Source: an optimization exercise on an open RTL-to-GDS flow (aim: small area). Production flows keep margins and buffers that such runs may drop. RTL that was checked went through simulation tests only; none was proved equivalent to the original. Not every run is shown, and edits may drop behaviour that the tests do not exercise. No functional check of the RTL was part of run 2. No activity file was given, so power comes from the tool's default toggle rates.

===== flow/constraint.sdc =====
create_clock -name core_clock -period 10.0 [get_ports {CLK}]
set_input_delay 2.0000 -clock core_clock [delete_from_list [all_inputs] [get_ports {CLK}]]
set_output_delay 2.0000 -clock core_clock [all_outputs]
set_load 0.01 [all_outputs]

===== flow/design.v =====
module vga640x480(
    input wire i_clk,            
    input wire i_pix_stb,        
    input wire i_rst,            
    output wire o_hs,            
    output wire o_vs,            
    output wire [9:0] o_hx,      
    output wire [9:0] o_v        
    );
    localparam HX_START = 10'd864;    
    localparam HX_LINE  = 10'd640;    
    reg [9:0] hx;
    reg [9:0] v_count;
    assign o_hs = ~((hx >= 10'd880) & (hx < 10'd976));
    assign o_vs = ~((v_count >= 10'd490) & (v_count < 10'd492));
    assign o_hx = hx;
    assign o_v  = v_count;
    always @(posedge i_clk)
    begin
        if (i_rst)
        begin
            hx <= HX_START;
            v_count <= 10'd0;
        end
        if (i_pix_stb)   
        begin
            if (hx == HX_LINE)
            begin
                hx <= HX_START;
                v_count <= v_count + 1'd1;
            end
            else
                hx <= hx + 1'd1;
            if (v_count == 10'd525)
                v_count <= 10'd0;
        end
    end
endmodule
module blockRunner(
    input wire CLK,              
    input wire RST_BTN,          
    output wire VGA_HS_O,        
    output wire VGA_VS_O,        
    output reg [3:0] VGA_R,      
    output reg [3:0] VGA_G,      
    output reg [3:0] VGA_B,      
    output wire a, ba, c, d, e, f, g,
    output wire a1, ba1, c1, d1, e1, f1, g1,
    output wire a2, ba2, c2, d2, e2, f2, g2,
    output wire a3, ba3, c3, d3, e3, f3, g3,
    input SW0,
    input KEY0,
    input KEY1,
    input KEY2,
    input KEY3
    );
    localparam menu = 2'd0, lose = 2'd1, playingDay = 2'd2, playingNight = 2'd3;
    reg [1:0] s;
    wire playing = s[1];
    wire inMenu  = (s == menu);
    wire inLose  = (s == lose);
    wire night   = (s == playingNight);
    reg pix_stb, ph;
    always @(posedge CLK)
        if (!RST_BTN) {pix_stb, ph} <= 2'b00;
        else          {pix_stb, ph} <= {ph, ~ph};
    wire [9:0] hx;
    wire [9:0] v;
    vga640x480 display (
        .i_clk(CLK), .i_pix_stb(pix_stb), .i_rst(~RST_BTN),
        .o_hs(VGA_HS_O), .o_vs(VGA_VS_O), .o_hx(hx), .o_v(v)
    );
    wire blank = hx[9] & hx[8];           
    reg [9:0]  cl;                  
    reg        nightToggle;         
    reg [3:0]  oneCount, tenCount, hunCount, thoCount;
    reg [3:0]  oneHi, tenHi, hunHi, thoHi;
    reg [3:0]  oneOut, tenOut, hunOut, thoOut;
    reg        crouch;              
    reg [12:0] count;
    reg [6:0]  count2;
    reg        st_count2;
    reg [7:0]  dinoYh;              
    reg [1:0]  direction;
    reg [9:0]  P;                   
    reg [2:0]  t1, t2, t4;          
    reg [3:0]  t3;                  
    reg [3:0]  rnd;                 
    reg [1:0]  spd;                 
    reg [12:0] countB1;
    reg [9:0]  countTime;
    reg [4:0]  countTime2;
    reg [4:0]  countDayNight;
    wire [8:0] dinoY = {dinoYh, 1'b0};
    wire tickT  = (count == 13'd5000);
    wire tickB  = (countB1 == 13'd5000);
    wire sec    = (countTime == 10'd1000);
    wire cstep  = (countTime >= 10'd990);
    wire backDrop = (hx > 0) & (hx < 640) & (v > 300) & (v < 477);
    wire sun      = (hx > 475) & (hx < 550) & (v > 50) & (v < 125);
    wire [9:0] ec3 = hx - cl;
    wire [9:0] ec2 = ec3 - 10'd290;
    wire [9:0] ec1 = hx - {cl[8:0], 1'b0} - 10'd90;
    wire wrap3 = (cl >= 10'd934);
    wire wrap2 = (cl >= 10'd634) & (cl <= 10'd733);
    wire wrap1 = (cl[8:0] >= 9'd417) & (cl[8:0] <= 9'd466);
    wire cloud  = ~blank & ~wrap1 & (ec1 != 0) & (ec1 < 10'd100) & (v > 75)  & (v < 125);
    wire cloud2 = ~blank & ~wrap2 & (ec2 != 0) & (ec2 < 10'd100) & (v > 100) & (v < 150);
    wire cloud3 = ~blank & ~wrap3 & (ec3 != 0) & (ec3 < 10'd90)  & (v > 85)  & (v < 135);
    wire clouds = cloud | cloud2 | cloud3;
    wire star = ((hx > 20)  & (hx < 25)  & (v > 50) & (v < 55))  |
                ((hx > 70)  & (hx < 75)  & (v > 125) & (v < 130)) |
                ((hx > 100) & (hx < 105) & (v > 30) & (v < 35))  |
                ((hx > 150) & (hx < 155) & (v > 65) & (v < 70))  |
                ((hx > 200) & (hx < 205) & (v > 20) & (v < 25))  |
                ((hx > 240) & (hx < 245) & (v > 80) & (v < 85))  |
                ((hx > 300) & (hx < 305) & (v > 90) & (v < 95))  |
                ((hx > 340) & (hx < 345) & (v > 40) & (v < 45))  |
                ((hx > 410) & (hx < 415) & (v > 75) & (v < 80))  |
                ((hx > 450) & (hx < 455) & (v > 90) & (v < 95));
    wire letters = ((hx > 90)  & (v > 120) & (hx < 120) & (v < 250)) |
                   ((hx > 190) & (v > 120) & (hx < 220) & (v < 250)) |
                   ((hx > 90)  & (v > 120) & (hx < 220) & (v < 150)) |
                   ((hx > 90)  & (v > 220) & (hx < 220) & (v < 250)) |
                   ((hx > 285) & (v > 120) & (hx < 315) & (v < 250)) |
                   ((hx > 385) & (v > 120) & (hx < 415) & (v < 250)) |
                   ((hx > 285) & (v > 120) & (hx < 415) & (v < 150)) |
                   ((hx > 285) & (v > 220) & (hx < 415) & (v < 250)) |
                   ((hx > 480) & (v > 120) & (hx < 510) & (v < 250)) |
                   ((hx > 490) & (v > 120) & (hx < 570) & (v < 150)) |
                   ((hx > 490) & (v > 180) & (hx < 550) & (v < 210));
    wire [8:0] dy = v[8:0] - dinoY;
    wire dino = (hx > 75) & (hx < 90) & (dy != 0) & (dy < (crouch ? 9'd20 : 9'd40));
    wire g260 = (v > 260), g265 = (v > 265), g270 = (v > 270), g280 = (v > 280);
    wire l270 = (v < 270), l280 = (v < 280), l290 = (v < 290), l300 = (v < 300);
    function yin;
        input [3:0] t;
        case (t)
            4'd0: yin = g280 & l300;
            4'd1: yin = g260 & l300;
            4'd2: yin = g270 & l300;
            4'd3: yin = g260 & l300;
            4'd4: yin = g265 & l300;
            4'd5: yin = g270 & l280;
            4'd6: yin = g280 & l290;
            4'd7: yin = g260 & l270;
            default: yin = g270 & l300;
        endcase
    endfunction
    function [4:0] wid;
        input [3:0] t;
        case (t)
            4'd1: wid = 5'd15;
            4'd2: wid = 5'd10;
            4'd5, 4'd6, 4'd7: wid = 5'd25;
            default: wid = 5'd20;
        endcase
    endfunction
    wire [9:0] D  = hx - P;
    wire [9:0] e1b = D;
    wire [9:0] e2b = D - 10'd680;
    wire [9:0] e3b = D - 10'd450;
    wire [9:0] e4b = D - 10'd220;
    wire x32 = (hx[9:5] != 0);
    wire [3:0] blocks;
    assign blocks[0] = ~blank & (e1b[9:5] == 0) & (e1b[4:0] != 0) & (e1b[4:0] < wid({1'b0, t1})) & (x32 | (e1b[4:0] <= hx[4:0])) & yin({1'b0, t1});
    assign blocks[1] = ~blank & (e2b[9:5] == 0) & (e2b[4:0] != 0) & (e2b[4:0] < wid({1'b0, t2})) & (x32 | (e2b[4:0] <= hx[4:0])) & yin({1'b0, t2});
    assign blocks[2] = ~blank & (e3b[9:5] == 0) & (e3b[4:0] != 0) & (e3b[4:0] < wid(t3))          & (x32 | (e3b[4:0] <= hx[4:0])) & yin(t3);
    assign blocks[3] = ~blank & (e4b[9:5] == 0) & (e4b[4:0] != 0) & (e4b[4:0] < wid({1'b0, t4})) & (x32 | (e4b[4:0] <= hx[4:0])) & yin({1'b0, t4});
    wire anyBlock = |blocks;
    wire rec0 = blocks[0] & (P == 10'd0);
    wire rec1 = blocks[1] & (P == 10'd344);
    wire rec2 = blocks[2] & (P == 10'd574);
    wire rec3 = blocks[3] & (P == 10'd804);
    wire hit = dino & anyBlock;
    wire inscreen = (hx >= 1) & (hx <= 639) & (v >= 1);
    wire bg = ~(backDrop | sun | anyBlock | dino | clouds) & inscreen;
    reg [1:0] ns;
    always @(*) begin
        case (s)
            menu:         ns = (KEY0 == 1'b0) ? playingDay : menu;
            playingDay:   ns = hit ? lose : (nightToggle ? playingNight : playingDay);
            playingNight: ns = hit ? lose : (!nightToggle ? playingDay : playingNight);
            default:      ns = (KEY1 == 1'b0) ? menu : lose;
        endcase
    end
    always @(posedge CLK or negedge RST_BTN)
        if (RST_BTN == 1'b0) s <= menu;
        else                 s <= ns;
    always @(posedge CLK) begin
        if (inMenu) begin
            cl <= 10'd10;
            nightToggle <= 1'b0;
        end else if (playing) begin
            if (cstep) cl <= cl + 1'd1;
            if (countDayNight >= 5'd20) nightToggle <= ~nightToggle;
        end
    end
    always @(posedge CLK) begin
        if (!RST_BTN) begin
            countTime <= 10'd0;
            countB1 <= 13'd0;
        end else if (playing) begin
            countTime <= sec ? 10'd0 : countTime + 1'd1;
            countB1 <= tickB ? 13'd0 : countB1 + 1'd1;
        end
    end
    always @(posedge CLK) begin
        if (inMenu) begin
            P <= 10'd10;
            t1 <= 3'd0;
            t2 <= 3'd3;
            t3 <= 4'd8;
            t4 <= 3'd7;
            spd <= 2'd0;
            countTime2 <= 5'd0;
            countDayNight <= 5'd0;
        end else if (playing) begin
            if (night) begin
                if (rec0) t1 <= rnd[3:1];
                if (rec1) t2 <= rnd[3:1];
                if (rec2) t3 <= {1'b0, rnd[3:1]};
                if (rec3) t4 <= rnd[3:1];
            end else begin
                if (rec0) t2 <= rnd[3:1];
                if (rec1) t3 <= {1'b0, rnd[3:1]};
                if (rec2) t4 <= rnd[3:1];
                if (rec3) t1 <= rnd[3:1];
            end
            if (tickB) P <= P - {8'd0, spd} - 1'd1;
            if (sec) begin
                countTime2 <= countTime2 + 1'd1;
                countDayNight <= countDayNight + 1'd1;
            end
            if (countTime2 >= 5'd30 && spd != 2'd3) begin
                spd <= spd + 1'd1;
                countTime2 <= 5'd0;
            end
            if (countDayNight >= 5'd20) countDayNight <= 5'd0;
        end
    end
    always @(posedge CLK)
        if (inMenu) rnd <= 4'd15;
        else        rnd <= rnd + 1'd1;
    always @(posedge CLK) begin
        if (RST_BTN == 1'b0) begin
            oneHi <= 4'd0; tenHi <= 4'd0; hunHi <= 4'd0; thoHi <= 4'd0;
        end
        if (SW0 == 1'b1) begin
            oneOut <= oneHi; tenOut <= tenHi; hunOut <= hunHi; thoOut <= thoHi;
        end else begin
            oneOut <= oneCount; tenOut <= tenCount; hunOut <= hunCount; thoOut <= thoCount;
        end
        case (s)
            menu: begin
                oneCount <= 4'd0; tenCount <= 4'd0; hunCount <= 4'd0; thoCount <= 4'd0;
            end
            playingDay, playingNight: begin
                if (sec) begin
                    oneCount <= oneCount + 1'd1;
                    if (oneCount >= 4'd9) begin
                        tenCount <= tenCount + 1'd1;
                        oneCount <= 4'd0;
                    end
                    if (night ? (tenCount >= 4'd9) : (tenCount > 4'd9)) begin
                        hunCount <= hunCount + 1'd1;
                        tenCount <= 4'd0;
                    end
                    if (night ? (hunCount >= 4'd9) : (hunCount > 4'd9)) begin
                        thoCount <= thoCount + 1'd1;
                        hunCount <= 4'd0;
                    end
                end
            end
            lose: begin
                if ({thoCount, hunCount, tenCount, oneCount} > {thoHi, hunHi, tenHi, oneHi}) begin
                    oneHi <= oneCount; tenHi <= tenCount; hunHi <= hunCount; thoHi <= thoCount;
                end
            end
        endcase
    end
    sevenSeg ones(oneOut[3], oneOut[2], oneOut[1], oneOut[0], a, ba, c, d, e, f, g);
    sevenSeg tens(tenOut[3], tenOut[2], tenOut[1], tenOut[0], a1, ba1, c1, d1, e1, f1, g1);
    sevenSeg hunds(hunOut[3], hunOut[2], hunOut[1], hunOut[0], a2, ba2, c2, d2, e2, f2, g2);
    sevenSeg thous(thoOut[3], thoOut[2], thoOut[1], thoOut[0], a3, ba3, c3, d3, e3, f3, g3);
    always @(posedge CLK) begin
        if (inMenu) crouch <= 1'b0;
        else if (playing) crouch <= ~KEY2;
    end
    always @(posedge CLK) begin
        if (RST_BTN == 1'b0) begin
            count <= 13'd0;
            count2 <= 7'd0;
            st_count2 <= 1'b0;
        end else begin
            count <= tickT ? 13'd0 : count + 1'd1;
            if (st_count2) begin
                if (count2 <= 7'd90) begin
                    if (tickT) count2 <= count2 + 1'd1;
                end else begin
                    st_count2 <= 1'b0;
                    count2 <= 7'd0;
                end
            end
            if (playing) begin
                if (KEY3 == 1'b0) st_count2 <= 1'b1;
                else if (KEY2 == 1'b0 && st_count2) count2 <= 7'd90;
            end
        end
    end
    wire c2rest = (count2 >= 7'd90) | (count2 == 7'd0);
    always @(posedge CLK) begin
        if (inMenu) begin
            dinoYh <= 8'd130;
            direction <= 2'd3;
        end else if (playing) begin
            if (tickT) begin
                if (direction == 2'd1) dinoYh <= dinoYh - 1'd1;
                else if (direction == 2'd2) dinoYh <= dinoYh + 1'd1;
                if (count2 != 0 && count2 <= 7'd45) direction <= 2'd1;
                else if (count2 >= 7'd45 && count2 <= 7'd90) direction <= 2'd2;
                else if (count2 == 7'd0) direction <= 2'd3;
            end else if (c2rest) begin
                dinoYh <= (KEY2 == 1'b0) ? 8'd140 : 8'd130;
            end
        end
    end
    always @(*) begin
        case (s)
            menu, playingDay: begin
                VGA_R[3] = backDrop | sun;
                VGA_G[3] = anyBlock | sun;
                VGA_B[3] = dino | bg;
                VGA_R[2] = backDrop | sun | clouds | bg;
                VGA_G[2] = anyBlock | backDrop | sun | clouds | bg;
                VGA_B[2] = clouds | dino;
                VGA_R[1] = backDrop | sun | clouds | bg;
                VGA_G[1] = backDrop | sun | clouds | bg;
                VGA_B[1] = backDrop | clouds | dino;
                VGA_R[0] = backDrop | clouds;
                VGA_G[0] = clouds;
                VGA_B[0] = clouds | dino | bg;
            end
            playingNight: begin
                VGA_R[3] = sun | star;
                VGA_G[3] = sun | star | anyBlock;
                VGA_B[3] = dino | sun | star;
                VGA_R[2] = backDrop | sun | clouds | star;
                VGA_G[2] = backDrop | sun | clouds | star | anyBlock;
                VGA_B[2] = dino | clouds | sun | star;
                VGA_R[1] = backDrop | sun | clouds | star;
                VGA_G[1] = backDrop | sun | clouds | star;
                VGA_B[1] = backDrop | dino | clouds | sun | star;
                VGA_R[0] = backDrop | clouds | sun | star;
                VGA_G[0] = clouds | sun | star;
                VGA_B[0] = dino | clouds | sun | star;
            end
            default: begin
                VGA_R[0] = backDrop;
                VGA_G[0] = anyBlock;
                VGA_B[0] = 1'b0;
                VGA_R[1] = backDrop | letters;
                VGA_G[1] = 1'b0;
                VGA_B[1] = 1'b0;
                VGA_R[2] = backDrop;
                VGA_G[2] = 1'b0;
                VGA_B[2] = 1'b0;
                VGA_R[3] = backDrop | letters;
                VGA_G[3] = 1'b0;
                VGA_B[3] = 1'b0;
            end
        endcase
    end
endmodule
module sevenSeg(a, b, c, d, o1, o2, o3, o4, o5, o6, o7);
	input a, b, c, d;
	output o1, o2, o3, o4, o5, o6, o7;
	assign o1 =~((~b&~d) | (~a&c) | (b&c) | (a&~d) | (~a&b&d) | (a&~b&~c));
	assign o2 =~((~a&~b) | (~b&~d) | (~a&~c&~d) | (~a&c&d) | (a&~c&d));
	assign o3 =~((~a&~c) | (~a&d) | (~c&d) | (~a&b) | (a&~b));
	assign o4 =~((~a&~b&~d) | (~b&c&d) | (b&~c&d) | (b&c&~d) | (a&~c&~d));
	assign o5 =~((~b&~d) | (c&~d) | (a&c) | (a&b));
	assign o6 =~((~c&~d) | (b&~d) | (a&~b) | (a&c) | (~a&b&~c));
	assign o7 =~((~b&c) | (c&~d) | (a&~b) | (a&d) | (~a&b&~c));
endmodule

===== flow/config.mk =====
export PLATFORM = sky130hd
export DESIGN_NAME = blockRunner
export DESIGN_NICKNAME = blockRunner
export VERILOG_FILES = /design/flow/design.v
export SDC_FILE = /design/flow/constraint.sdc
export NUM_CORES = 4
export LEC_CHECK = 0
export CAP_MARGIN = 20
export CORE_MARGIN = 2
export CORE_UTILIZATION = 40
export SLEW_MARGIN = 20

===== flow/run.sh =====
#!/bin/bash
# synth_recipe.tcl (not shown) runs the flow's synth.tcl, then flattens the netlist and writes it again
# the make line also repeats each setting of config.mk as NAME=value (left out here)
make -C /OpenROAD-flow-scripts/flow DESIGN_CONFIG=/design/flow/config.mk WORK_HOME=/design/flow/orfs CLKGATE_MAP_FILE= SYNTH_SCRIPT=/design/flow/synth_recipe.tcl finish

==> impl_metrics.csv, run 1 <==
group,metric,value,unit
status,status,"timing/DRC/antenna clean",
synth,syn-cell-area,15110,um^2
clock_network,post_cts_buffers,0,
timing,post-route-min-period,8.687,ns
finish,multi_input_area_share,0.6258,
global_route,grt_busiest_layer,"met2",
worst_hold_path,hp-class,"flop to flop",
pwr,pwr-share-comb,0.151,
finish,bufAreaShareNonClock,0.03565,
clock_network,cts_inserted_buffers,17,
flow_run,drv_cap,0,
clock_network,cts_tree,"yes",
finish,final_common_cell,"nor2_1",
finish,inverters_excl_clock,145,
finish,fillCellCount,3781,
routing,drt_wl_total,42930,um
clock_network,path_clk_slew,0.08,ns
synth,synth_compound_area_frac,0.2120,
routing,met3_wirelength,2352,um
placed_design,pre_cts_ws,1.810,ns
pwr,seq_power_share,0.434,
pwr,p_int,1218,uW
clock_network,clock_latency,0.46,ns
finish,multi_input_cells,1572,
global_route,gr-usage-met1,0.2884,
synth,ys.warnings.count,2,
pwr,switchingPower,521.9,uW
synth,synth.distinct_cells,92,
worst_setup_path,worst_path_largest_cell_delay,0.64,ns
worst_setup_path,path_buf_inv,4,
timing,relSlewSlack,0.2315,
finish,most-common-layout-cells,"nor2_1 (220), nand2_1 (201), dfxtp_1 (149), ha_1 (142), inv_1 (141)",
timing,setup_viol_count_final,0,
placed_design,dp_cells,2468,
finish,sh_seq_area,0.2292,
routing,wl_met2,19350,um
worst_setup_path,path_max_fanout,13,
synth,synth_nets,2141,
timing,fin_ws,1.313,ns
worst_setup_path,crit_path_end_kind,"output pin",
placed_design,gp_congestion,0.9802,
finish,top_regs,"countB1: 13 flops, count: 13 flops",
worst_setup_path,crit_slowest_cell,"clkdlybuf4s50_1",
floorplanning,dieArea,39340,um^2
synth,synthCells,1986,
synth,yosysMostFrequentCell,"nor2_1",
pwr,finalPower,1740,uW
worst_setup_path,critPathCapture,"VGA_R[2]",
finish,nNetsFinal,2131,
finish,seq_cell_count,177,
synth,synth-xor-area-share,0.06351,
finish,drive_above_1_share,0.04123,
synth,muxShareOfSynthArea,0.02153,
routing,drt_iter0_drc,1074,
routing,avgViaCountPerCell,5.780,
synth,yosysSeqAreaShare,0.2524,
synth,async_flop_share,0.01130,
worst_setup_path,path_cells,"inv_1 > ha_1 > inv_1 > fa_1 > a21o_1 > a21oi_1 > xor2_1 > inv_2 > xnor2_1 > ha_1 > and3_1 > a21boi_0 > a211o_1 > a31oi_1 > o2111ai_1 > nor4b_1 > a311o_1 > or3_1 > o32ai_1 > clkdlybuf4s50_1",
routing,highest_layer,"met4",
worst_hold_path,min_from,"ph",
pwr,clock_power,721,uW
floorplanning,io_pins,49,
synth,postSynthAreaPerCell,7.608,um^2
finish,fin_cells,2500,
finish,seq_area,3814,um^2
synth,synth_seq_cells,177,
clock_network,h-tree-depth,4,
synth,synth_top_cell_area_share,0.1974,
worst_setup_path,r2r_cells,17,
clock_network,clock-sinks,177,
worst_hold_path,min_to,"ph",
clock_network,cts.repair.resized,0,
worst_setup_path,timing.rr.start,"display.hx[0]",
synth,ys.flop_type,"dfxtp_1",
finish,nClkBuffers,18,
global_route,grt-ovfl-total,0,
floorplanning,tap_cells,511,
placed_design,placed_area,15990,um^2
finish,largestClassByArea,"multi-input gates",
synth,synth_edf_count,26,
global_route,grt.met2_usage,0.3597,
global_route,grt_pass1_vias,13522,
pwr,maxPowerGroup,"sequential cells",
timing,setup_tns,0,ns
synth,synth_top_family_by_area,"simple AND/OR/NAND/NOR gates",
floorplanning,rows,71,
timing,tightest_slew,1.142,ns
global_route,grt_use_met3,0.03185,
pwr,powerSeq,756,uW
global_route,grt_max_degree,42,
worst_setup_path,cp.arrival,6.69,ns
worst_setup_path,crit_family,"compound AO/OA/AOI/OAI gates",
pwr,swShare,0.2999,
global_route,track_usage,0.2194,
timing,holdWs,0.4091,ns
routing,avgRoutedWirePerCell,17.17,um
global_route,antenna_found_initial,0,
global_route,grt_pass1_wl,69290,um
finish,nNonClkBuffers,63,
worst_setup_path,reg2reg_to,"t4[0]",
finish,finalInstanceArea,16640,um^2
worst_setup_path,criticalPathCategory,"flop to output pin",
timing,final_hold_viol_count,0,
routing,drtPass1Iterations,8,
finish,area_growth,10.10,%
timing,min_period_over_period,0.8687,
pwr,power.density,104.6,nW/um^2
finish,antenna_cells,0,
timing,slew_viol_final,0,
synth,synth-simple-area-share,0.2628,
synth,synth_fa_ha_area_frac,0.1282,
clock_network,cts_hold_buf,0,
worst_setup_path,crit_cells,20,
finish,fin_util,0.4448,
synth,yosys-top-cells-count,"nor2_1 (221), nand2_1 (201), dfxtp_1 (149)",
floorplanning,start_util,0.4040,
timing,fmax,115.1,MHz
routing,vias,14449,
synth,synth.area.top_cells,"dfxtp_1 (20%), ha_1 (12%), nor2_1 (5.5%)",
worst_setup_path,critPathLaunchType,"flop",
clock_network,cts-root-buf,"clkbuf_16",
worst_hold_path,holdPathStages,1,
routing,wl_met1,19720,um
pwr,p_comb,263,uW
finish,clockNetworkAreaShare,0.03821,
pwr,leakage,0.006392,uW
timing,rsz0062_at_grt,"no",
worst_setup_path,required,8.00,ns
routing,drc,0,
routing,final_antenna_net_count,0,
placed_design,dp_hpwl,32000,um
timing,clock_skew,0.01971,ns
finish,multiInputGateArea,10410,um^2
clock_network,max-clock-path-buffers,2,
worst_setup_path,r2r_setup_slack,4.15,ns
worst_setup_path,critPathLaunch,"display.hx[0]",
synth,yosysTopAreaCell,"dfxtp_1",
pwr,power.clock.fraction,0.415,
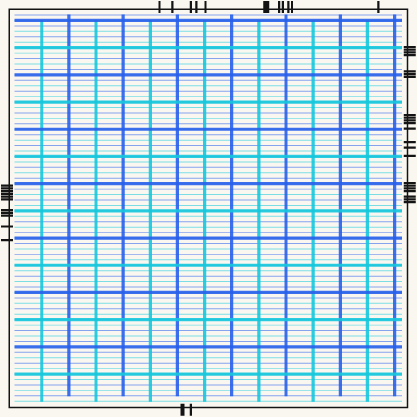
(run_1/floorplan.png)
Drawn at 2 px/um. Pins as bars on the die edge.
legend:
  cyan:
    net: VSS
  blue:
    net: VDD
met1 rails: 72
met5 straps: 14
rows: 71
met4 straps: 14
signal pins: 49
Max IR drop VDD: 0.1271 mV
core box area: 37400 um^2
Die Wd: 198.4 um
Die Ht: 198.4 um

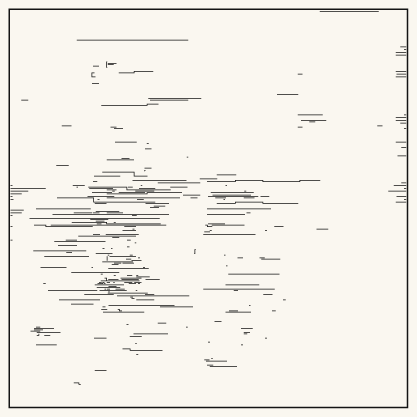
(run_1/m3.png)
Drawn at 2 px/um.
longest straight run: 64.9 um
share of all routed wire: 5.5%
nets with wire on the layer: 179

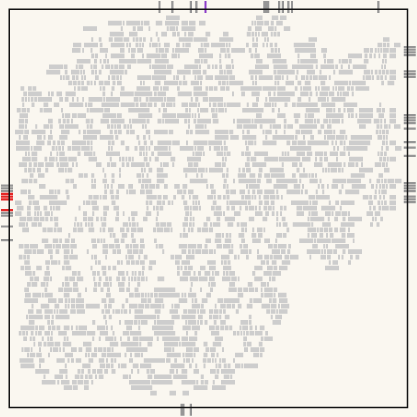
(run_1/pinout.png)
Drawn at 2 px/um. Pins as bars across the die edge, other pins in gray.
legend:
  red:
    port: VGA_B
    pins: 4
    direction: output
    edge: left
  purple:
    port: KEY1
    pins: 1
    direction: input
    edge: top
all pins by edge: 22 right, 13 top, 11 left, 3 bottom
port bufs: 48

==> run 2: a larger rewrite; changed files in full <==
==> flow/design.v <==
module vga640x480(
    input wire i_clk,            
    input wire i_pix_stb,        
    input wire i_rst,            
    output wire o_hs,            
    output wire o_vs,            
    output wire [9:0] o_hx,      
    output wire [9:0] o_v        
    );
    localparam HX_START = 10'd864;    
    localparam HX_LINE  = 10'd640;    
    reg [9:0] hx;
    reg [9:0] v_count;
    assign o_hs = ~((hx >= 10'd880) & (hx < 10'd976));
    assign o_vs = ~((v_count >= 10'd490) & (v_count < 10'd492));
    assign o_hx = hx;
    assign o_v  = v_count;
    always @(posedge i_clk)
    begin
        if (i_rst)
        begin
            hx <= HX_START;
            v_count <= 10'd0;
        end
        if (i_pix_stb)   
        begin
            if (hx == HX_LINE)
            begin
                hx <= HX_START;
                v_count <= v_count + 1'd1;
            end
            else
                hx <= hx + 1'd1;
            if (v_count == 10'd525)
                v_count <= 10'd0;
        end
    end
endmodule
module blockRunner(
    input wire CLK,              
    input wire RST_BTN,          
    output wire VGA_HS_O,        
    output wire VGA_VS_O,        
    output reg [3:0] VGA_R,      
    output reg [3:0] VGA_G,      
    output reg [3:0] VGA_B,      
    output wire a, ba, c, d, e, f, g,
    output wire a1, ba1, c1, d1, e1, f1, g1,
    output wire a2, ba2, c2, d2, e2, f2, g2,
    output wire a3, ba3, c3, d3, e3, f3, g3,
    input SW0,
    input KEY0,
    input KEY1,
    input KEY2,
    input KEY3
    );
    localparam menu = 2'd0, lose = 2'd1, playingDay = 2'd2, playingNight = 2'd3;
    reg [1:0] s;
    wire playing = s[1];
    wire inMenu  = (s == menu);
    wire inLose  = (s == lose);
    wire night   = (s == playingNight);
    reg pix_stb, ph;
    always @(posedge CLK)
        if (!RST_BTN) {pix_stb, ph} <= 2'b00;
        else          {pix_stb, ph} <= {ph, ~ph};
    wire [9:0] hx;
    wire [9:0] v;
    vga640x480 display (
        .i_clk(CLK), .i_pix_stb(pix_stb), .i_rst(~RST_BTN),
        .o_hs(VGA_HS_O), .o_vs(VGA_VS_O), .o_hx(hx), .o_v(v)
    );
    wire blank = hx[9] & hx[8];           
    reg [9:0]  cl;                  
    reg        nightToggle;         
    reg [3:0]  oneC, tenC, hunC, thoC;      
    reg [3:0]  oneH, tenH, hunH, thoH;      
    reg [2:0]  m6;                          
    reg [1:0]  s_d;                         
    reg        SW0_d;
    reg        crouch;              
    reg [12:0] count;
    reg [6:0]  count2;
    reg        st_count2;
    reg [7:0]  dinoYh;              
    reg [1:0]  direction;
    reg [9:0]  P;                   
    reg [2:0]  t1, t2, t4;          
    reg [3:0]  t3;                  
    reg [3:0]  rnd;                 
    reg [1:0]  spd;                 
    reg [12:0] countB1;
    reg [9:0]  countTime;
    wire [8:0] dinoY = {dinoYh, 1'b0};
    wire tickT  = (count == 13'd5000);
    wire tickB  = (countB1 == 13'd5000);
    wire sec    = (countTime == 10'd1000);
    wire cstep  = (countTime >= 10'd990);
    wire backDrop = (hx > 0) & (hx < 640) & (v > 300) & (v < 477);
    wire sun      = (hx > 475) & (hx < 550) & (v > 50) & (v < 125);
    wire [9:0] ec3 = hx - cl;                  
    wire [9:0] fc1 = hx - {cl[8:0], 1'b0};     
    wire wrap3 = (cl >= 10'd934);
    wire wrap2 = (cl >= 10'd634) & (cl <= 10'd733);
    wire wrap1 = (cl[8:0] >= 9'd417) & (cl[8:0] <= 9'd466);
    wire cloud  = ~blank & ~wrap1 & (fc1 > 10'd90) & (fc1 < 10'd190) & (v > 75)  & (v < 125);
    wire cloud2 = ~blank & ~wrap2 & (ec3 > 10'd290) & (ec3 < 10'd390) & (v > 100) & (v < 150);
    wire cloud3 = ~blank & ~wrap3 & (ec3 != 0) & (ec3 < 10'd90)  & (v > 85)  & (v < 135);
    wire clouds = cloud | cloud2 | cloud3;
    wire star = ((hx > 20)  & (hx < 25)  & (v > 50) & (v < 55))  |
                ((hx > 70)  & (hx < 75)  & (v > 125) & (v < 130)) |
                ((hx > 100) & (hx < 105) & (v > 30) & (v < 35))  |
                ((hx > 150) & (hx < 155) & (v > 65) & (v < 70))  |
                ((hx > 200) & (hx < 205) & (v > 20) & (v < 25))  |
                ((hx > 240) & (hx < 245) & (v > 80) & (v < 85))  |
                ((hx > 300) & (hx < 305) & (v > 90) & (v < 95))  |
                ((hx > 340) & (hx < 345) & (v > 40) & (v < 45))  |
                ((hx > 410) & (hx < 415) & (v > 75) & (v < 80))  |
                ((hx > 450) & (hx < 455) & (v > 90) & (v < 95));
    wire letters = ((hx > 90)  & (v > 120) & (hx < 120) & (v < 250)) |
                   ((hx > 190) & (v > 120) & (hx < 220) & (v < 250)) |
                   ((hx > 90)  & (v > 120) & (hx < 220) & (v < 150)) |
                   ((hx > 90)  & (v > 220) & (hx < 220) & (v < 250)) |
                   ((hx > 285) & (v > 120) & (hx < 315) & (v < 250)) |
                   ((hx > 385) & (v > 120) & (hx < 415) & (v < 250)) |
                   ((hx > 285) & (v > 120) & (hx < 415) & (v < 150)) |
                   ((hx > 285) & (v > 220) & (hx < 415) & (v < 250)) |
                   ((hx > 480) & (v > 120) & (hx < 510) & (v < 250)) |
                   ((hx > 490) & (v > 120) & (hx < 570) & (v < 150)) |
                   ((hx > 490) & (v > 180) & (hx < 550) & (v < 210));
    wire [8:0] dy = v[8:0] - dinoY;
    wire dino = (hx > 75) & (hx < 90) & (dy != 0) & (dy < (crouch ? 9'd20 : 9'd40));
    wire g260 = (v > 260), g265 = (v > 265), g270 = (v > 270), g280 = (v > 280);
    wire l270 = (v < 270), l280 = (v < 280), l290 = (v < 290), l300 = (v < 300);
    function yin;
        input [3:0] t;
        case (t)
            4'd0: yin = g280 & l300;
            4'd1: yin = g260 & l300;
            4'd2: yin = g270 & l300;
            4'd3: yin = g260 & l300;
            4'd4: yin = g265 & l300;
            4'd5: yin = g270 & l280;
            4'd6: yin = g280 & l290;
            4'd7: yin = g260 & l270;
            default: yin = g270 & l300;
        endcase
    endfunction
    function [4:0] wid;
        input [3:0] t;
        case (t)
            4'd1: wid = 5'd15;
            4'd2: wid = 5'd10;
            4'd5, 4'd6, 4'd7: wid = 5'd25;
            default: wid = 5'd20;
        endcase
    endfunction
    wire [9:0] D  = hx - P;
    wire [4:0] eA = D[4:0];               
    wire [4:0] eB = D[4:0] - 5'd8;        
    wire [4:0] eC = D[4:0] - 5'd2;        
    wire [4:0] eD = D[4:0] + 5'd4;        
    wire RA = (D[9:5] == 5'd0);
    wire RB = (D[9:5] == ((D[4:0] < 5'd8)  ? 5'd22 : 5'd21));
    wire RC = (D[9:5] == ((D[4:0] < 5'd2)  ? 5'd15 : 5'd14));
    wire RD = (D[9:5] == ((D[4:0] < 5'd28) ? 5'd7  : 5'd6));
    wire [4:0] eb = ({5{RA}} & eA) | ({5{RB}} & eB) | ({5{RC}} & eC) | ({5{RD}} & eD);
    wire [3:0] tb = ({4{RA}} & {1'b0, t1}) | ({4{RB}} & {1'b0, t2}) | ({4{RC}} & t3) | ({4{RD}} & {1'b0, t4});
    wire x32 = (hx[9:5] != 0);
    wire anyBlock = ~blank & (eb != 0) & (eb < wid(tb)) & (x32 | (eb <= hx[4:0])) & yin(tb);
    wire recAny = anyBlock & ~x32 & (eb == hx[4:0]);
    wire hit = dino & anyBlock;
    wire inscreen = (hx >= 1) & (hx <= 639) & (v >= 1);
    wire bg = ~(backDrop | sun | anyBlock | dino | clouds) & inscreen;
    reg [1:0] ns;
    always @(*) begin
        case (s)
            menu:         ns = (KEY0 == 1'b0) ? playingDay : menu;
            playingDay:   ns = hit ? lose : (nightToggle ? playingNight : playingDay);
            playingNight: ns = hit ? lose : (!nightToggle ? playingDay : playingNight);
            default:      ns = (KEY1 == 1'b0) ? menu : lose;
        endcase
    end
    always @(posedge CLK or negedge RST_BTN)
        if (RST_BTN == 1'b0) s <= menu;
        else                 s <= ns;
    always @(posedge CLK) begin
        s_d <= s;
        SW0_d <= SW0;
    end
    wire inc_d   = s_d[1] & (countTime == 10'd0);    
    wire night_d = (s_d == playingNight);
    wire rst_d   = ~pix_stb & ~ph;                   
    wire wrap_d  = inc_d & (oneC == 4'd9);           
    wire dn_ev   = playing & wrap_d & m6[0];                                  
    wire spd_ev  = playing & wrap_d & ((m6 == 3'd2) | (m6 == 3'd5)) & (spd != 2'd3);  
    always @(posedge CLK) begin
        if (inMenu) begin
            cl <= 10'd10;
            nightToggle <= 1'b0;
        end else if (playing) begin
            if (cstep) cl <= cl + 1'd1;
            if (dn_ev) nightToggle <= ~nightToggle;
        end
    end
    always @(posedge CLK) begin
        if (!RST_BTN) begin
            countTime <= 10'd0;
            countB1 <= 13'd0;
        end else if (playing) begin
            countTime <= sec ? 10'd0 : countTime + 1'd1;
            countB1 <= tickB ? 13'd0 : countB1 + 1'd1;
        end
    end
    wire rec = recAny & playing;
    always @(posedge CLK) begin
        if (inMenu) begin
            P <= 10'd10;
            t1 <= 3'd0;
            t2 <= 3'd3;
            t3 <= 4'd8;
            t4 <= 3'd7;
            spd <= 2'd0;
        end else if (playing) begin
            if (rec & (night ? RA : RD)) t1 <= rnd[3:1];
            if (rec & (night ? RB : RA)) t2 <= rnd[3:1];
            if (rec & (night ? RC : RB)) t3 <= {1'b0, rnd[3:1]};
            if (rec & (night ? RD : RC)) t4 <= rnd[3:1];
            if (tickB) P <= P - {8'd0, spd} - 1'd1;
            if (spd_ev) spd <= spd + 1'd1;
        end
    end
    always @(posedge CLK)
        if (inMenu) rnd <= 4'd15;
        else        rnd <= rnd + 1'd1;
    always @(posedge CLK) begin
        if (s_d == menu) begin
            oneC <= 4'd0; tenC <= 4'd0; hunC <= 4'd0; thoC <= 4'd0;
            m6 <= 3'd0;
        end else if (inc_d) begin
            oneC <= oneC + 1'd1;
            if (oneC >= 4'd9) begin
                tenC <= tenC + 1'd1;
                oneC <= 4'd0;
                m6 <= (m6 == 3'd5) ? 3'd0 : m6 + 1'd1;
            end
            if (night_d ? (tenC >= 4'd9) : (tenC > 4'd9)) begin
                hunC <= hunC + 1'd1;
                tenC <= 4'd0;
            end
            if (night_d ? (hunC >= 4'd9) : (hunC > 4'd9)) begin
                thoC <= thoC + 1'd1;
                hunC <= 4'd0;
            end
        end
        if (rst_d) begin
            oneH <= 4'd0; tenH <= 4'd0; hunH <= 4'd0; thoH <= 4'd0;
        end else if (s_d == lose && {thoC, hunC, tenC, oneC} > {thoH, hunH, tenH, oneH}) begin
            oneH <= oneC; tenH <= tenC; hunH <= hunC; thoH <= thoC;
        end
    end
    wire [3:0] oneOut = SW0_d ? oneH : oneC;
    wire [3:0] tenOut = SW0_d ? tenH : tenC;
    wire [3:0] hunOut = SW0_d ? hunH : hunC;
    wire [3:0] thoOut = SW0_d ? thoH : thoC;
    sevenSeg ones(oneOut[3], oneOut[2], oneOut[1], oneOut[0], a, ba, c, d, e, f, g);
    sevenSeg tens(tenOut[3], tenOut[2], tenOut[1], tenOut[0], a1, ba1, c1, d1, e1, f1, g1);
    sevenSeg hunds(hunOut[3], hunOut[2], hunOut[1], hunOut[0], a2, ba2, c2, d2, e2, f2, g2);
    sevenSeg thous(thoOut[3], thoOut[2], thoOut[1], thoOut[0], a3, ba3, c3, d3, e3, f3, g3);
    always @(posedge CLK) begin
        if (inMenu) crouch <= 1'b0;
        else if (playing) crouch <= ~KEY2;
    end
    always @(posedge CLK) begin
        if (RST_BTN == 1'b0) begin
            count <= 13'd0;
            count2 <= 7'd0;
            st_count2 <= 1'b0;
        end else begin
            count <= tickT ? 13'd0 : count + 1'd1;
            if (st_count2) begin
                if (count2 <= 7'd90) begin
                    if (tickT) count2 <= count2 + 1'd1;
                end else begin
                    st_count2 <= 1'b0;
                    count2 <= 7'd0;
                end
            end
            if (playing) begin
                if (KEY3 == 1'b0) st_count2 <= 1'b1;
                else if (KEY2 == 1'b0 && st_count2) count2 <= 7'd90;
            end
        end
    end
    wire c2rest = (count2 >= 7'd90) | (count2 == 7'd0);
    always @(posedge CLK) begin
        if (inMenu) begin
            dinoYh <= 8'd130;
            direction <= 2'd3;
        end else if (playing) begin
            if (tickT) begin
                if (direction == 2'd1) dinoYh <= dinoYh - 1'd1;
                else if (direction == 2'd2) dinoYh <= dinoYh + 1'd1;
                if (count2 != 0 && count2 <= 7'd45) direction <= 2'd1;
                else if (count2 >= 7'd45 && count2 <= 7'd90) direction <= 2'd2;
                else if (count2 == 7'd0) direction <= 2'd3;
            end else if (c2rest) begin
                dinoYh <= (KEY2 == 1'b0) ? 8'd140 : 8'd130;
            end
        end
    end
    always @(*) begin
        case (s)
            menu, playingDay: begin
                VGA_R[3] = backDrop | sun;
                VGA_G[3] = anyBlock | sun;
                VGA_B[3] = dino | bg;
                VGA_R[2] = backDrop | sun | clouds | bg;
                VGA_G[2] = anyBlock | backDrop | sun | clouds | bg;
                VGA_B[2] = clouds | dino;
                VGA_R[1] = backDrop | sun | clouds | bg;
                VGA_G[1] = backDrop | sun | clouds | bg;
                VGA_B[1] = backDrop | clouds | dino;
                VGA_R[0] = backDrop | clouds;
                VGA_G[0] = clouds;
                VGA_B[0] = clouds | dino | bg;
            end
            playingNight: begin
                VGA_R[3] = sun | star;
                VGA_G[3] = sun | star | anyBlock;
                VGA_B[3] = dino | sun | star;
                VGA_R[2] = backDrop | sun | clouds | star;
                VGA_G[2] = backDrop | sun | clouds | star | anyBlock;
                VGA_B[2] = dino | clouds | sun | star;
                VGA_R[1] = backDrop | sun | clouds | star;
                VGA_G[1] = backDrop | sun | clouds | star;
                VGA_B[1] = backDrop | dino | clouds | sun | star;
                VGA_R[0] = backDrop | clouds | sun | star;
                VGA_G[0] = clouds | sun | star;
                VGA_B[0] = dino | clouds | sun | star;
            end
            default: begin
                VGA_R[0] = backDrop;
                VGA_G[0] = anyBlock;
                VGA_B[0] = 1'b0;
                VGA_R[1] = backDrop | letters;
                VGA_G[1] = 1'b0;
                VGA_B[1] = 1'b0;
                VGA_R[2] = backDrop;
                VGA_G[2] = 1'b0;
                VGA_B[2] = 1'b0;
                VGA_R[3] = backDrop | letters;
                VGA_G[3] = 1'b0;
                VGA_B[3] = 1'b0;
            end
        endcase
    end
endmodule
module sevenSeg(a, b, c, d, o1, o2, o3, o4, o5, o6, o7);
	input a, b, c, d;
	output o1, o2, o3, o4, o5, o6, o7;
	assign o1 =~((~b&~d) | (~a&c) | (b&c) | (a&~d) | (~a&b&d) | (a&~b&~c));
	assign o2 =~((~a&~b) | (~b&~d) | (~a&~c&~d) | (~a&c&d) | (a&~c&d));
	assign o3 =~((~a&~c) | (~a&d) | (~c&d) | (~a&b) | (a&~b));
	assign o4 =~((~a&~b&~d) | (~b&c&d) | (b&~c&d) | (b&c&~d) | (a&~c&~d));
	assign o5 =~((~b&~d) | (c&~d) | (a&c) | (a&b));
	assign o6 =~((~c&~d) | (b&~d) | (a&~b) | (a&c) | (~a&b&~c));
	assign o7 =~((~b&c) | (c&~d) | (a&~b) | (a&d) | (~a&b&~c));
endmodule
==> flow/config.mk <==
export PLATFORM = sky130hd
export DESIGN_NAME = blockRunner
export DESIGN_NICKNAME = blockRunner
export VERILOG_FILES = /design/flow/design.v
export SDC_FILE = /design/flow/constraint.sdc
export NUM_CORES = 4
export LEC_CHECK = 0
export CAP_MARGIN = 20
export CORE_MARGIN = 2
export CORE_UTILIZATION = 70
export PLACE_DENSITY = 0.8
export SLEW_MARGIN = 20
==> run 2 against run 1 <==
  * Core utilization rose by 33 points
  * Sequential cell count shrank 20
  * Cell count decreased by 20%
  * Hold slack better by 0.0048 ns
  * Largest cell class unchanged
==> impl_metrics.csv, run 2 <==
group,metric,value,unit
worst_setup_path,critPathCapture,"VGA_G[0]",
global_route,grt_pass1_wl,58570,um
pwr,power.clock.fraction,0.301,
synth,synth_top_family_by_area,"simple AND/OR/NAND/NOR gates",
synth,synth_top_cell_area_share,0.2204,
timing,setup_viol_count_final,0,
timing,rsz0062_at_grt,"no",
floorplanning,io_pins,49,
timing,final_hold_viol_count,0,
synth,synth_fa_ha_area_frac,0.1117,
finish,most-common-layout-cells,"nor2_1 (213), nand2_1 (160), dfxtp_1 (145), o21ai_0 (109), ha_1 (108)",
worst_setup_path,crit_family,"compound AO/OA/AOI/OAI gates",
finish,antenna_cells,0,
finish,finalInstanceArea,14390,um^2
synth,postSynthAreaPerCell,7.587,um^2
finish,seq_area,3253,um^2
worst_setup_path,path_buf_inv,4,
global_route,grt_max_degree,36,
finish,fin_util,0.7743,
worst_setup_path,criticalPathCategory,"flop to output pin",
clock_network,post_cts_buffers,0,
pwr,pwr-share-comb,0.340,
finish,seq_cell_count,157,
finish,multi_input_cells,1401,
routing,drc,0,
finish,multi_input_area_share,0.6424,
finish,multiInputGateArea,9241,um^2
clock_network,max-clock-path-buffers,2,
worst_setup_path,r2r_setup_slack,3.51,ns
global_route,grt-ovfl-total,0,
pwr,maxPowerGroup,"sequential cells",
floorplanning,coreArea,18580,um^2
floorplanning,dieArea,19930,um^2
synth,muxShareOfSynthArea,0.03619,
status,status,"timing/DRC/antenna clean",
synth,synth.distinct_cells,98,
clock_network,path_clk_slew,0.07,ns
floorplanning,rows,50,
global_route,grt.met2_usage,0.6216,
finish,largestClassByArea,"multi-input gates",
timing,fin_ws,0.6519,ns
worst_setup_path,critPathLaunchType,"flop",
global_route,grt_pass1_vias,12228,
worst_hold_path,holdPathStages,1,
synth,synthCells,1736,
timing,fmax,107.0,MHz
timing,slew_viol_final,0,
finish,nNonClkBuffers,66,
pwr,p_comb,737,uW
pwr,swShare,0.3824,
worst_setup_path,path_max_fanout,11,
pwr,p_int,1338,uW
worst_setup_path,required,8.00,ns
timing,clock_skew,0.01779,ns
global_route,grt_use_met3,0.05605,
placed_design,pre_cts_ws,1.235,ns
clock_network,cts_inserted_buffers,17,
finish,top_regs,"countB1: 13 flops, count: 13 flops",
routing,drtPass1Iterations,8,
pwr,clock_power,652,uW
floorplanning,die_h,141.2,um
synth,synth-xor-area-share,0.07324,
worst_setup_path,crit_slowest_cell,"edfxtp_1",
clock_network,cts-root-buf,"clkbuf_16",
synth,syn-cell-area,13170,um^2
synth,ys.warnings.count,2,
placed_design,placed_area,13790,um^2
worst_setup_path,cp.arrival,7.35,ns
synth,yosysTopAreaCell,"dfxtp_1",
finish,drive_above_1_share,0.05511,
timing,holdWs,0.4139,ns
synth,yosysMostFrequentCell,"nor2_1",
finish,fillCellCount,1382,
pwr,leakage,0.005594,uW
worst_setup_path,crit_path_end_kind,"output pin",
worst_hold_path,min_to,"rnd[0]",
finish,nNetsFinal,1868,
global_route,track_usage,0.3560,
worst_setup_path,reg2reg_to,"s[1]",
placed_design,numPortBuffers,48,
clock_network,clock_latency,0.44,ns
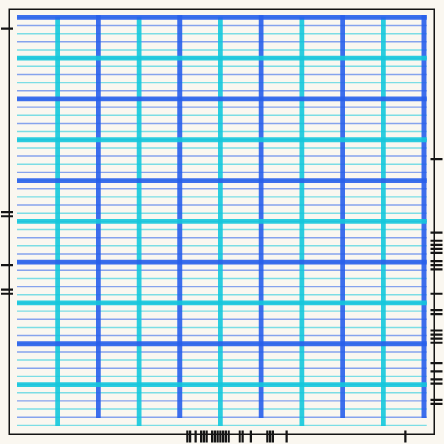
(run_2/floorplan.png)
Drawn at 3 px/um. Pins as bars on the die edge.
legend:
  cyan:
    net: VSS
  blue:
    net: VDD
met5 straps: 10
signal pins: 49

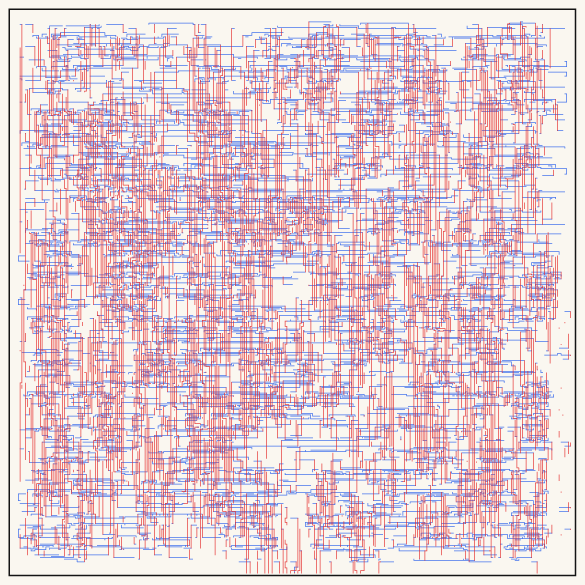
(run_2/layers.png)
Drawn at 4 px/um. Two of the layers only.
legend:
  red:
    layer: M2
    wire_length: 17200 um
  blue:
    layer: M1
    wire_length: 14500 um
Total Wirelength: 35680 um
wire per inst: 17.90 um

## Run 3: what changed since run 2
--- a/flow/design.v
+++ b/flow/design.v
@@ -92,10 +92,21 @@
     reg [12:0] countB1;
     reg [9:0]  countTime;
     wire [8:0] dinoY = {dinoYh, 1'b0};
-    wire tickT  = (count == 13'd5000);
-    wire tickB  = (countB1 == 13'd5000);
-    wire sec    = (countTime == 10'd1000);
-    wire cstep  = (countTime >= 10'd990);
+    function [12:0] step13;
+        input [12:0] q;
+        step13 = {q[11:0], ~(q[12] ^ q[3] ^ q[2] ^ q[0])};
+    endfunction
+    function [9:0] step10;
+        input [9:0] q;
+        step10 = {q[8:0], ~(q[9] ^ q[6])};
+    endfunction
+    localparam [12:0] S5000 = 13'b0110110000010;    
+    localparam [9:0]  S989  = 10'b0100001000;       
+    localparam [9:0]  S1000 = 10'b0101100100;       
+    reg cstep;                                      
+    wire tickT  = (count == S5000);
+    wire tickB  = (countB1 == S5000);
+    wire sec    = (countTime == S1000);
     wire backDrop = (hx > 0) & (hx < 640) & (v > 300) & (v < 477);
     wire sun      = (hx > 475) & (hx < 550) & (v > 50) & (v < 125);
     wire [9:0] ec3 = hx - cl;                  
@@ -206,10 +217,12 @@
     always @(posedge CLK) begin
         if (!RST_BTN) begin
             countTime <= 10'd0;
+            cstep <= 1'b0;
             countB1 <= 13'd0;
         end else if (playing) begin
-            countTime <= sec ? 10'd0 : countTime + 1'd1;
-            countB1 <= tickB ? 13'd0 : countB1 + 1'd1;
+            countTime <= sec ? 10'd0 : step10(countTime);
+            cstep <= (countTime == S989) | (cstep & ~sec);
+            countB1 <= tickB ? 13'd0 : step13(countB1);
         end
     end
     wire rec = recAny & playing;
@@ -263,9 +276,9 @@
     wire [3:0] tenOut = SW0_d ? tenH : tenC;
     wire [3:0] hunOut = SW0_d ? hunH : hunC;
     wire [3:0] thoOut = SW0_d ? thoH : thoC;
-    sevenSeg ones(oneOut[3], oneOut[2], oneOut[1], oneOut[0], a, ba, c, d, e, f, g);
-    sevenSeg tens(tenOut[3], tenOut[2], tenOut[1], tenOut[0], a1, ba1, c1, d1, e1, f1, g1);
-    sevenSeg hunds(hunOut[3], hunOut[2], hunOut[1], hunOut[0], a2, ba2, c2, d2, e2, f2, g2);
+    sevenSeg9  ones(oneOut[3], oneOut[2], oneOut[1], oneOut[0], a, ba, c, d, e, f, g);
+    sevenSeg10 tens(tenOut[3], tenOut[2], tenOut[1], tenOut[0], a1, ba1, c1, d1, e1, f1, g1);
+    sevenSeg10 hunds(hunOut[3], hunOut[2], hunOut[1], hunOut[0], a2, ba2, c2, d2, e2, f2, g2);
     sevenSeg thous(thoOut[3], thoOut[2], thoOut[1], thoOut[0], a3, ba3, c3, d3, e3, f3, g3);
     always @(posedge CLK) begin
         if (inMenu) crouch <= 1'b0;
@@ -277,7 +290,7 @@
             count2 <= 7'd0;
             st_count2 <= 1'b0;
         end else begin
-            count <= tickT ? 13'd0 : count + 1'd1;
+            count <= tickT ? 13'd0 : step13(count);
             if (st_count2) begin
                 if (count2 <= 7'd90) begin
                     if (tickT) count2 <= count2 + 1'd1;
@@ -367,3 +380,25 @@
 	assign o6 =~((~c&~d) | (b&~d) | (a&~b) | (a&c) | (~a&b&~c));
 	assign o7 =~((~b&c) | (c&~d) | (a&~b) | (a&d) | (~a&b&~c));
 endmodule
+module sevenSeg9(a, b, c, d, o1, o2, o3, o4, o5, o6, o7);
+	input a, b, c, d;
+	output o1, o2, o3, o4, o5, o6, o7;
+	assign o1 = (~a&~b&~c&d) | (b&~c&~d);
+	assign o2 = (b&~c&d) | (b&c&~d);
+	assign o3 = (~b&c&~d);
+	assign o4 = (~b&~c&d) | (b&~c&~d) | (b&c&d);
+	assign o5 = (b&~c) | d;
+	assign o6 = (~a&~b&d) | (~b&c) | (c&d);
+	assign o7 = (~a&~b&~c) | (b&c&d);
+endmodule
+module sevenSeg10(a, b, c, d, o1, o2, o3, o4, o5, o6, o7);
+	input a, b, c, d;
+	output o1, o2, o3, o4, o5, o6, o7;
+	assign o1 = (~a&~b&~c&d) | (b&~c&~d);
+	assign o2 = (b&~c&d) | (b&c&~d);
+	assign o3 = (~a&~b&c&~d);
+	assign o4 = (a&c) | (~b&~c&d) | (b&~c&~d) | (b&c&d);
+	assign o5 = (b&~c) | d;
+	assign o6 = (~a&~b&c) | (~a&~b&d) | (c&d);
+	assign o7 = (~a&~b&~c) | (b&c&d);
+endmodule
==> flow/flow/run.sh (new file) <==
#!/bin/bash
# Own layout flow: the standard synthesis, then an area re-mapping of the logic between the
# registers (reabc.sh), then the standard layout from floorplan to finish.
# Each tool writes its full output to a log of its own in the work folder.
set -euo pipefail
HERE=$(cd "$(dirname "${BASH_SOURCE[0]}")" && pwd)
WORK=$(cd "$HERE/.." && pwd)
cd "$WORK"
YOSYS=$FLOW_HOME/../tools/install/yosys/bin/yosys
[[ -x $YOSYS ]] || YOSYS=yosys
LIB=$FLOW_HOME/platforms/$FLOW_PLATFORM/lib/sky130_fd_sc_hd__tt_025C_1v80.lib
R=$WORK/orfs/results/$FLOW_PLATFORM/blockRunner/base

bash standard.sh synth > "$WORK/flow_1_synth.log" 2>&1
cp "$R/1_2_yosys.v" "$WORK/1_2_yosys.standard.v"
YOSYS=$YOSYS bash "$HERE/reabc.sh" "$WORK/1_2_yosys.standard.v" "$WORK/1_2_yosys.reabc.v" "$LIB" "$FLOW_TOP" "$WORK/flow_2_reabc.log"
cp "$WORK/1_2_yosys.reabc.v" "$R/1_2_yosys.v"
rm -f "$R/1_synth.odb"
bash standard.sh finish > "$WORK/flow_3_layout.log" 2>&1
==> flow/flow/reabc.sh (new file) <==
#!/bin/bash
# usage: reabc.sh IN.v OUT.v LIB TOP LOG
# Re-maps the combinational logic of a mapped netlist for area with yosys/abc.
# Registers and tie cells are kept as black boxes, so their instances, names and cell types stay.
set -euo pipefail
IN=$1; OUT=$2; LIB=$3; TOP=$4; LOG=$5
YOSYS=${YOSYS:-yosys}
KEEP=$(grep -oE 'sky130_fd_sc_hd__(df|edf|sdf|dl|conb)[a-z0-9_]*' "$IN" | sort -u | tr '\n' ' ')
SCRIPT=${REABC_SCRIPT:-"+strash;dc2;dch,-f;map,-a;mfs2;strash;dc2;dch,-f;map,-a;mfs2;strash;dch,-f;map,-a;topo"}
YS=$(dirname "$LOG")/reabc.ys
cat > "$YS" <<EOS
read_liberty -ignore_miss_func $LIB
read_verilog $IN
hierarchy -top $TOP
blackbox $KEEP
flatten
opt_clean
stat -liberty $LIB
abc -liberty $LIB -dont_use *lpflow* -dont_use *probe* -script "$SCRIPT"
opt_clean -purge
hilomap -singleton -hicell sky130_fd_sc_hd__conb_1 HI -locell sky130_fd_sc_hd__conb_1 LO
insbuf -buf sky130_fd_sc_hd__buf_4 A X
opt_clean -purge
stat -liberty $LIB
select -module $TOP
write_verilog -noattr -nohex -nodec -selected $OUT
EOS
$YOSYS -s "$YS" > $LOG 2>&1
==> flow/standard.sh (new file) <==
#!/bin/bash
# synth_recipe.tcl (not shown) runs the flow's synth.tcl, then flattens the netlist and writes it again
# the make line also repeats each setting of config.mk as NAME=value (left out here)
make -C /OpenROAD-flow-scripts/flow DESIGN_CONFIG=/design/flow/config.mk WORK_HOME=/design/flow/orfs CLKGATE_MAP_FILE= SYNTH_SCRIPT=/design/flow/synth_recipe.tcl "${@:-finish}"
--- a/flow/config.mk
+++ b/flow/config.mk
@@ -7,6 +7,5 @@
 export LEC_CHECK = 0
 export CAP_MARGIN = 20
 export CORE_MARGIN = 2
-export CORE_UTILIZATION = 70
-export PLACE_DENSITY = 0.8
+export CORE_UTILIZATION = 40
 export SLEW_MARGIN = 20
removed: flow/run.sh
==> run 3 against run 2 <==
  * Largest power group unchanged
  * Fmax rose by 7.1%
  * Sequential power fell by 2.7%
  * Combinational power fell by 48%
  * Still clean on timing, DRC and antenna
==> impl_metrics.csv, run 3 <==
group,metric,value,unit
status,status,"timing/DRC/antenna clean",
timing,tightest_slew,1.098,ns
worst_setup_path,r2r_setup_slack,4.12,ns
clock_network,cts_tree,"yes",
pwr,clock_power,684,uW
routing,wl_met2,14100,um
timing,slew_viol_final,0,
worst_setup_path,reg2reg_to,"t4[0]",
floorplanning,coreArea,25040,um^2
worst_setup_path,r2r_cells,31,
clock_network,path_clk_slew,0.08,ns
placed_design,pre_cts_ws,1.727,ns
finish,most-common-layout-cells,"nor2_1 (368), nand2_1 (260), clkinv_1 (257), a21oi_1 (148), dfxtp_1 (146)",
routing,final_antenna_net_count,0,
finish,top_regs,"countB1: 13 flops, count: 13 flops",
worst_setup_path,critPathLaunch,"display.hx[1]",
finish,fin_cells,2065,
worst_setup_path,criticalPathCategory,"flop to output pin",
placed_design,gp_congestion,0.9615,
timing,setup_tns,0,ns
clock_network,post_cts_buffers,0,
finish,seq_cell_count,158,
pwr,maxPowerGroup,"sequential cells",
floorplanning,tap_cells,330,
worst_setup_path,crit_cells,33,
placed_design,numPortBuffers,48,
pwr,power.clock.fraction,0.375,
finish,nNonClkBuffers,55,
pwr,swShare,0.3377,
routing,vias,11300,
worst_setup_path,path_buf_inv,8,
clock_network,max-clock-path-buffers,2,
placed_design,placed_area,11100,um^2
global_route,grt_use_met3,0.04444,
clock_network,clock_latency,0.44,ns
finish,final_common_cell,"nor2_1",
pwr,power.density,155.6,nW/um^2
worst_setup_path,critPathLaunchType,"flop",
finish,antenna_cells,0,
pwr,p_int,1207,uW
routing,drt_wl_total,31920,um
finish,largestClassByArea,"multi-input gates",
finish,multiInputGateArea,5916,um^2
worst_setup_path,path_max_fanout,9,
floorplanning,start_util,0.4054,
finish,finalInstanceArea,11720,um^2
finish,drive_above_1_share,0.03055,
finish,multi_input_cells,1233,
clock_network,cts-root-buf,"clkbuf_16",
synth,synth_nets,1655,
routing,met3_wirelength,2031,um
worst_setup_path,crit_slowest_cell,"clkdlybuf4s50_1",
routing,avgRoutedWirePerCell,15.46,um
global_route,grt.met2_usage,0.3914,
floorplanning,io_pins,49,
finish,bufAreaShareNonClock,0.04549,
finish,fillCellCount,2624,
pwr,switchingPower,615.5,uW
worst_hold_path,min_from,"count[4]",
worst_hold_path,hp-class,"flop to flop",
synth,postSynthAreaPerCell,6.160,um^2
worst_setup_path,crit_path_end_kind,"output pin",
floorplanning,dieArea,26670,um^2
worst_hold_path,holdPathStages,2,
timing,fmax,114.5,MHz
global_route,grt_busiest_layer,"met2",
pwr,powerSeq,756,uW
global_route,grt_pass1_vias,10449,
timing,min_period_over_period,0.8730,
worst_setup_path,required,8.00,ns
finish,nNetsFinal,1729,
synth,syn-cell-area,10150,um^2
routing,drtPass1Iterations,9,
worst_hold_path,min_to,"count[5]",
finish,area_growth,15.42,%
finish,seq_area,3273,um^2
floorplanning,die_w,163.3,um
clock_network,cts_inserted_buffers,17,
timing,fin_ws,1.270,ns
worst_setup_path,crit_family,"simple AND/OR/NAND/NOR gates",
global_route,grt_pass1_wl,52380,um
timing,clock_skew,0.02065,ns
pwr,ir_worst_vdd,0.09997,mV
global_route,track_usage,0.2444,
global_route,antenna_found_initial,0,
timing,holdWs,0.4261,ns
synth,ys.warnings.count,2,
pwr,p_comb,383,uW
timing,rsz0062_at_grt,"no",
floorplanning,rows,58,
routing,wl_met1,14710,um
finish,multi_input_area_share,0.5049,
finish,fin_util,0.4680,
placed_design,dp_hpwl,24590,um
finish,inverters_excl_clock,257,
synth,synthCells,1648,
routing,drt_iter0_drc,829,
pwr,finalPower,1823,uW
flow_run,drv_cap,0,
placed_design,dp_cells,2033,
worst_setup_path,worst_path_largest_cell_delay,0.53,ns
timing,final_hold_viol_count,0,
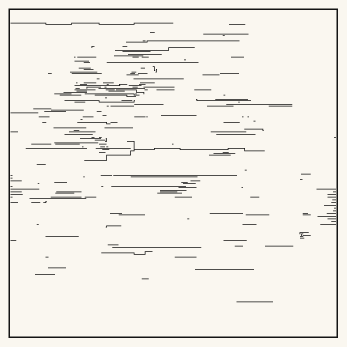
(run_3/m3.png)
Drawn at 2 px/um.
share of all routed wire: 6.4%
longest straight run: 61.6 um
wire length on this layer: 2030 um

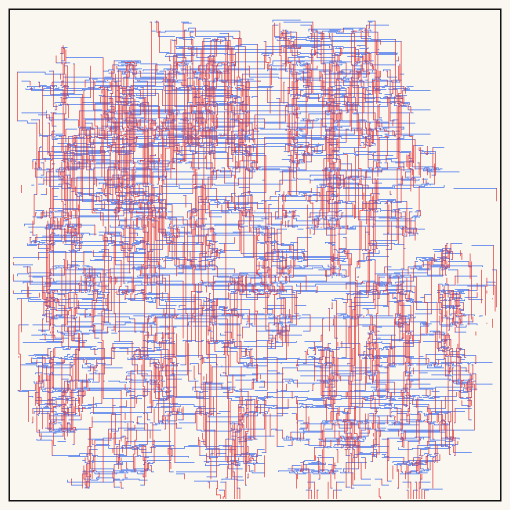
(run_3/layers.png)
Drawn at 3 px/um. Two of the layers only.
legend:
  red:
    layer: M2
    wire_length: 14100 um
  blue:
    layer: M1
    wire_length: 14700 um

## Run 4: what changed since run 3
--- a/flow/flow/run.sh
+++ b/flow/flow/run.sh
@@ -16,4 +16,9 @@
 YOSYS=$YOSYS bash "$HERE/reabc.sh" "$WORK/1_2_yosys.standard.v" "$WORK/1_2_yosys.reabc.v" "$LIB" "$FLOW_TOP" "$WORK/flow_2_reabc.log"
 cp "$WORK/1_2_yosys.reabc.v" "$R/1_2_yosys.v"
 rm -f "$R/1_synth.odb"
-bash standard.sh finish > "$WORK/flow_3_layout.log" 2>&1
+# Port buffers as the standard flow places them, but of the smallest buffer cell; a clock tree of
+# small buffers without dummy loads.
+bash standard.sh finish \
+  "BUFFER_PORTS_ARGS=-buffer_cell sky130_fd_sc_hd__buf_1" \
+  "CTS_ARGS=-sink_clustering_enable -repair_clock_nets -dont_use_dummy_load -buf_list sky130_fd_sc_hd__clkbuf_8 -root_buf sky130_fd_sc_hd__clkbuf_16 -sink_clustering_size 20 -sink_clustering_max_diameter 60" \
+  > "$WORK/flow_3_layout.log" 2>&1
--- a/flow/flow/reabc.sh
+++ b/flow/flow/reabc.sh
@@ -6,7 +6,7 @@
 IN=$1; OUT=$2; LIB=$3; TOP=$4; LOG=$5
 YOSYS=${YOSYS:-yosys}
 KEEP=$(grep -oE 'sky130_fd_sc_hd__(df|edf|sdf|dl|conb)[a-z0-9_]*' "$IN" | sort -u | tr '\n' ' ')
-SCRIPT=${REABC_SCRIPT:-"+strash;dc2;dch,-f;map,-a;mfs2;strash;dc2;dch,-f;map,-a;mfs2;strash;dch,-f;map,-a;topo"}
+SCRIPT=${REABC_SCRIPT:-"+strash;dc2;dch,-f;map,-a;mfs2;strash;dc2;dch,-f;amap;mfs2;strash;dch,-f;amap;mfs2;strash;dch,-f;amap;topo"}
 YS=$(dirname "$LOG")/reabc.ys
 cat > "$YS" <<EOS
 read_liberty -ignore_miss_func $LIB
==> run 4 against run 3 <==
  * Wire length shrank 8.6%
  * Total power shrank 12%
  * Via count shrank 6.0%
  * Clock power shrank 46%
  * Sequential share of layout area grew 2.9 points
  * Sequential power grew 4.0%
  * Non-clock buffer count grew 5
  * Core utilization shrank 1.8 points
  * First-iteration DRC count shrank 6.9%
  * Critical path type unchanged
  * Critical endpoint unchanged
==> impl_metrics.csv, run 4 <==
group,metric,value,unit
status,status,"timing/DRC/antenna clean",
clock_network,cts_hold_buf,0,
routing,avgViaCountPerCell,5.774,
routing,drt_iter0_drc,772,
worst_setup_path,critPathLaunchType,"flop",
worst_setup_path,crit_family,"compound AO/OA/AOI/OAI gates",
placed_design,dp_hpwl,21780,um
worst_setup_path,path_buf_inv,4,
global_route,grt_busiest_layer,"met2",
timing,fmax,111.1,MHz
finish,drive_above_1_share,0.02171,
pwr,ir_worst_vdd,0.07736,mV
global_route,grt_pass1_wl,47140,um
routing,wl_met1,13720,um
global_route,track_usage,0.2233,
finish,multi_input_area_share,0.5368,
worst_setup_path,reg2reg_to,"t4[2]",
finish,seq_area,3273,um^2
pwr,maxPowerGroup,"sequential cells",
finish,multiInputGateArea,5698,um^2
floorplanning,start_util,0.4099,
clock_network,cts_inserted_buffers,17,
worst_setup_path,crit_path_end_kind,"output pin",
pwr,power.clock.fraction,0.232,
finish,inverters_excl_clock,194,
finish,final_common_cell,"nor2_1",
floorplanning,rows,56,
pwr,p_comb,443,uW
finish,seq_cell_count,158,
routing,highest_layer,"met4",
placed_design,dp_cells,1819,
timing,rsz0062_at_grt,"no",
finish,largestClassByArea,"multi-input gates",
worst_setup_path,criticalPathCategory,"flop to output pin",
worst_setup_path,timing.rr.start,"display.hx[0]",
global_route,antenna_found_initial,0,
synth,synthCells,1443,
worst_setup_path,critPathLaunch,"display.hx[0]",
finish,area_growth,9.656,%
global_route,grt.met2_usage,0.3528,
finish,nNetsFinal,1529,
placed_design,numPortBuffers,48,
routing,met3_wirelength,2034,um
pwr,switchingPower,572.1,uW
routing,drc,0,
floorplanning,io_pins,49,
placed_design,pre_cts_ws,0.7269,ns
flow_run,drv_cap,0,
worst_setup_path,r2r_cells,37,
global_route,grt_max_degree,32,
global_route,gr-usage-met1,0.3066,
pwr,finalPower,1600,uW
finish,antenna_cells,0,
pwr,powerSeq,786,uW
worst_setup_path,required,8.00,ns
timing,relSlewSlack,0.4444,
synth,syn-cell-area,9679,um^2
clock_network,post_cts_buffers,0,
timing,final_hold_viol_count,0,
timing,slew_viol_final,0,
worst_hold_path,min_from,"count[2]",
worst_setup_path,r2r_setup_slack,2.17,ns
worst_setup_path,cp.arrival,7.00,ns
timing,min_period_over_period,0.9002,
clock_network,cts_tree,"yes",
synth,postSynthAreaPerCell,6.708,um^2
finish,clockNetworkAreaShare,0.02311,
timing,setup_tns,0,ns
global_route,grt_use_met3,0.03959,
worst_hold_path,holdPathStages,2,
finish,nClkBuffers,17,
finish,top_regs,"countB1: 13 flops, count: 13 flops",
global_route,grt_pass1_vias,9464,
clock_network,h-tree-depth,4,
pwr,seq_power_share,0.491,
pwr,p_int,1028,uW
timing,setup_viol_count_final,0,
floorplanning,die_w,159.6,um
finish,fin_util,0.4495,
pwr,pwr-share-comb,0.277,
routing,drtPass1Iterations,6,
routing,wl_met2,12600,um
timing,post-route-min-period,9.002,ns
finish,bufAreaShareNonClock,0.02546,
routing,avgRoutedWirePerCell,15.87,um
clock_network,clock_latency,0.39,ns
clock_network,cts.repair.resized,0,
routing,vias,10619,
worst_hold_path,hp-class,"flop to flop",
finish,fillCellCount,2441,
finish,fin_cells,1839,
timing,holdWs,0.4373,ns
clock_network,cts-root-buf,"clkbuf_16",
pwr,power.density,150.7,nW/um^2
clock_network,max-clock-path-buffers,2,
routing,final_antenna_net_count,0,
pwr,leakage,0.003539,uW
floorplanning,dieArea,25460,um^2
worst_setup_path,critPathCapture,"VGA_G[2]",
global_route,grt-ovfl-total,0,
timing,fin_ws,0.9976,ns
finish,nNonClkBuffers,60,
finish,sh_seq_area,0.3084,
worst_hold_path,min_to,"count[3]",
synth,synth_nets,1450,
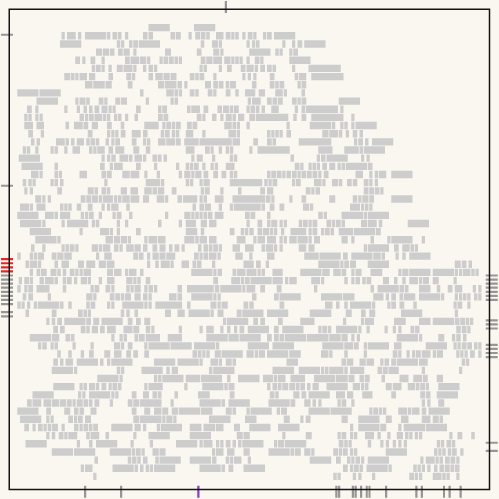
(run_4/pinout.png)
Drawn at 3 px/um. Pins as bars across the die edge, other pins in gray.
legend:
  purple:
    port: KEY1
    pins: 1
    direction: input
    edge: bottom
  red:
    port: VGA_B
    pins: 4
    direction: output
    edge: left
all pins by edge: 16 left, 16 bottom, 16 right, 1 top

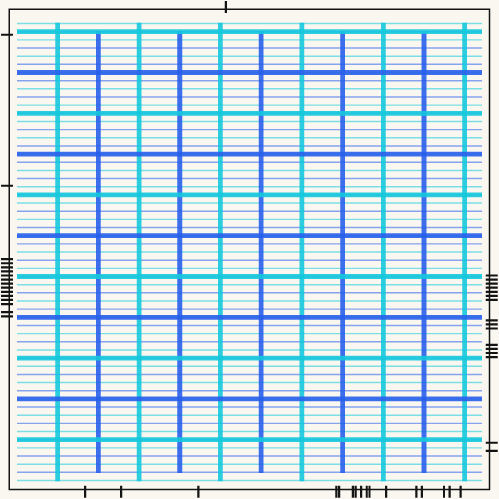
(run_4/floorplan.png)
Drawn at 3 px/um. Pins as bars on the die edge.
legend:
  cyan:
    net: VSS
  blue:
    net: VDD
met1 rails: 57
met4 straps: 11

## Run 5: what changed since run 4
--- a/flow/flow/reabc.sh
+++ b/flow/flow/reabc.sh
@@ -19,7 +19,7 @@
 abc -liberty $LIB -dont_use *lpflow* -dont_use *probe* -script "$SCRIPT"
 opt_clean -purge
 hilomap -singleton -hicell sky130_fd_sc_hd__conb_1 HI -locell sky130_fd_sc_hd__conb_1 LO
-insbuf -buf sky130_fd_sc_hd__buf_4 A X
+insbuf -buf sky130_fd_sc_hd__buf_1 A X
 opt_clean -purge
 stat -liberty $LIB
 select -module $TOP
--- a/flow/config.mk
+++ b/flow/config.mk
@@ -8,4 +8,5 @@
 export CAP_MARGIN = 20
 export CORE_MARGIN = 2
 export CORE_UTILIZATION = 40
+export GPL_TIMING_DRIVEN = 0
 export SLEW_MARGIN = 20
==> run 5 against run 4 <==
  * Still clean
  * Register-to-register slack got worse by 0.12 ns
  * Non-clock buffer count decreased by 7
  * Clock-buffer cell count unchanged
  * Cell count decreased by 0.38%
  * Synthesized area unchanged
  * Core utilization about the same
  * Synthesized cell count unchanged
  * Largest power group unchanged
==> impl_metrics.csv, run 5 <==
group,metric,value,unit
routing,drtPass1Iterations,5,
floorplanning,rows,56,
clock_network,path_clk_slew,0.09,ns
routing,avgViaCountPerCell,5.730,
floorplanning,start_util,0.4099,
placed_design,dp_cells,1811,
routing,met3_wirelength,1622,um
worst_setup_path,reg2reg_to,"t4[2]",
finish,inverters_excl_clock,194,
finish,seq_cell_count,158,
clock_network,cts_tree,"yes",
finish,top_regs,"countB1: 13 flops, count: 13 flops",
pwr,p_int,1028,uW
floorplanning,tap_cells,319,
worst_setup_path,criticalPathCategory,"flop to output pin",
worst_setup_path,cp.arrival,7.22,ns
timing,min_period_over_period,0.9221,
global_route,antenna_found_initial,0,
worst_hold_path,min_from,"count[5]",
timing,final_hold_viol_count,0,
worst_setup_path,crit_slowest_cell,"edfxtp_1",
finish,fin_util,0.4499,
finish,most-common-layout-cells,"nor2_1 (335), clkinv_1 (193), dfxtp_1 (146), nand2_1 (117), o21ai_0 (117)",
synth,syn-cell-area,9679,um^2
pwr,pwr-share-comb,0.277,
finish,clockNetworkAreaShare,0.02308,
worst_setup_path,r2r_cells,38,
timing,setup_tns,0,ns
worst_setup_path,critPathLaunchType,"flop",
clock_network,clock-sinks,158,
pwr,ir_worst_vdd,0.07340,mV
pwr,leakage,0.003514,uW
pwr,power.clock.fraction,0.235,
finish,antenna_cells,0,
placed_design,dp_hpwl,21450,um
clock_network,post_cts_buffers,0,
pwr,swShare,0.3594,
flow_run,drv_cap,0,
global_route,grt_pass1_vias,9459,
timing,clock_skew,0.03228,ns
timing,setup_viol_count_final,0,
finish,area_growth,9.759,%
routing,wl_met2,12230,um
pwr,p_comb,445,uW
timing,fmax,108.5,MHz
timing,holdWs,0.4353,ns
finish,fillCellCount,2492,
worst_setup_path,r2r_setup_slack,2.05,ns
pwr,seq_power_share,0.488,
pwr,powerSeq,783,uW
global_route,grt-ovfl-total,0,
global_route,gr-usage-met1,0.3227,
worst_setup_path,timing.rr.start,"display.hx[0]",
floorplanning,dieArea,25460,um^2
timing,post-route-min-period,9.221,ns
worst_hold_path,holdPathStages,2,
finish,final_common_cell,"nor2_1",
worst_setup_path,critPathLaunch,"display.hx[0]",
synth,synth_nets,1450,
finish,multiInputGateArea,5753,um^2
floorplanning,io_pins,49,
pwr,maxPowerGroup,"sequential cells",
timing,fin_ws,0.7792,ns
timing,relSlewSlack,0.3632,
timing,slew_viol_final,0,
worst_setup_path,critPathCapture,"VGA_G[2]",
finish,fin_cells,1832,
routing,highest_layer,"met4",
routing,drt_iter0_drc,859,
worst_setup_path,path_buf_inv,3,
synth,ys.warnings.count,2,
worst_setup_path,required,8.00,ns
placed_design,placed_area,10290,um^2
worst_hold_path,min_to,"count[6]",
global_route,grt_pass1_wl,47690,um
placed_design,numPortBuffers,48,
clock_network,max-clock-path-buffers,2,
finish,drive_above_1_share,0.02247,
finish,finalInstanceArea,10620,um^2
finish,largestClassByArea,"multi-input gates",
routing,wl_met1,14170,um
finish,multi_input_area_share,0.5415,
routing,drc,0,
clock_network,h-tree-depth,4,
routing,drt_wl_total,28620,um
pwr,switchingPower,576.8,uW
finish,nNetsFinal,1522,
worst_setup_path,path_max_fanout,6,
clock_network,cts-root-buf,"clkbuf_16",
finish,seq_area,3274,um^2
status,status,"timing/DRC/antenna clean",
routing,final_antenna_net_count,0,
pwr,power.density,151.1,nW/um^2
clock_network,cts_hold_buf,0,
placed_design,pre_cts_ws,0.1327,ns
placed_design,gp_congestion,0.9814,
pwr,finalPower,1605,uW
routing,avgRoutedWirePerCell,15.62,um
finish,sh_seq_area,0.3082,
clock_network,cts_inserted_buffers,17,
worst_hold_path,hp-class,"flop to flop",
synth,postSynthAreaPerCell,6.708,um^2
pwr,clock_power,377,uW
worst_setup_path,crit_path_end_kind,"output pin",
finish,nNonClkBuffers,53,
global_route,grt.met2_usage,0.3449,
routing,vias,10498,
synth,synthCells,1443,
global_route,grt_use_met3,0.03855,
finish,nClkBuffers,17,
global_route,grt_max_degree,33,
worst_setup_path,worst_path_largest_cell_delay,0.51,ns
worst_setup_path,crit_cells,37,
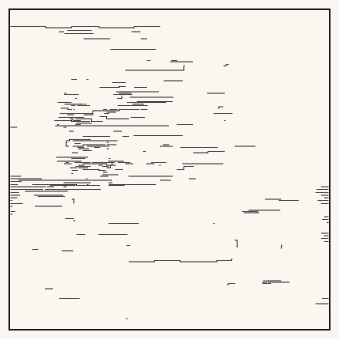
(run_5/m3.png)
Drawn at 2 px/um.
longest straight run: 56.6 um
nets with wire on the layer: 145
wire length on this layer: 1620 um

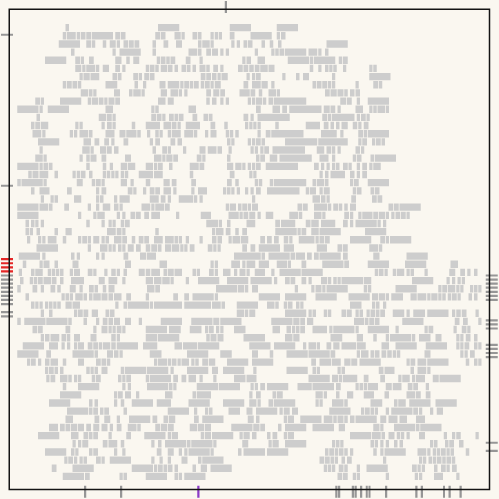
(run_5/pinout.png)
Drawn at 3 px/um. Pins as bars across the die edge, other pins in gray.
legend:
  purple:
    port: KEY1
    pins: 1
    direction: input
    edge: bottom
  red:
    port: VGA_B
    pins: 4
    direction: output
    edge: left
Die Ht: 159.6 um
Die Wd: 159.6 um

## Run 6: what changed since run 5
--- a/flow/design.v
+++ b/flow/design.v
@@ -109,7 +109,8 @@
     wire sec    = (countTime == S1000);
     wire backDrop = (hx > 0) & (hx < 640) & (v > 300) & (v < 477);
     wire sun      = (hx > 475) & (hx < 550) & (v > 50) & (v < 125);
-    wire [9:0] ec3 = hx - cl;                  
+    wire [9:0] D  = hx - (v[8] ? P : cl);
+    wire [9:0] ec3 = D;                        
     wire [9:0] fc1 = hx - {cl[8:0], 1'b0};     
     wire wrap3 = (cl >= 10'd934);
     wire wrap2 = (cl >= 10'd634) & (cl <= 10'd733);
@@ -166,7 +167,6 @@
             default: wid = 5'd20;
         endcase
     endfunction
-    wire [9:0] D  = hx - P;
     wire [4:0] eA = D[4:0];               
     wire [4:0] eB = D[4:0] - 5'd8;        
     wire [4:0] eC = D[4:0] - 5'd2;        
--- a/flow/flow/reabc.sh
+++ b/flow/flow/reabc.sh
@@ -19,7 +19,7 @@
 abc -liberty $LIB -dont_use *lpflow* -dont_use *probe* -script "$SCRIPT"
 opt_clean -purge
 hilomap -singleton -hicell sky130_fd_sc_hd__conb_1 HI -locell sky130_fd_sc_hd__conb_1 LO
-insbuf -buf sky130_fd_sc_hd__buf_1 A X
+insbuf -buf sky130_fd_sc_hd__buf_4 A X
 opt_clean -purge
 stat -liberty $LIB
 select -module $TOP
--- a/flow/config.mk
+++ b/flow/config.mk
@@ -8,5 +8,4 @@
 export CAP_MARGIN = 20
 export CORE_MARGIN = 2
 export CORE_UTILIZATION = 40
-export GPL_TIMING_DRIVEN = 0
 export SLEW_MARGIN = 20
==> run 6 against run 5 <==
  * Still clean
  * Via count is 0.58% lower
  * Core utilization is 0.31 points lower
  * Total power is 9.5% lower
  * Cell count shrank 2.0%
  * Wire length rose by 2.5%
  * Sequential power decreased by 5.5%
  * Clock skew rose by 0.012 ns
  * Non-clock buffer count rose by 7
  * Hold slack worse by 0.0096 ns
  * Setup slack improved by 0.0055 ns
  * Critical path type unchanged
  * Critical endpoint unchanged
==> impl_metrics.csv, run 6 <==
group,metric,value,unit
timing,min_period_over_period,0.9215,
timing,clock_skew,0.04403,ns
clock_network,cts_tree,"yes",
synth,synthCells,1399,
synth,syn-cell-area,9509,um^2
clock_network,cts.repair.resized,0,
finish,seq_cell_count,158,
worst_setup_path,crit_path_end_kind,"output pin",
worst_setup_path,crit_slowest_cell,"dfxtp_2",
timing,holdWs,0.4257,ns
routing,avgRoutedWirePerCell,16.35,um
finish,sh_seq_area,0.3131,
pwr,finalPower,1453,uW
placed_design,gp_congestion,0.9933,
placed_design,placed_area,10170,um^2
routing,avgViaCountPerCell,5.814,
finish,multi_input_area_share,0.5244,
worst_setup_path,r2r_cells,30,
finish,fin_cells,1795,
global_route,grt_busiest_layer,"met2",
clock_network,cts_hold_buf,0,
clock_network,max-clock-path-buffers,2,
finish,fin_util,0.4469,
pwr,switchingPower,492.7,uW
finish,bufAreaShareNonClock,0.02584,
worst_setup_path,timing.rr.start,"display.v_count[8]",
global_route,grt_use_met3,0.03504,
pwr,p_comb,330,uW
global_route,grt.met2_usage,0.3723,
pwr,clock_power,383,uW
routing,vias,10437,
worst_setup_path,criticalPathCategory,"flop to output pin",
finish,nNonClkBuffers,60,
pwr,power.density,139.0,nW/um^2
clock_network,post_cts_buffers,0,
routing,drc,0,
global_route,antenna_found_initial,0,
timing,fin_ws,0.7847,ns
finish,clockNetworkAreaShare,0.02345,
placed_design,dp_cells,1776,
clock_network,clock-sinks,158,
routing,drt_wl_total,29350,um
finish,finalInstanceArea,10460,um^2
timing,rsz0062_at_grt,"no",
routing,highest_layer,"met4",
pwr,leakage,0.003480,uW
clock_network,path_clk_slew,0.10,ns
pwr,seq_power_share,0.509,
worst_setup_path,required,8.00,ns
worst_setup_path,crit_cells,38,
finish,nNetsFinal,1485,
floorplanning,tap_cells,319,
pwr,maxPowerGroup,"sequential cells",
worst_hold_path,min_to,"count[5]",
routing,drt_iter0_drc,983,
worst_hold_path,holdPathStages,2,
finish,final_common_cell,"nor2_1",
global_route,grt_pass1_wl,46790,um
clock_network,cts-root-buf,"clkbuf_16",
worst_setup_path,path_max_fanout,15,
synth,postSynthAreaPerCell,6.797,um^2
worst_setup_path,path_common_cell,"clkinv_1",
clock_network,h-tree-depth,4,
synth,synth_nets,1406,
clock_network,clock_latency,0.40,ns
worst_setup_path,worst_path_largest_cell_delay,0.50,ns
pwr,powerSeq,740,uW
worst_setup_path,cp.arrival,7.22,ns
worst_setup_path,crit_family,"compound AO/OA/AOI/OAI gates",
worst_setup_path,reg2reg_to,"t3[0]",
finish,nClkBuffers,17,
timing,setup_viol_count_final,0,
worst_hold_path,hp-class,"flop to flop",
finish,multiInputGateArea,5484,um^2
finish,top_regs,"countB1: 13 flops, count: 13 flops",
finish,multi_input_cells,1033,
timing,relSlewSlack,0.3375,
placed_design,dp_hpwl,21980,um
routing,wl_met2,12880,um
pwr,pwr-share-comb,0.227,
finish,most-common-layout-cells,"nor2_1 (318), clkinv_1 (207), dfxtp_1 (145), nand2_1 (107), a21oi_1 (98)",
finish,antenna_cells,0,
timing,post-route-min-period,9.215,ns
worst_setup_path,r2r_setup_slack,2.73,ns
global_route,grt_pass1_vias,9185,
routing,met3_wirelength,1725,um
floorplanning,io_pins,49,
timing,setup_tns,0,ns
global_route,grt_max_degree,39,
placed_design,pre_cts_ws,0.5296,ns
timing,final_hold_viol_count,0,
floorplanning,dieArea,25020,um^2
routing,drtPass1Iterations,5,
synth,ys.warnings.count,2,
floorplanning,start_util,0.4063,
timing,slew_viol_final,0,
pwr,swShare,0.3390,
pwr,power.clock.fraction,0.263,
worst_hold_path,min_from,"count[4]",
worst_setup_path,critPathCapture,"VGA_G[2]",
timing,tightest_slew,0.9938,ns
floorplanning,rows,56,
global_route,track_usage,0.2346,
worst_setup_path,critPathLaunch,"display.v_count[8]",
finish,seq_area,3274,um^2
global_route,grt-ovfl-total,0,
finish,largestClassByArea,"multi-input gates",
flow_run,drv_cap,0,
routing,final_antenna_net_count,0,
finish,inverters_excl_clock,208,
clock_network,cts_inserted_buffers,17,
finish,fillCellCount,2509,
finish,area_growth,9.973,%
routing,wl_met1,13990,um
worst_setup_path,critPathLaunchType,"flop",
worst_setup_path,path_buf_inv,8,
pwr,p_int,960.6,uW
placed_design,numPortBuffers,48,
global_route,gr-usage-met1,0.3253,
finish,drive_above_1_share,0.02439,
timing,fmax,108.5,MHz
status,status,"timing/DRC/antenna clean",
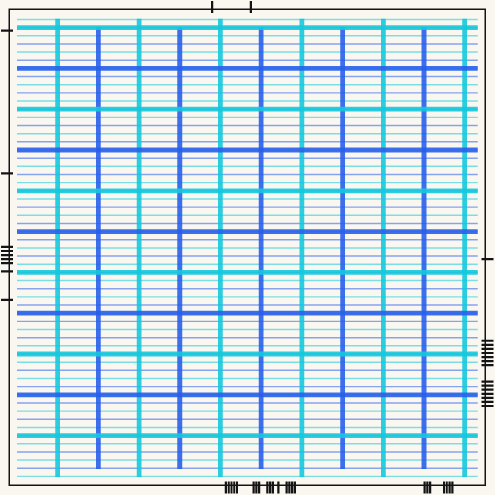
(run_6/floorplan.png)
Drawn at 3 px/um. Pins as bars on the die edge.
legend:
  blue:
    net: VDD
  cyan:
    net: VSS
met5 straps: 11
met4 straps: 11
Max IR drop VDD: 0.09163 mV
core box area: 23400 um^2

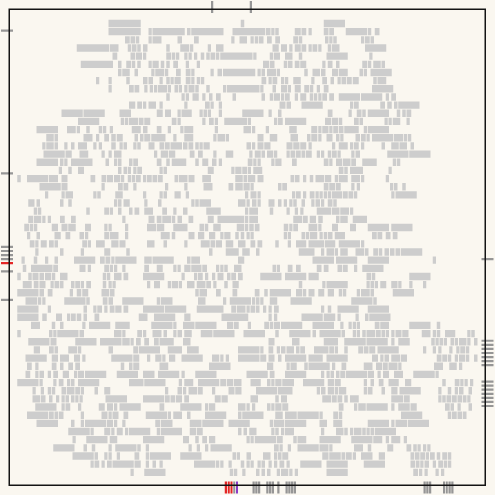
(run_6/pinout.png)
Drawn at 3 px/um. Pins as bars across the die edge, other pins in gray.
legend:
  purple:
    port: KEY1
    pins: 1
    direction: input
    edge: bottom
  red:
    port: VGA_B
    pins: 4
    direction: output
    edge: 3 bottom, 1 left
all pins by edge: 23 bottom, 15 right, 9 left, 2 top
Die Wd: 158.2 um
Die Ht: 158.2 um

## Run 7: what changed since run 6
--- a/flow/flow/run.sh
+++ b/flow/flow/run.sh
@@ -20,5 +20,5 @@
 # small buffers without dummy loads.
 bash standard.sh finish \
   "BUFFER_PORTS_ARGS=-buffer_cell sky130_fd_sc_hd__buf_1" \
-  "CTS_ARGS=-sink_clustering_enable -repair_clock_nets -dont_use_dummy_load -buf_list sky130_fd_sc_hd__clkbuf_8 -root_buf sky130_fd_sc_hd__clkbuf_16 -sink_clustering_size 20 -sink_clustering_max_diameter 60" \
+  "CTS_ARGS=-repair_clock_nets -dont_use_dummy_load -buf_list sky130_fd_sc_hd__clkbuf_8 -root_buf sky130_fd_sc_hd__clkbuf_16" \
   > "$WORK/flow_3_layout.log" 2>&1
==> run 7 against run 6 <==
  * Still clean
  * First-iteration DRC count stayed put
  * Hold slack unchanged
  * Synthesized cell count unchanged
  * Register-to-register slack barely moved
  * Final area is the same
  * Via count did not move
  * Synthesized area is the same
  * Sequential cell count unchanged
  * Clock skew stayed put
  * Cell count unchanged
  * Die area is the same
  * Wire length unchanged
  * Critical path type unchanged
  * Largest power group unchanged
  * Highest routed layer unchanged
==> impl_metrics.csv, run 7 <==
group,metric,value,unit
floorplanning,tap_cells,319,
pwr,power.density,139.0,nW/um^2
floorplanning,io_pins,49,
placed_design,numPortBuffers,48,
clock_network,h-tree-depth,4,
clock_network,cts_tree,"yes",
placed_design,pre_cts_ws,0.5296,ns
synth,postSynthAreaPerCell,6.797,um^2
timing,rsz0062_at_grt,"no",
placed_design,gp_congestion,0.9933,
clock_network,cts-root-buf,"clkbuf_16",
synth,syn-cell-area,9509,um^2
floorplanning,rows,56,
global_route,grt_busiest_layer,"met2",
timing,setup_viol_count_final,0,
worst_setup_path,crit_slowest_cell,"dfxtp_2",
clock_network,max-clock-path-buffers,2,
global_route,grt.met2_usage,0.3723,
timing,post-route-min-period,9.215,ns
global_route,antenna_found_initial,0,
pwr,powerSeq,740,uW
global_route,grt_pass1_wl,46790,um
finish,fin_util,0.4469,
finish,largestClassByArea,"multi-input gates",
finish,final_common_cell,"nor2_1",
worst_hold_path,min_from,"count[4]",
timing,final_hold_viol_count,0,
routing,avgRoutedWirePerCell,16.35,um
worst_setup_path,crit_path_end_kind,"output pin",
pwr,power.clock.fraction,0.263,
finish,finalInstanceArea,10460,um^2
clock_network,cts_hold_buf,0,
finish,nNetsFinal,1485,
pwr,ir_worst_vdd,0.09163,mV
timing,holdWs,0.4257,ns
worst_setup_path,r2r_cells,30,
finish,drive_above_1_share,0.02439,
pwr,p_comb,330,uW
routing,wl_met1,13990,um
worst_setup_path,r2r_setup_slack,2.73,ns
clock_network,post_cts_buffers,0,
finish,fin_cells,1795,
finish,top_regs,"countB1: 13 flops, count: 13 flops",
timing,clock_skew,0.04403,ns
timing,setup_tns,0,ns
finish,area_growth,9.973,%
pwr,maxPowerGroup,"sequential cells",
pwr,pwr-share-comb,0.227,
timing,tightest_slew,0.9938,ns
worst_setup_path,path_buf_inv,8,
finish,antenna_cells,0,
worst_setup_path,required,8.00,ns
pwr,seq_power_share,0.509,
placed_design,dp_hpwl,21980,um
clock_network,path_clk_slew,0.10,ns
routing,drc,0,
floorplanning,die_w,158.2,um
timing,slew_viol_final,0,
global_route,grt_use_met3,0.03504,
placed_design,placed_area,10170,um^2
timing,min_period_over_period,0.9215,
finish,most-common-layout-cells,"nor2_1 (318), clkinv_1 (207), dfxtp_1 (145), nand2_1 (107), a21oi_1 (98)",
pwr,switchingPower,492.7,uW
routing,vias,10437,
worst_setup_path,criticalPathCategory,"flop to output pin",
global_route,gr-usage-met1,0.3253,
timing,fin_ws,0.7847,ns
routing,drt_wl_total,29350,um
worst_hold_path,hp-class,"flop to flop",
worst_setup_path,crit_family,"compound AO/OA/AOI/OAI gates",
pwr,leakage,0.003480,uW
flow_run,drv_cap,0,
worst_hold_path,holdPathStages,2,
routing,final_antenna_net_count,0,
finish,nClkBuffers,17,
floorplanning,start_util,0.4063,
clock_network,cts.repair.resized,0,
placed_design,dp_cells,1776,
global_route,grt-ovfl-total,0,
worst_setup_path,timing.rr.start,"display.v_count[8]",
pwr,p_int,960.6,uW
floorplanning,coreArea,23400,um^2
timing,relSlewSlack,0.3375,
worst_setup_path,reg2reg_to,"t3[0]",
finish,seq_area,3274,um^2
finish,seq_cell_count,158,
worst_setup_path,path_common_cell,"clkinv_1",
worst_hold_path,min_to,"count[5]",
synth,synthCells,1399,
timing,fmax,108.5,MHz
floorplanning,die_h,158.2,um
routing,avgViaCountPerCell,5.814,
routing,wl_met2,12880,um
finish,sh_seq_area,0.3131,
worst_setup_path,critPathLaunch,"display.v_count[8]",
finish,nNonClkBuffers,60,
routing,met3_wirelength,1725,um
pwr,swShare,0.3390,
clock_network,cts_inserted_buffers,17,
floorplanning,dieArea,25020,um^2
finish,multi_input_area_share,0.5244,
synth,ys.warnings.count,2,
finish,clockNetworkAreaShare,0.02345,
pwr,clock_power,383,uW
finish,inverters_excl_clock,208,
worst_setup_path,crit_cells,38,
synth,synth_nets,1406,
global_route,track_usage,0.2346,
worst_setup_path,cp.arrival,7.22,ns
finish,fillCellCount,2509,
worst_setup_path,worst_path_largest_cell_delay,0.50,ns
global_route,grt_max_degree,39,
routing,highest_layer,"met4",
clock_network,clock-sinks,158,
routing,drt_iter0_drc,983,
finish,bufAreaShareNonClock,0.02584,
global_route,grt_pass1_vias,9185,
status,status,"timing/DRC/antenna clean",
finish,multiInputGateArea,5484,um^2
routing,drtPass1Iterations,5,
worst_setup_path,critPathLaunchType,"flop",
clock_network,clock_latency,0.40,ns
finish,multi_input_cells,1033,
worst_setup_path,critPathCapture,"VGA_G[2]",
pwr,finalPower,1453,uW
worst_setup_path,path_max_fanout,15,
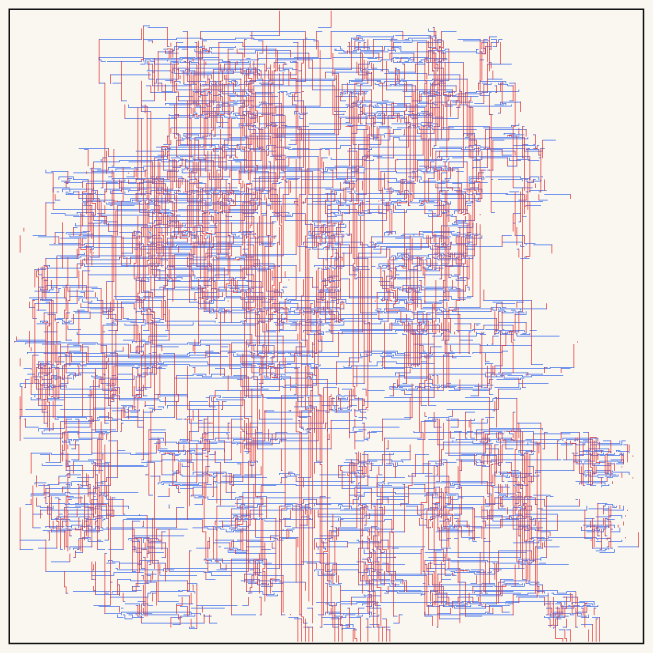
(run_7/layers.png)
Drawn at 4 px/um. Two of the layers only.
legend:
  blue:
    layer: M1
    wire_length: 14000 um
  red:
    layer: M2
    wire_length: 12900 um

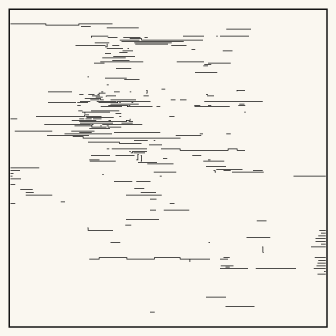
(run_7/m3.png)
Drawn at 2 px/um.
longest straight run: 48.5 um
wire length on this layer: 1730 um

## Run 8: what changed since run 7
--- a/flow/flow/run.sh
+++ b/flow/flow/run.sh
@@ -20,5 +20,5 @@
 # small buffers without dummy loads.
 bash standard.sh finish \
   "BUFFER_PORTS_ARGS=-buffer_cell sky130_fd_sc_hd__buf_1" \
-  "CTS_ARGS=-repair_clock_nets -dont_use_dummy_load -buf_list sky130_fd_sc_hd__clkbuf_8 -root_buf sky130_fd_sc_hd__clkbuf_16" \
+  "CTS_ARGS=-sink_clustering_enable -repair_clock_nets -dont_use_dummy_load -buf_list sky130_fd_sc_hd__clkbuf_8 -root_buf sky130_fd_sc_hd__clkbuf_16 -sink_clustering_size 40 -sink_clustering_max_diameter 150 -sink_clustering_levels 1" \
   > "$WORK/flow_3_layout.log" 2>&1
==> run 8 against run 7 <==
  * Largest power group unchanged
  * First-iteration DRC count unchanged
  * Combinational power is essentially flat
  * Clock-buffer cell count unchanged
  * Hold slack is the same
  * Core utilization unchanged
  * Sequential cell count stayed put
  * Global-route usage is the same
  * Via count stayed put
  * Wire length is the same
  * Non-clock buffer count did not move
  * Register-to-register slack is essentially flat
  * Still clean
==> impl_metrics.csv, run 8 <==
group,metric,value,unit
pwr,ir_worst_vdd,0.09163,mV
floorplanning,tap_cells,319,
placed_design,gp_congestion,0.9933,
floorplanning,coreArea,23400,um^2
pwr,swShare,0.3390,
timing,holdWs,0.4257,ns
pwr,p_comb,330,uW
finish,top_regs,"countB1: 13 flops, count: 13 flops",
placed_design,pre_cts_ws,0.5296,ns
finish,seq_area,3274,um^2
worst_setup_path,cp.arrival,7.22,ns
global_route,gr-usage-met1,0.3253,
worst_setup_path,crit_cells,38,
placed_design,dp_cells,1776,
timing,fin_ws,0.7847,ns
finish,sh_seq_area,0.3131,
routing,drtPass1Iterations,5,
worst_hold_path,hp-class,"flop to flop",
floorplanning,dieArea,25020,um^2
status,status,"timing/DRC/antenna clean",
worst_setup_path,path_max_fanout,15,
global_route,grt_pass1_vias,9185,
worst_setup_path,crit_family,"compound AO/OA/AOI/OAI gates",
pwr,power.clock.fraction,0.263,
timing,rsz0062_at_grt,"no",
floorplanning,rows,56,
finish,nNonClkBuffers,60,
worst_setup_path,critPathLaunch,"display.v_count[8]",
synth,syn-cell-area,9509,um^2
worst_setup_path,critPathCapture,"VGA_G[2]",
placed_design,numPortBuffers,48,
worst_setup_path,criticalPathCategory,"flop to output pin",
finish,bufAreaShareNonClock,0.02584,
pwr,maxPowerGroup,"sequential cells",
worst_setup_path,required,8.00,ns
finish,final_common_cell,"nor2_1",
routing,wl_met1,13990,um
global_route,grt-ovfl-total,0,
global_route,track_usage,0.2346,
worst_setup_path,reg2reg_to,"t3[0]",
pwr,finalPower,1453,uW
placed_design,placed_area,10170,um^2
worst_hold_path,min_to,"count[5]",
timing,clock_skew,0.04403,ns
finish,finalInstanceArea,10460,um^2
finish,nClkBuffers,17,
timing,relSlewSlack,0.3375,
timing,setup_tns,0,ns
clock_network,max-clock-path-buffers,2,
worst_setup_path,r2r_cells,30,
routing,highest_layer,"met4",
clock_network,cts.repair.resized,0,
timing,slew_viol_final,0,
timing,tightest_slew,0.9938,ns
worst_hold_path,holdPathStages,2,
global_route,grt.met2_usage,0.3723,
worst_setup_path,crit_path_end_kind,"output pin",
finish,inverters_excl_clock,208,
floorplanning,die_h,158.2,um
routing,avgViaCountPerCell,5.814,
finish,drive_above_1_share,0.02439,
clock_network,clock-sinks,158,
global_route,grt_busiest_layer,"met2",
## Run 9: what changed since run 8
--- a/flow/flow/run.sh
+++ b/flow/flow/run.sh
@@ -20,5 +20,5 @@
 # small buffers without dummy loads.
 bash standard.sh finish \
   "BUFFER_PORTS_ARGS=-buffer_cell sky130_fd_sc_hd__buf_1" \
-  "CTS_ARGS=-sink_clustering_enable -repair_clock_nets -dont_use_dummy_load -buf_list sky130_fd_sc_hd__clkbuf_8 -root_buf sky130_fd_sc_hd__clkbuf_16 -sink_clustering_size 40 -sink_clustering_max_diameter 150 -sink_clustering_levels 1" \
+  "CTS_ARGS=-sink_clustering_enable -repair_clock_nets -dont_use_dummy_load -buf_list {sky130_fd_sc_hd__clkbuf_4 sky130_fd_sc_hd__clkbuf_8} -root_buf sky130_fd_sc_hd__clkbuf_16 -sink_clustering_size 20 -sink_clustering_max_diameter 60" \
   > "$WORK/flow_3_layout.log" 2>&1
==> run 9 against run 8 <==
  * Cell count is the same
  * Combinational power is essentially flat
  * Non-clock buffer count is the same
  * Via count is the same
  * Critical path type unchanged
  * Clock skew is the same
==> impl_metrics.csv, run 9 <==
group,metric,value,unit
status,status,"timing/DRC/antenna clean",
floorplanning,coreArea,23400,um^2
placed_design,pre_cts_ws,0.5296,ns
finish,nClkBuffers,17,
finish,bufAreaShareNonClock,0.02584,
synth,postSynthAreaPerCell,6.797,um^2
worst_setup_path,r2r_cells,30,
floorplanning,die_h,158.2,um
routing,drc,0,
synth,ys.warnings.count,2,
finish,largestClassByArea,"multi-input gates",
timing,setup_viol_count_final,0,
global_route,grt.met2_usage,0.3723,
global_route,grt-ovfl-total,0,
worst_setup_path,critPathLaunch,"display.v_count[8]",
pwr,clock_power,383,uW
pwr,powerSeq,740,uW
finish,fin_cells,1795,
timing,setup_tns,0,ns
clock_network,clock-sinks,158,
placed_design,dp_hpwl,21980,um
global_route,antenna_found_initial,0,
timing,min_period_over_period,0.9215,
floorplanning,rows,56,
worst_setup_path,r2r_setup_slack,2.73,ns
routing,avgRoutedWirePerCell,16.35,um
worst_setup_path,crit_slowest_cell,"dfxtp_2",
worst_setup_path,reg2reg_to,"t3[0]",
pwr,ir_worst_vdd,0.09163,mV
finish,antenna_cells,0,
finish,drive_above_1_share,0.02439,
finish,seq_cell_count,158,
worst_hold_path,min_to,"count[5]",
pwr,pwr-share-comb,0.227,
pwr,maxPowerGroup,"sequential cells",
pwr,leakage,0.003480,uW
finish,inverters_excl_clock,208,
timing,relSlewSlack,0.3375,
global_route,grt_busiest_layer,"met2",
worst_hold_path,min_from,"count[4]",
worst_setup_path,path_max_fanout,15,
worst_setup_path,critPathCapture,"VGA_G[2]",
worst_setup_path,timing.rr.start,"display.v_count[8]",
timing,holdWs,0.4257,ns
finish,most-common-layout-cells,"nor2_1 (318), clkinv_1 (207), dfxtp_1 (145), nand2_1 (107), a21oi_1 (98)",
clock_network,post_cts_buffers,0,
worst_setup_path,crit_cells,38,
timing,clock_skew,0.04403,ns
global_route,grt_max_degree,39,
global_route,gr-usage-met1,0.3253,
timing,fmax,108.5,MHz
finish,area_growth,9.973,%
finish,clockNetworkAreaShare,0.02345,
pwr,p_comb,330,uW
global_route,grt_use_met3,0.03504,
timing,final_hold_viol_count,0,
pwr,switchingPower,492.7,uW
pwr,power.clock.fraction,0.263,
routing,avgViaCountPerCell,5.814,
pwr,seq_power_share,0.509,
routing,wl_met1,13990,um
finish,multi_input_area_share,0.5244,
timing,post-route-min-period,9.215,ns
floorplanning,dieArea,25020,um^2
routing,drt_wl_total,29350,um
clock_network,cts_inserted_buffers,17,
global_route,grt_pass1_wl,46790,um
flow_run,drv_cap,0,
placed_design,gp_congestion,0.9933,
clock_network,cts_tree,"yes",
routing,vias,10437,
finish,finalInstanceArea,10460,um^2
routing,drt_iter0_drc,983,
floorplanning,io_pins,49,
clock_network,max-clock-path-buffers,2,
synth,synth_nets,1406,
routing,met3_wirelength,1725,um
placed_design,numPortBuffers,48,
routing,final_antenna_net_count,0,
worst_setup_path,crit_path_end_kind,"output pin",
pwr,swShare,0.3390,
worst_setup_path,critPathLaunchType,"flop",
timing,rsz0062_at_grt,"no",
worst_hold_path,holdPathStages,2,
pwr,power.density,139.0,nW/um^2
worst_setup_path,crit_family,"compound AO/OA/AOI/OAI gates",
finish,fillCellCount,2509,
clock_network,path_clk_slew,0.10,ns
worst_setup_path,criticalPathCategory,"flop to output pin",
clock_network,cts-root-buf,"clkbuf_16",
worst_setup_path,required,8.00,ns
global_route,track_usage,0.2346,
clock_network,cts_hold_buf,0,
finish,nNonClkBuffers,60,
routing,drtPass1Iterations,5,
routing,wl_met2,12880,um
timing,tightest_slew,0.9938,ns
global_route,grt_pass1_vias,9185,
finish,sh_seq_area,0.3131,
pwr,finalPower,1453,uW
floorplanning,tap_cells,319,
## Run 10: what changed since run 9
--- a/flow/flow/run.sh
+++ b/flow/flow/run.sh
@@ -20,5 +20,5 @@
 # small buffers without dummy loads.
 bash standard.sh finish \
   "BUFFER_PORTS_ARGS=-buffer_cell sky130_fd_sc_hd__buf_1" \
-  "CTS_ARGS=-sink_clustering_enable -repair_clock_nets -dont_use_dummy_load -buf_list {sky130_fd_sc_hd__clkbuf_4 sky130_fd_sc_hd__clkbuf_8} -root_buf sky130_fd_sc_hd__clkbuf_16 -sink_clustering_size 20 -sink_clustering_max_diameter 60" \
+  "CTS_ARGS=-sink_clustering_enable -repair_clock_nets -dont_use_dummy_load -buf_list sky130_fd_sc_hd__clkbuf_8 -root_buf sky130_fd_sc_hd__clkbuf_16 -sink_clustering_size 20 -sink_clustering_max_diameter 60" \
   > "$WORK/flow_3_layout.log" 2>&1
==> flow/flow/reabc.sh (replaced) <==
#!/bin/bash
# usage: reabc.sh IN.v OUT.v LIB TOP LOG
# Re-maps the combinational logic of a mapped netlist for area with yosys/abc.
# The AIG is first restructured for size with ABC's &deepsyn (time-limited), then mapped for area.
# Registers and tie cells are kept as black boxes, so their instances, names and cell types stay.
set -euo pipefail
IN=$1; OUT=$2; LIB=$3; TOP=$4; LOG=$5
YOSYS=${YOSYS:-yosys}
KEEP=$(grep -oE 'sky130_fd_sc_hd__(df|edf|sdf|dl|conb)[a-z0-9_]*' "$IN" | sort -u | tr '\n' ' ')
B="strash;dc2;dch,-f;amap;mfs2"
SCRIPT=${REABC_SCRIPT:-"+strash;&get,-n;&deepsyn,-T,240,-S,1;&put;dch,-f;map,-a;mfs2;$B;$B;strash;dch,-f;amap;topo"}
YS=$(dirname "$LOG")/reabc.ys
cat > "$YS" <<EOS
read_liberty -ignore_miss_func $LIB
read_verilog $IN
hierarchy -top $TOP
blackbox $KEEP
flatten
opt_clean
stat -liberty $LIB
abc -liberty $LIB -dont_use *lpflow* -dont_use *probe* -script "$SCRIPT"
opt_clean -purge
hilomap -singleton -hicell sky130_fd_sc_hd__conb_1 HI -locell sky130_fd_sc_hd__conb_1 LO
insbuf -buf sky130_fd_sc_hd__buf_1 A X
opt_clean -purge
stat -liberty $LIB
select -module $TOP
write_verilog -noattr -nohex -nodec -selected $OUT
EOS
$YOSYS -s "$YS" > $LOG 2>&1
==> run 10 against run 9 <==
  * Combinational power is about 20% higher
  * Die area is 6.3% lower
  * Sequential power is 2% higher
  * Fmax is 0.16% higher
  * Critical path type unchanged
  * Largest cell class unchanged
==> impl_metrics.csv, run 10 <==
group,metric,value,unit
status,status,"timing/DRC/antenna clean",
placed_design,dp_cells,1616,
global_route,grt-ovfl-total,0,
synth,ys.warnings.count,2,
finish,finalInstanceArea,9766,um^2
clock_network,clock_latency,0.39,ns
worst_setup_path,r2r_setup_slack,3.07,ns
floorplanning,start_util,0.4075,
worst_setup_path,critPathCapture,"VGA_R[1]",
synth,syn-cell-area,8892,um^2
global_route,grt_busiest_layer,"met2",
worst_hold_path,min_to,"rnd[0]",
clock_network,cts.repair.resized,0,
timing,min_period_over_period,0.9201,
timing,final_hold_viol_count,0,
pwr,pwr-share-comb,0.261,
global_route,antenna_found_initial,0,
routing,final_antenna_net_count,0,
finish,largestClassByArea,"multi-input gates",
timing,holdWs,0.4067,ns
timing,slew_viol_final,0,
finish,nNetsFinal,1365,
finish,most-common-layout-cells,"nor2_1 (245), clkinv_1 (204), dfxtp_1 (145), o21ai_0 (106), nand2_1 (102)",
finish,multiInputGateArea,4880,um^2
worst_hold_path,holdPathStages,1,
worst_setup_path,path_max_fanout,14,
routing,drt_iter0_drc,848,
worst_setup_path,r2r_cells,41,
finish,top_regs,"countB1: 13 flops, count: 13 flops",
worst_setup_path,required,8.00,ns
timing,post-route-min-period,9.201,ns
finish,antenna_cells,0,
worst_setup_path,critPathLaunch,"display.v_count[8]",
global_route,track_usage,0.2219,
worst_setup_path,crit_path_end_kind,"output pin",
global_route,gr-usage-met1,0.3034,
global_route,grt_pass1_vias,8321,
finish,seq_area,3277,um^2
pwr,power.density,155.9,nW/um^2
worst_setup_path,criticalPathCategory,"flop to output pin",
pwr,seq_power_share,0.496,
routing,drtPass1Iterations,6,
placed_design,placed_area,9457,um^2
floorplanning,io_pins,49,
worst_hold_path,hp-class,"flop to flop",
worst_setup_path,worst_path_largest_cell_delay,0.45,ns
finish,drive_above_1_share,0.02655,
finish,nClkBuffers,17,
floorplanning,tap_cells,280,
pwr,swShare,0.3516,
placed_design,pre_cts_ws,0.4873,ns
worst_setup_path,path_buf_inv,6,
timing,relSlewSlack,0.3448,
clock_network,cts_inserted_buffers,17,
routing,wl_met2,11700,um
worst_setup_path,crit_slowest_cell,"dfxtp_4",
clock_network,h-tree-depth,4,
clock_network,cts_tree,"yes",
timing,fin_ws,0.7992,ns
routing,drc,0,
floorplanning,dieArea,23440,um^2
finish,area_growth,9.821,%
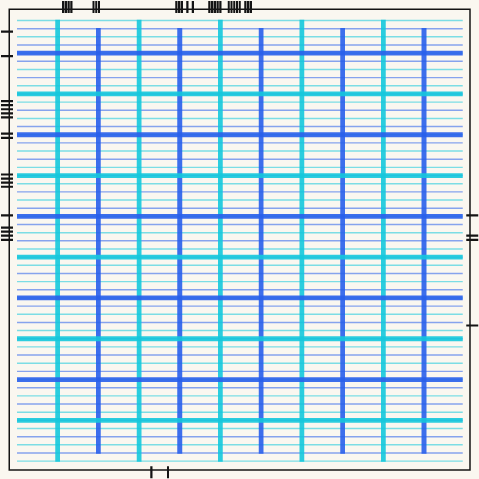
(run_10/floorplan.png)
Drawn at 3 px/um. Pins as bars on the die edge.
legend:
  cyan:
    net: VSS
  blue:
    net: VDD
rows: 54
met5 straps: 10
met1 rails: 55
met4 straps: 10
signal pins: 49
Max IR drop VDD: 0.1394 mV
Die Wd: 153.1 um
core box area: 21820 um^2
Die Ht: 153.1 um

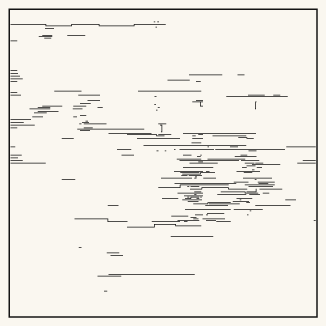
(run_10/m3.png)
Drawn at 2 px/um.
main direction: horizontal
share of all routed wire: 6.4%
longest straight run: 51.1 um
nets with wire on the layer: 137
wire length on this layer: 1670 um
Total Wirelength: 26360 um
DR vias: 9375
met3 Resource Use GR: 0.03771

## Run 11: what changed since run 10
==> flow/flow/reabc.sh (replaced) <==
#!/bin/bash
# usage: reabc.sh IN.v OUT.v LIB TOP LOG
# Re-maps the combinational logic of a mapped netlist for area with yosys/abc. The AIG is first
# restructured for size with ABC's &deepsyn (time-limited) from several random seeds in parallel,
# each then mapped for area; the smallest result is kept.
# Registers and tie cells are kept as black boxes, so their instances, names and cell types stay.
set -euo pipefail
IN=$1; OUT=$2; LIB=$3; TOP=$4; LOG=$5
YOSYS=${YOSYS:-yosys}
DIR=$(dirname "$LOG")/reabc_runs
mkdir -p "$DIR"
KEEP=$(grep -oE 'sky130_fd_sc_hd__(df|edf|sdf|dl|conb)[a-z0-9_]*' "$IN" | sort -u | tr '\n' ' ')
B="strash;dc2;dch,-f;amap;mfs2"
SEEDS=${REABC_SEEDS:-"1 2 3 4"}
for S in $SEEDS; do
  SCRIPT="+strash;&get,-n;&deepsyn,-T,240,-S,$S;&put;dch,-f;map,-a;mfs2;$B;$B;strash;dch,-f;amap;topo"
  cat > "$DIR/reabc_$S.ys" <<EOS
read_liberty -ignore_miss_func $LIB
read_verilog $IN
hierarchy -top $TOP
blackbox $KEEP
flatten
opt_clean
stat -liberty $LIB
abc -liberty $LIB -dont_use *lpflow* -dont_use *probe* -script "$SCRIPT"
opt_clean -purge
hilomap -singleton -hicell sky130_fd_sc_hd__conb_1 HI -locell sky130_fd_sc_hd__conb_1 LO
insbuf -buf sky130_fd_sc_hd__buf_1 A X
opt_clean -purge
stat -liberty $LIB
select -module $TOP
write_verilog -noattr -nohex -nodec -selected $DIR/out_$S.v
EOS
  $YOSYS -s "$DIR/reabc_$S.ys" > "$DIR/reabc_$S.log" 2>&1 &
done
wait
BEST=""; BESTA=""
for S in $SEEDS; do
  A=$(grep "Chip area" "$DIR/reabc_$S.log" | tail -1 | awk '{print $NF}')
  echo "seed $S: area $A" >> "$LOG"
  if [[ -s "$DIR/out_$S.v" && -n "$A" ]] && { [[ -z "$BESTA" ]] || awk -v a="$A" -v b="$BESTA" 'BEGIN{exit !(a<b)}'; }; then
    BEST=$S; BESTA=$A
  fi
done
[[ -n "$BEST" ]] || { echo "no result" >> "$LOG"; exit 1; }
echo "kept seed $BEST: area $BESTA" >> "$LOG"
cp "$DIR/out_$BEST.v" "$OUT"
==> run 11 against run 10 <==
  * Still clean
  * Wire length down 2.0%
  * Hold slack got worse by 0.0023 ns
  * Cell count up 0.24%
  * Critical path type unchanged
  * Critical endpoint is now VGA_G[2]
  * Largest power group unchanged
==> impl_metrics.csv, run 11 <==
group,metric,value,unit
status,status,"timing/DRC/antenna clean",
pwr,powerSeq,734,uW
worst_setup_path,crit_path_end_kind,"output pin",
routing,drtPass1Iterations,6,
timing,holdWs,0.4043,ns
clock_network,path_clk_slew,0.10,ns
clock_network,cts.repair.resized,1,
global_route,grt_pass1_wl,42660,um
global_route,grt_busiest_layer,"met2",
clock_network,clock-sinks,158,
clock_network,post_cts_buffers,0,
routing,met3_wirelength,1708,um
finish,most-common-layout-cells,"nor2_1 (261), clkinv_1 (208), dfxtp_1 (145), nand2_1 (101), o21ai_0 (94)",
pwr,power.clock.fraction,0.264,
timing,slew_viol_final,0,
synth,synthCells,1289,
finish,multi_input_area_share,0.4963,
routing,wl_met1,12210,um
clock_network,cts-root-buf,"clkbuf_16",
floorplanning,rows,54,
global_route,grt_max_degree,25,
global_route,grt_use_met3,0.03441,
worst_setup_path,timing.rr.start,"display.hx[2]",
worst_hold_path,hp-class,"flop to flop",
pwr,finalPower,1389,uW
finish,area_growth,9.649,%
pwr,p_int,940.3,uW
global_route,grt.met2_usage,0.3395,
timing,setup_tns,0,ns
worst_setup_path,criticalPathCategory,"flop to output pin",
floorplanning,io_pins,49,
timing,clock_skew,0.03951,ns
global_route,grt-ovfl-total,0,
finish,multiInputGateArea,4812,um^2
routing,wl_met2,11290,um
placed_design,placed_area,9419,um^2
finish,finalInstanceArea,9697,um^2
pwr,p_comb,288,uW
routing,final_antenna_net_count,0,
worst_hold_path,min_to,"count[6]",
clock_network,max-clock-path-buffers,2,
pwr,switchingPower,448.5,uW
timing,final_hold_viol_count,0,
pwr,power.density,143.2,nW/um^2
finish,fillCellCount,2280,
worst_setup_path,worst_path_largest_cell_delay,0.50,ns
finish,drive_above_1_share,0.02206,
finish,top_regs,"countB1: 13 flops, count: 13 flops",
finish,antenna_cells,0,
worst_setup_path,path_buf_inv,4,
timing,rsz0062_at_grt,"no",
pwr,clock_power,367,uW
pwr,leakage,0.003234,uW
worst_setup_path,critPathLaunchType,"flop",
routing,drc,0,
placed_design,dp_cells,1623,
timing,setup_viol_count_final,0,
floorplanning,start_util,0.4065,
timing,tightest_slew,0.8526,ns
finish,seq_area,3277,um^2
pwr,swShare,0.3229,
floorplanning,dieArea,23310,um^2
worst_setup_path,path_common_cell,"nor2_1",
global_route,grt_pass1_vias,8587,
finish,inverters_excl_clock,209,
clock_network,h-tree-depth,4,
synth,syn-cell-area,8843,um^2
clock_network,cts_inserted_buffers,17,
placed_design,gp_congestion,0.9614,
finish,fin_cells,1640,
timing,min_period_over_period,0.9188,
finish,sh_seq_area,0.3379,
synth,synth_nets,1296,
placed_design,pre_cts_ws,0.3928,ns
synth,postSynthAreaPerCell,6.861,um^2
global_route,antenna_found_initial,0,
worst_setup_path,cp.arrival,7.19,ns
worst_hold_path,holdPathStages,2,
clock_network,clock_latency,0.39,ns
clock_network,cts_hold_buf,0,
finish,clockNetworkAreaShare,0.02529,
worst_setup_path,required,8.00,ns
finish,final_common_cell,"nor2_1",
pwr,pwr-share-comb,0.207,
routing,avgViaCountPerCell,5.749,
finish,seq_cell_count,158,
worst_hold_path,min_from,"count[5]",
placed_design,numPortBuffers,48,
worst_setup_path,crit_cells,35,
routing,drt_iter0_drc,974,
synth,ys.warnings.count,2,
finish,multi_input_cells,922,
worst_setup_path,r2r_setup_slack,2.59,ns
finish,nNonClkBuffers,54,
finish,nClkBuffers,17,
floorplanning,tap_cells,280,
worst_setup_path,reg2reg_to,"t3[1]",
finish,largestClassByArea,"multi-input gates",
worst_setup_path,crit_slowest_cell,"or4_1",
timing,relSlewSlack,0.4241,
worst_setup_path,critPathCapture,"VGA_G[2]",
pwr,seq_power_share,0.528,
pwr,maxPowerGroup,"sequential cells",
global_route,gr-usage-met1,0.3107,
placed_design,dp_hpwl,19590,um
worst_setup_path,path_max_fanout,13,
worst_setup_path,crit_family,"simple AND/OR/NAND/NOR gates",
routing,highest_layer,"met4",
clock_network,cts_tree,"yes",
flow_run,drv_cap,0,
finish,nNetsFinal,1369,
timing,fmax,108.8,MHz
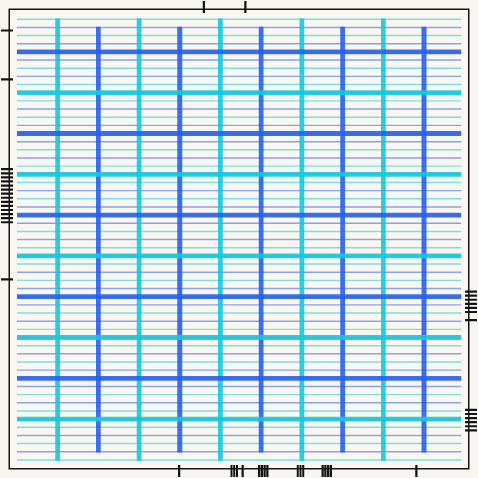
(run_11/floorplan.png)
Drawn at 3 px/um. Pins as bars on the die edge.
legend:
  cyan:
    net: VSS
  blue:
    net: VDD
met1 rails: 55
met4 straps: 10
signal pins: 49
met5 straps: 10
rows: 54
core box area: 21760 um^2
Max IR drop VDD: 0.08970 mV
Die Wd: 152.7 um

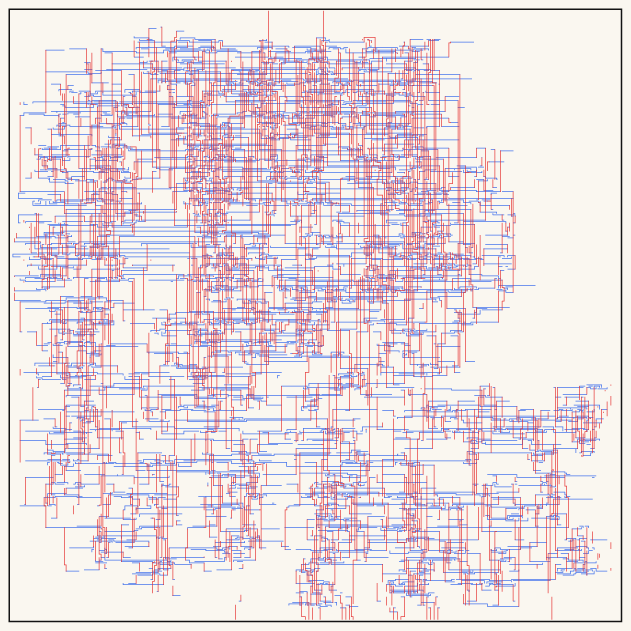
(run_11/layers.png)
Drawn at 4 px/um. Two of the layers only.
legend:
  red:
    layer: M2
    wire_length: 11300 um
  blue:
    layer: M1
    wire_length: 12200 um
GRT Total Usage: 0.2199
Total Wirelength: 25820 um
DR vias: 9429
wire per inst: 15.75 um

## Run 12: what changed since run 11
--- a/flow/design.v
+++ b/flow/design.v
@@ -15,25 +15,19 @@
     assign o_vs = ~((v_count >= 10'd490) & (v_count < 10'd492));
     assign o_hx = hx;
     assign o_v  = v_count;
+    wire wrap_h = i_pix_stb & (hx == HX_LINE);
     always @(posedge i_clk)
     begin
-        if (i_rst)
-        begin
+        if ((i_rst & ~i_pix_stb) | wrap_h)
             hx <= HX_START;
+        else
+            hx <= hx + {9'd0, i_pix_stb};
+        if (i_pix_stb & (v_count == 10'd525))
+            v_count <= 10'd0;
+        else if (wrap_h)
+            v_count <= v_count + 1'd1;
+        else if (i_rst)
             v_count <= 10'd0;
-        end
-        if (i_pix_stb)   
-        begin
-            if (hx == HX_LINE)
-            begin
-                hx <= HX_START;
-                v_count <= v_count + 1'd1;
-            end
-            else
-                hx <= hx + 1'd1;
-            if (v_count == 10'd525)
-                v_count <= 10'd0;
-        end
     end
 endmodule
 module blockRunner(
==> run 12 against run 11 <==
  * Largest power group unchanged
  * Sequential share of layout area down 0.83 points
  * Highest routed layer unchanged
  * Setup slack gained 0.20 ns
  * Wire length is 1.3% lower
  * Critical endpoint unchanged
  * Cell count rose by 0.30%
  * Fmax grew 2.2%
  * Still clean on timing, DRC and antenna
  * Non-clock buffer count shrank 1
==> impl_metrics.csv, run 12 <==
group,metric,value,unit
global_route,grt_pass1_wl,42370,um
placed_design,placed_area,9373,um^2
pwr,pwr-share-comb,0.272,
routing,avgRoutedWirePerCell,15.50,um
timing,rsz0062_at_grt,"no",
worst_setup_path,worst_path_largest_cell_delay,0.55,ns
worst_setup_path,path_max_fanout,18,
finish,top_regs,"countB1: 13 flops, count: 13 flops",
routing,wl_met2,11190,um
clock_network,cts-root-buf,"clkbuf_16",
floorplanning,die_w,152.3,um
global_route,grt.met2_usage,0.3458,
worst_hold_path,min_from,"rnd[0]",
finish,fin_util,0.4440,
routing,drt_iter0_drc,916,
routing,avgViaCountPerCell,5.694,
finish,largestClassByArea,"multi-input gates",
finish,multi_input_cells,927,
timing,fin_ws,1.009,ns
clock_network,max-clock-path-buffers,2,
global_route,grt_busiest_layer,"met2",
floorplanning,tap_cells,280,
clock_network,h-tree-depth,4,
finish,seq_cell_count,158,
routing,final_antenna_net_count,0,
clock_network,cts_tree,"yes",
clock_network,post_cts_buffers,0,
global_route,antenna_found_initial,0,
pwr,switchingPower,535.5,uW
finish,fin_cells,1645,
finish,finalInstanceArea,9630,um^2
clock_network,cts_hold_buf,0,
pwr,power.density,158.0,nW/um^2
worst_setup_path,cp.arrival,6.99,ns
routing,wl_met1,12080,um
global_route,grt_pass1_vias,8575,
routing,drc,0,
global_route,grt_max_degree,28,
clock_network,path_clk_slew,0.08,ns
worst_setup_path,critPathLaunch,"display.v_count[8]",
timing,holdWs,0.3966,ns
finish,inverters_excl_clock,210,
timing,post-route-min-period,8.991,ns
routing,highest_layer,"met4",
floorplanning,io_pins,49,
pwr,power.clock.fraction,0.245,
placed_design,dp_hpwl,19500,um
global_route,grt-ovfl-total,0,
pwr,p_comb,414,uW
global_route,track_usage,0.2198,
timing,relSlewSlack,0.4032,
floorplanning,rows,54,
worst_setup_path,critPathLaunchType,"flop",
pwr,powerSeq,735,uW
worst_hold_path,hp-class,"flop to flop",
synth,synthCells,1295,
placed_design,gp_congestion,0.9908,
floorplanning,start_util,0.4058,
finish,nNonClkBuffers,53,
pwr,swShare,0.3519,
finish,antenna_cells,0,
pwr,seq_power_share,0.483,
global_route,gr-usage-met1,0.3097,
finish,bufAreaShareNonClock,0.02261,
worst_setup_path,critPathCapture,"VGA_G[2]",
finish,most-common-layout-cells,"nor2_1 (263), clkinv_1 (209), dfxtp_1 (155), nand2_1 (98), o22ai_1 (89)",
synth,ys.warnings.count,2,
timing,min_period_over_period,0.8991,
worst_setup_path,path_common_cell,"nand2_1",
worst_setup_path,crit_family,"compound AO/OA/AOI/OAI gates",
pwr,clock_power,373,uW
clock_network,cts.repair.resized,0,
finish,sh_seq_area,0.3296,
pwr,p_int,986.1,uW
pwr,finalPower,1522,uW
timing,setup_viol_count_final,0,
placed_design,numPortBuffers,48,
worst_setup_path,path_buf_inv,5,
flow_run,drv_cap,0,
placed_design,pre_cts_ws,0.9190,ns
routing,drtPass1Iterations,6,
floorplanning,die_h,152.3,um
worst_setup_path,criticalPathCategory,"flop to output pin",
floorplanning,dieArea,23200,um^2
timing,slew_viol_final,0,
worst_setup_path,r2r_cells,37,
finish,fillCellCount,2251,
timing,fmax,111.2,MHz
timing,final_hold_viol_count,0,
clock_network,clock-sinks,158,
timing,clock_skew,0.03199,ns
worst_setup_path,crit_cells,37,
finish,drive_above_1_share,0.01905,
synth,syn-cell-area,8801,um^2
worst_setup_path,reg2reg_to,"t4[1]",
placed_design,dp_cells,1628,
finish,seq_area,3174,um^2
floorplanning,coreArea,21690,um^2
finish,multi_input_area_share,0.5037,
worst_setup_path,crit_slowest_cell,"dfxtp_2",
clock_network,cts_inserted_buffers,17,
worst_setup_path,required,8.00,ns
pwr,ir_worst_vdd,0.09835,mV
synth,synth_nets,1302,
synth,postSynthAreaPerCell,6.796,um^2
finish,nNetsFinal,1374,
clock_network,clock_latency,0.39,ns
worst_hold_path,min_to,"rnd[0]",
worst_setup_path,r2r_setup_slack,2.65,ns
finish,area_growth,9.426,%
timing,tightest_slew,0.8727,ns
worst_setup_path,timing.rr.start,"display.v_count[8]",
finish,multiInputGateArea,4851,um^2
pwr,leakage,0.003308,uW
finish,nClkBuffers,17,
worst_hold_path,holdPathStages,1,
status,status,"timing/DRC/antenna clean",
worst_setup_path,crit_path_end_kind,"output pin",
routing,met3_wirelength,1667,um
finish,final_common_cell,"nor2_1",
pwr,maxPowerGroup,"sequential cells",
finish,clockNetworkAreaShare,0.02546,
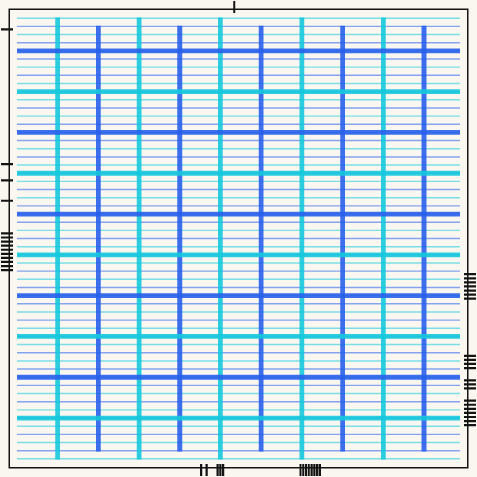
(run_12/floorplan.png)
Drawn at 3 px/um. Pins as bars on the die edge.
legend:
  blue:
    net: VDD
  cyan:
    net: VSS
rows: 54
met4 straps: 10
signal pins: 49
met1 rails: 55
met5 straps: 10

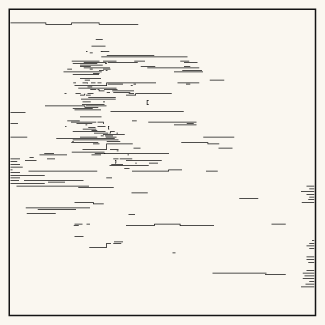
(run_12/m3.png)
Drawn at 2 px/um.
main direction: horizontal
nets with wire on the layer: 139
DR vias: 9366
Total Wirelength: 25490 um
met3 Resource Use GR: 0.03356


==> notes/layouts.md <==
Pictures saved along the way, in no particular order.

Pin map.
Drawn at 3 px/um. Pins as bars across the die edge, other pins in gray.
panel A
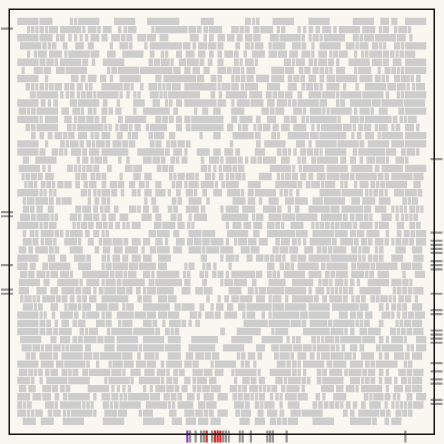
panel B
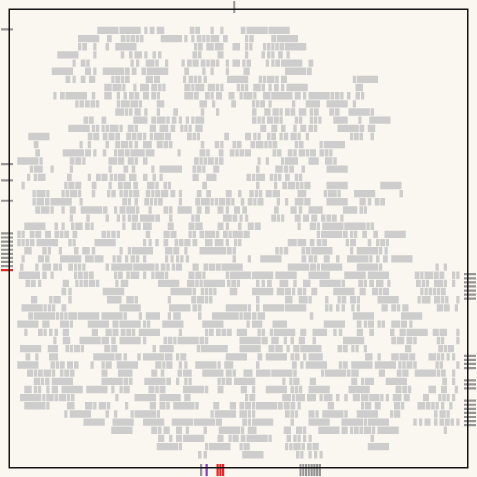
panel C
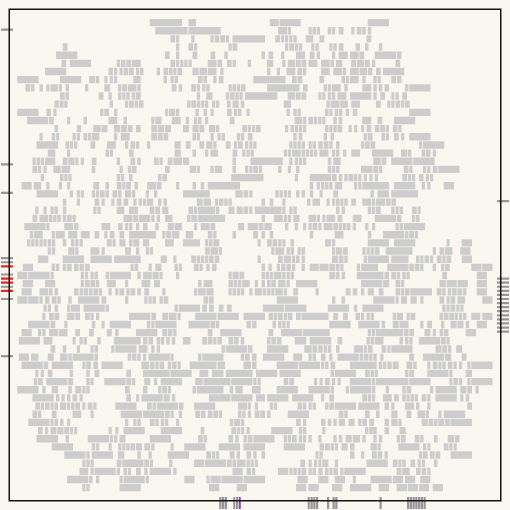
panel D
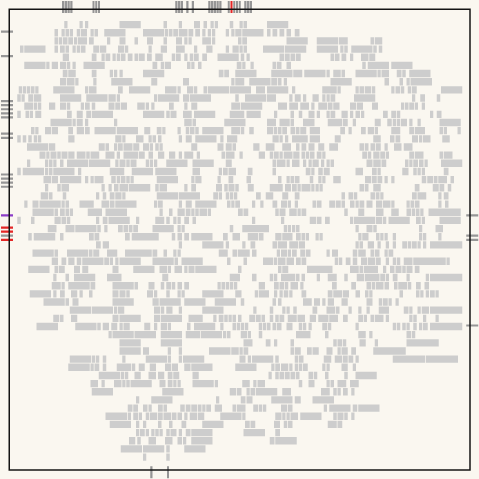
panel B -> run 12
panel C -> run 3
panel A -> run 2
panel D -> run 10
- smallest die: panel A

Key to panel A:
legend:
  red:
    port: VGA_B
    pins: 4
    direction: output
    edge: bottom
  purple:
    port: KEY1
    pins: 1
    direction: input
    edge: bottom
all pins by edge: 22 right, 21 bottom, 6 left


==> screenshots <==
M3 wires.
shot_01.png
Drawn at 2 px/um.
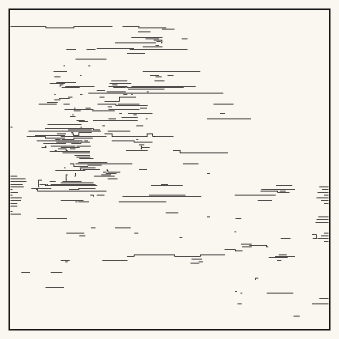
shot_02.png
Drawn at 3 px/um.
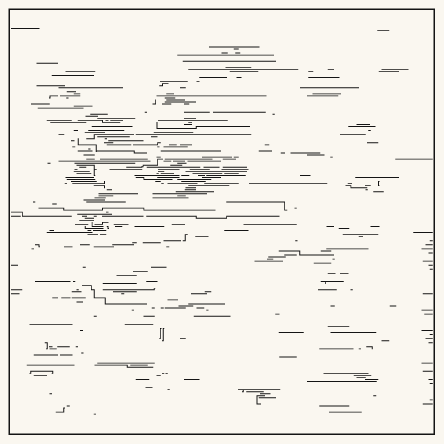
shot_03.png
Drawn at 2 px/um.
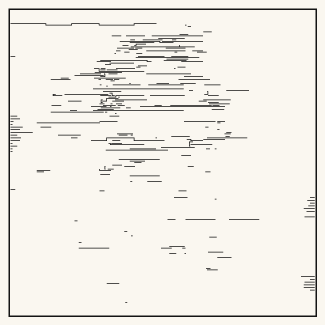
| from | picture |
|---|---|
| run 2 | shot_02.png |
| run 4 | shot_01.png |
| run 11 | shot_03.png |
Of these, smallest die: shot_02.png

Key to shot_03.png:
wire length on this layer: 1710 um
main direction: horizontal
nets with wire on the layer: 166

==> separate check: timing with driven ports <==
The flow's constraints put no driver on any port. The routed layouts listed below were extracted and timed again, unchanged, in two steps.
Step 1, drivers: a clkbuf_16 drives CLK and a buf_2 each remaining input, both assumed.
Step 2 adds t to the input delays and takes it off the output delays; t is the mean of the earliest and latest rising clock arrival at the registers after step 1. Input paths then give back, and output paths get back, about the clock's delay inside the block.
a / b / c = ideal ports / drivers / drivers and shift; a / b = the first two.
run | t (ns) | slack for setup (ns) | worst setup path after step 2 | worst slew at a driven data input, ns
run 1 | 0.506 | 1.313 / 1.261 / 1.767 | register to output | 0.04
run 2 | 0.484 | 0.652 / 0.604 / 1.088 | register to output | 0.04
run 3 | 0.472 | 1.270 / 1.225 / 1.697 | register to output | 0.03
run 4 | 0.418 | 0.998 / 0.950 / 1.368 | register to output | 0.06
run 5 | 0.427 | 0.779 / 0.728 / 1.156 | register to output | 0.03
run 6 | 0.420 | 0.785 / 0.738 / 1.158 | register to output | 0.03
run 7 | 0.420 | 0.785 / 0.738 / 1.158 | register to output | 0.03
run 8 | 0.420 | 0.785 / 0.738 / 1.158 | register to output | 0.03
run 9 | 0.420 | 0.785 / 0.738 / 1.158 | register to output | 0.03
run 10 | 0.416 | 0.799 / 0.752 / 1.168 | register to output | 0.03
run 11 | 0.417 | 0.812 / 0.766 / 1.183 | register to output | 0.03
run 12 | 0.423 | 1.009 / 0.961 / 1.385 | register to output | 0.04
After both steps every run listed still meets setup and hold.
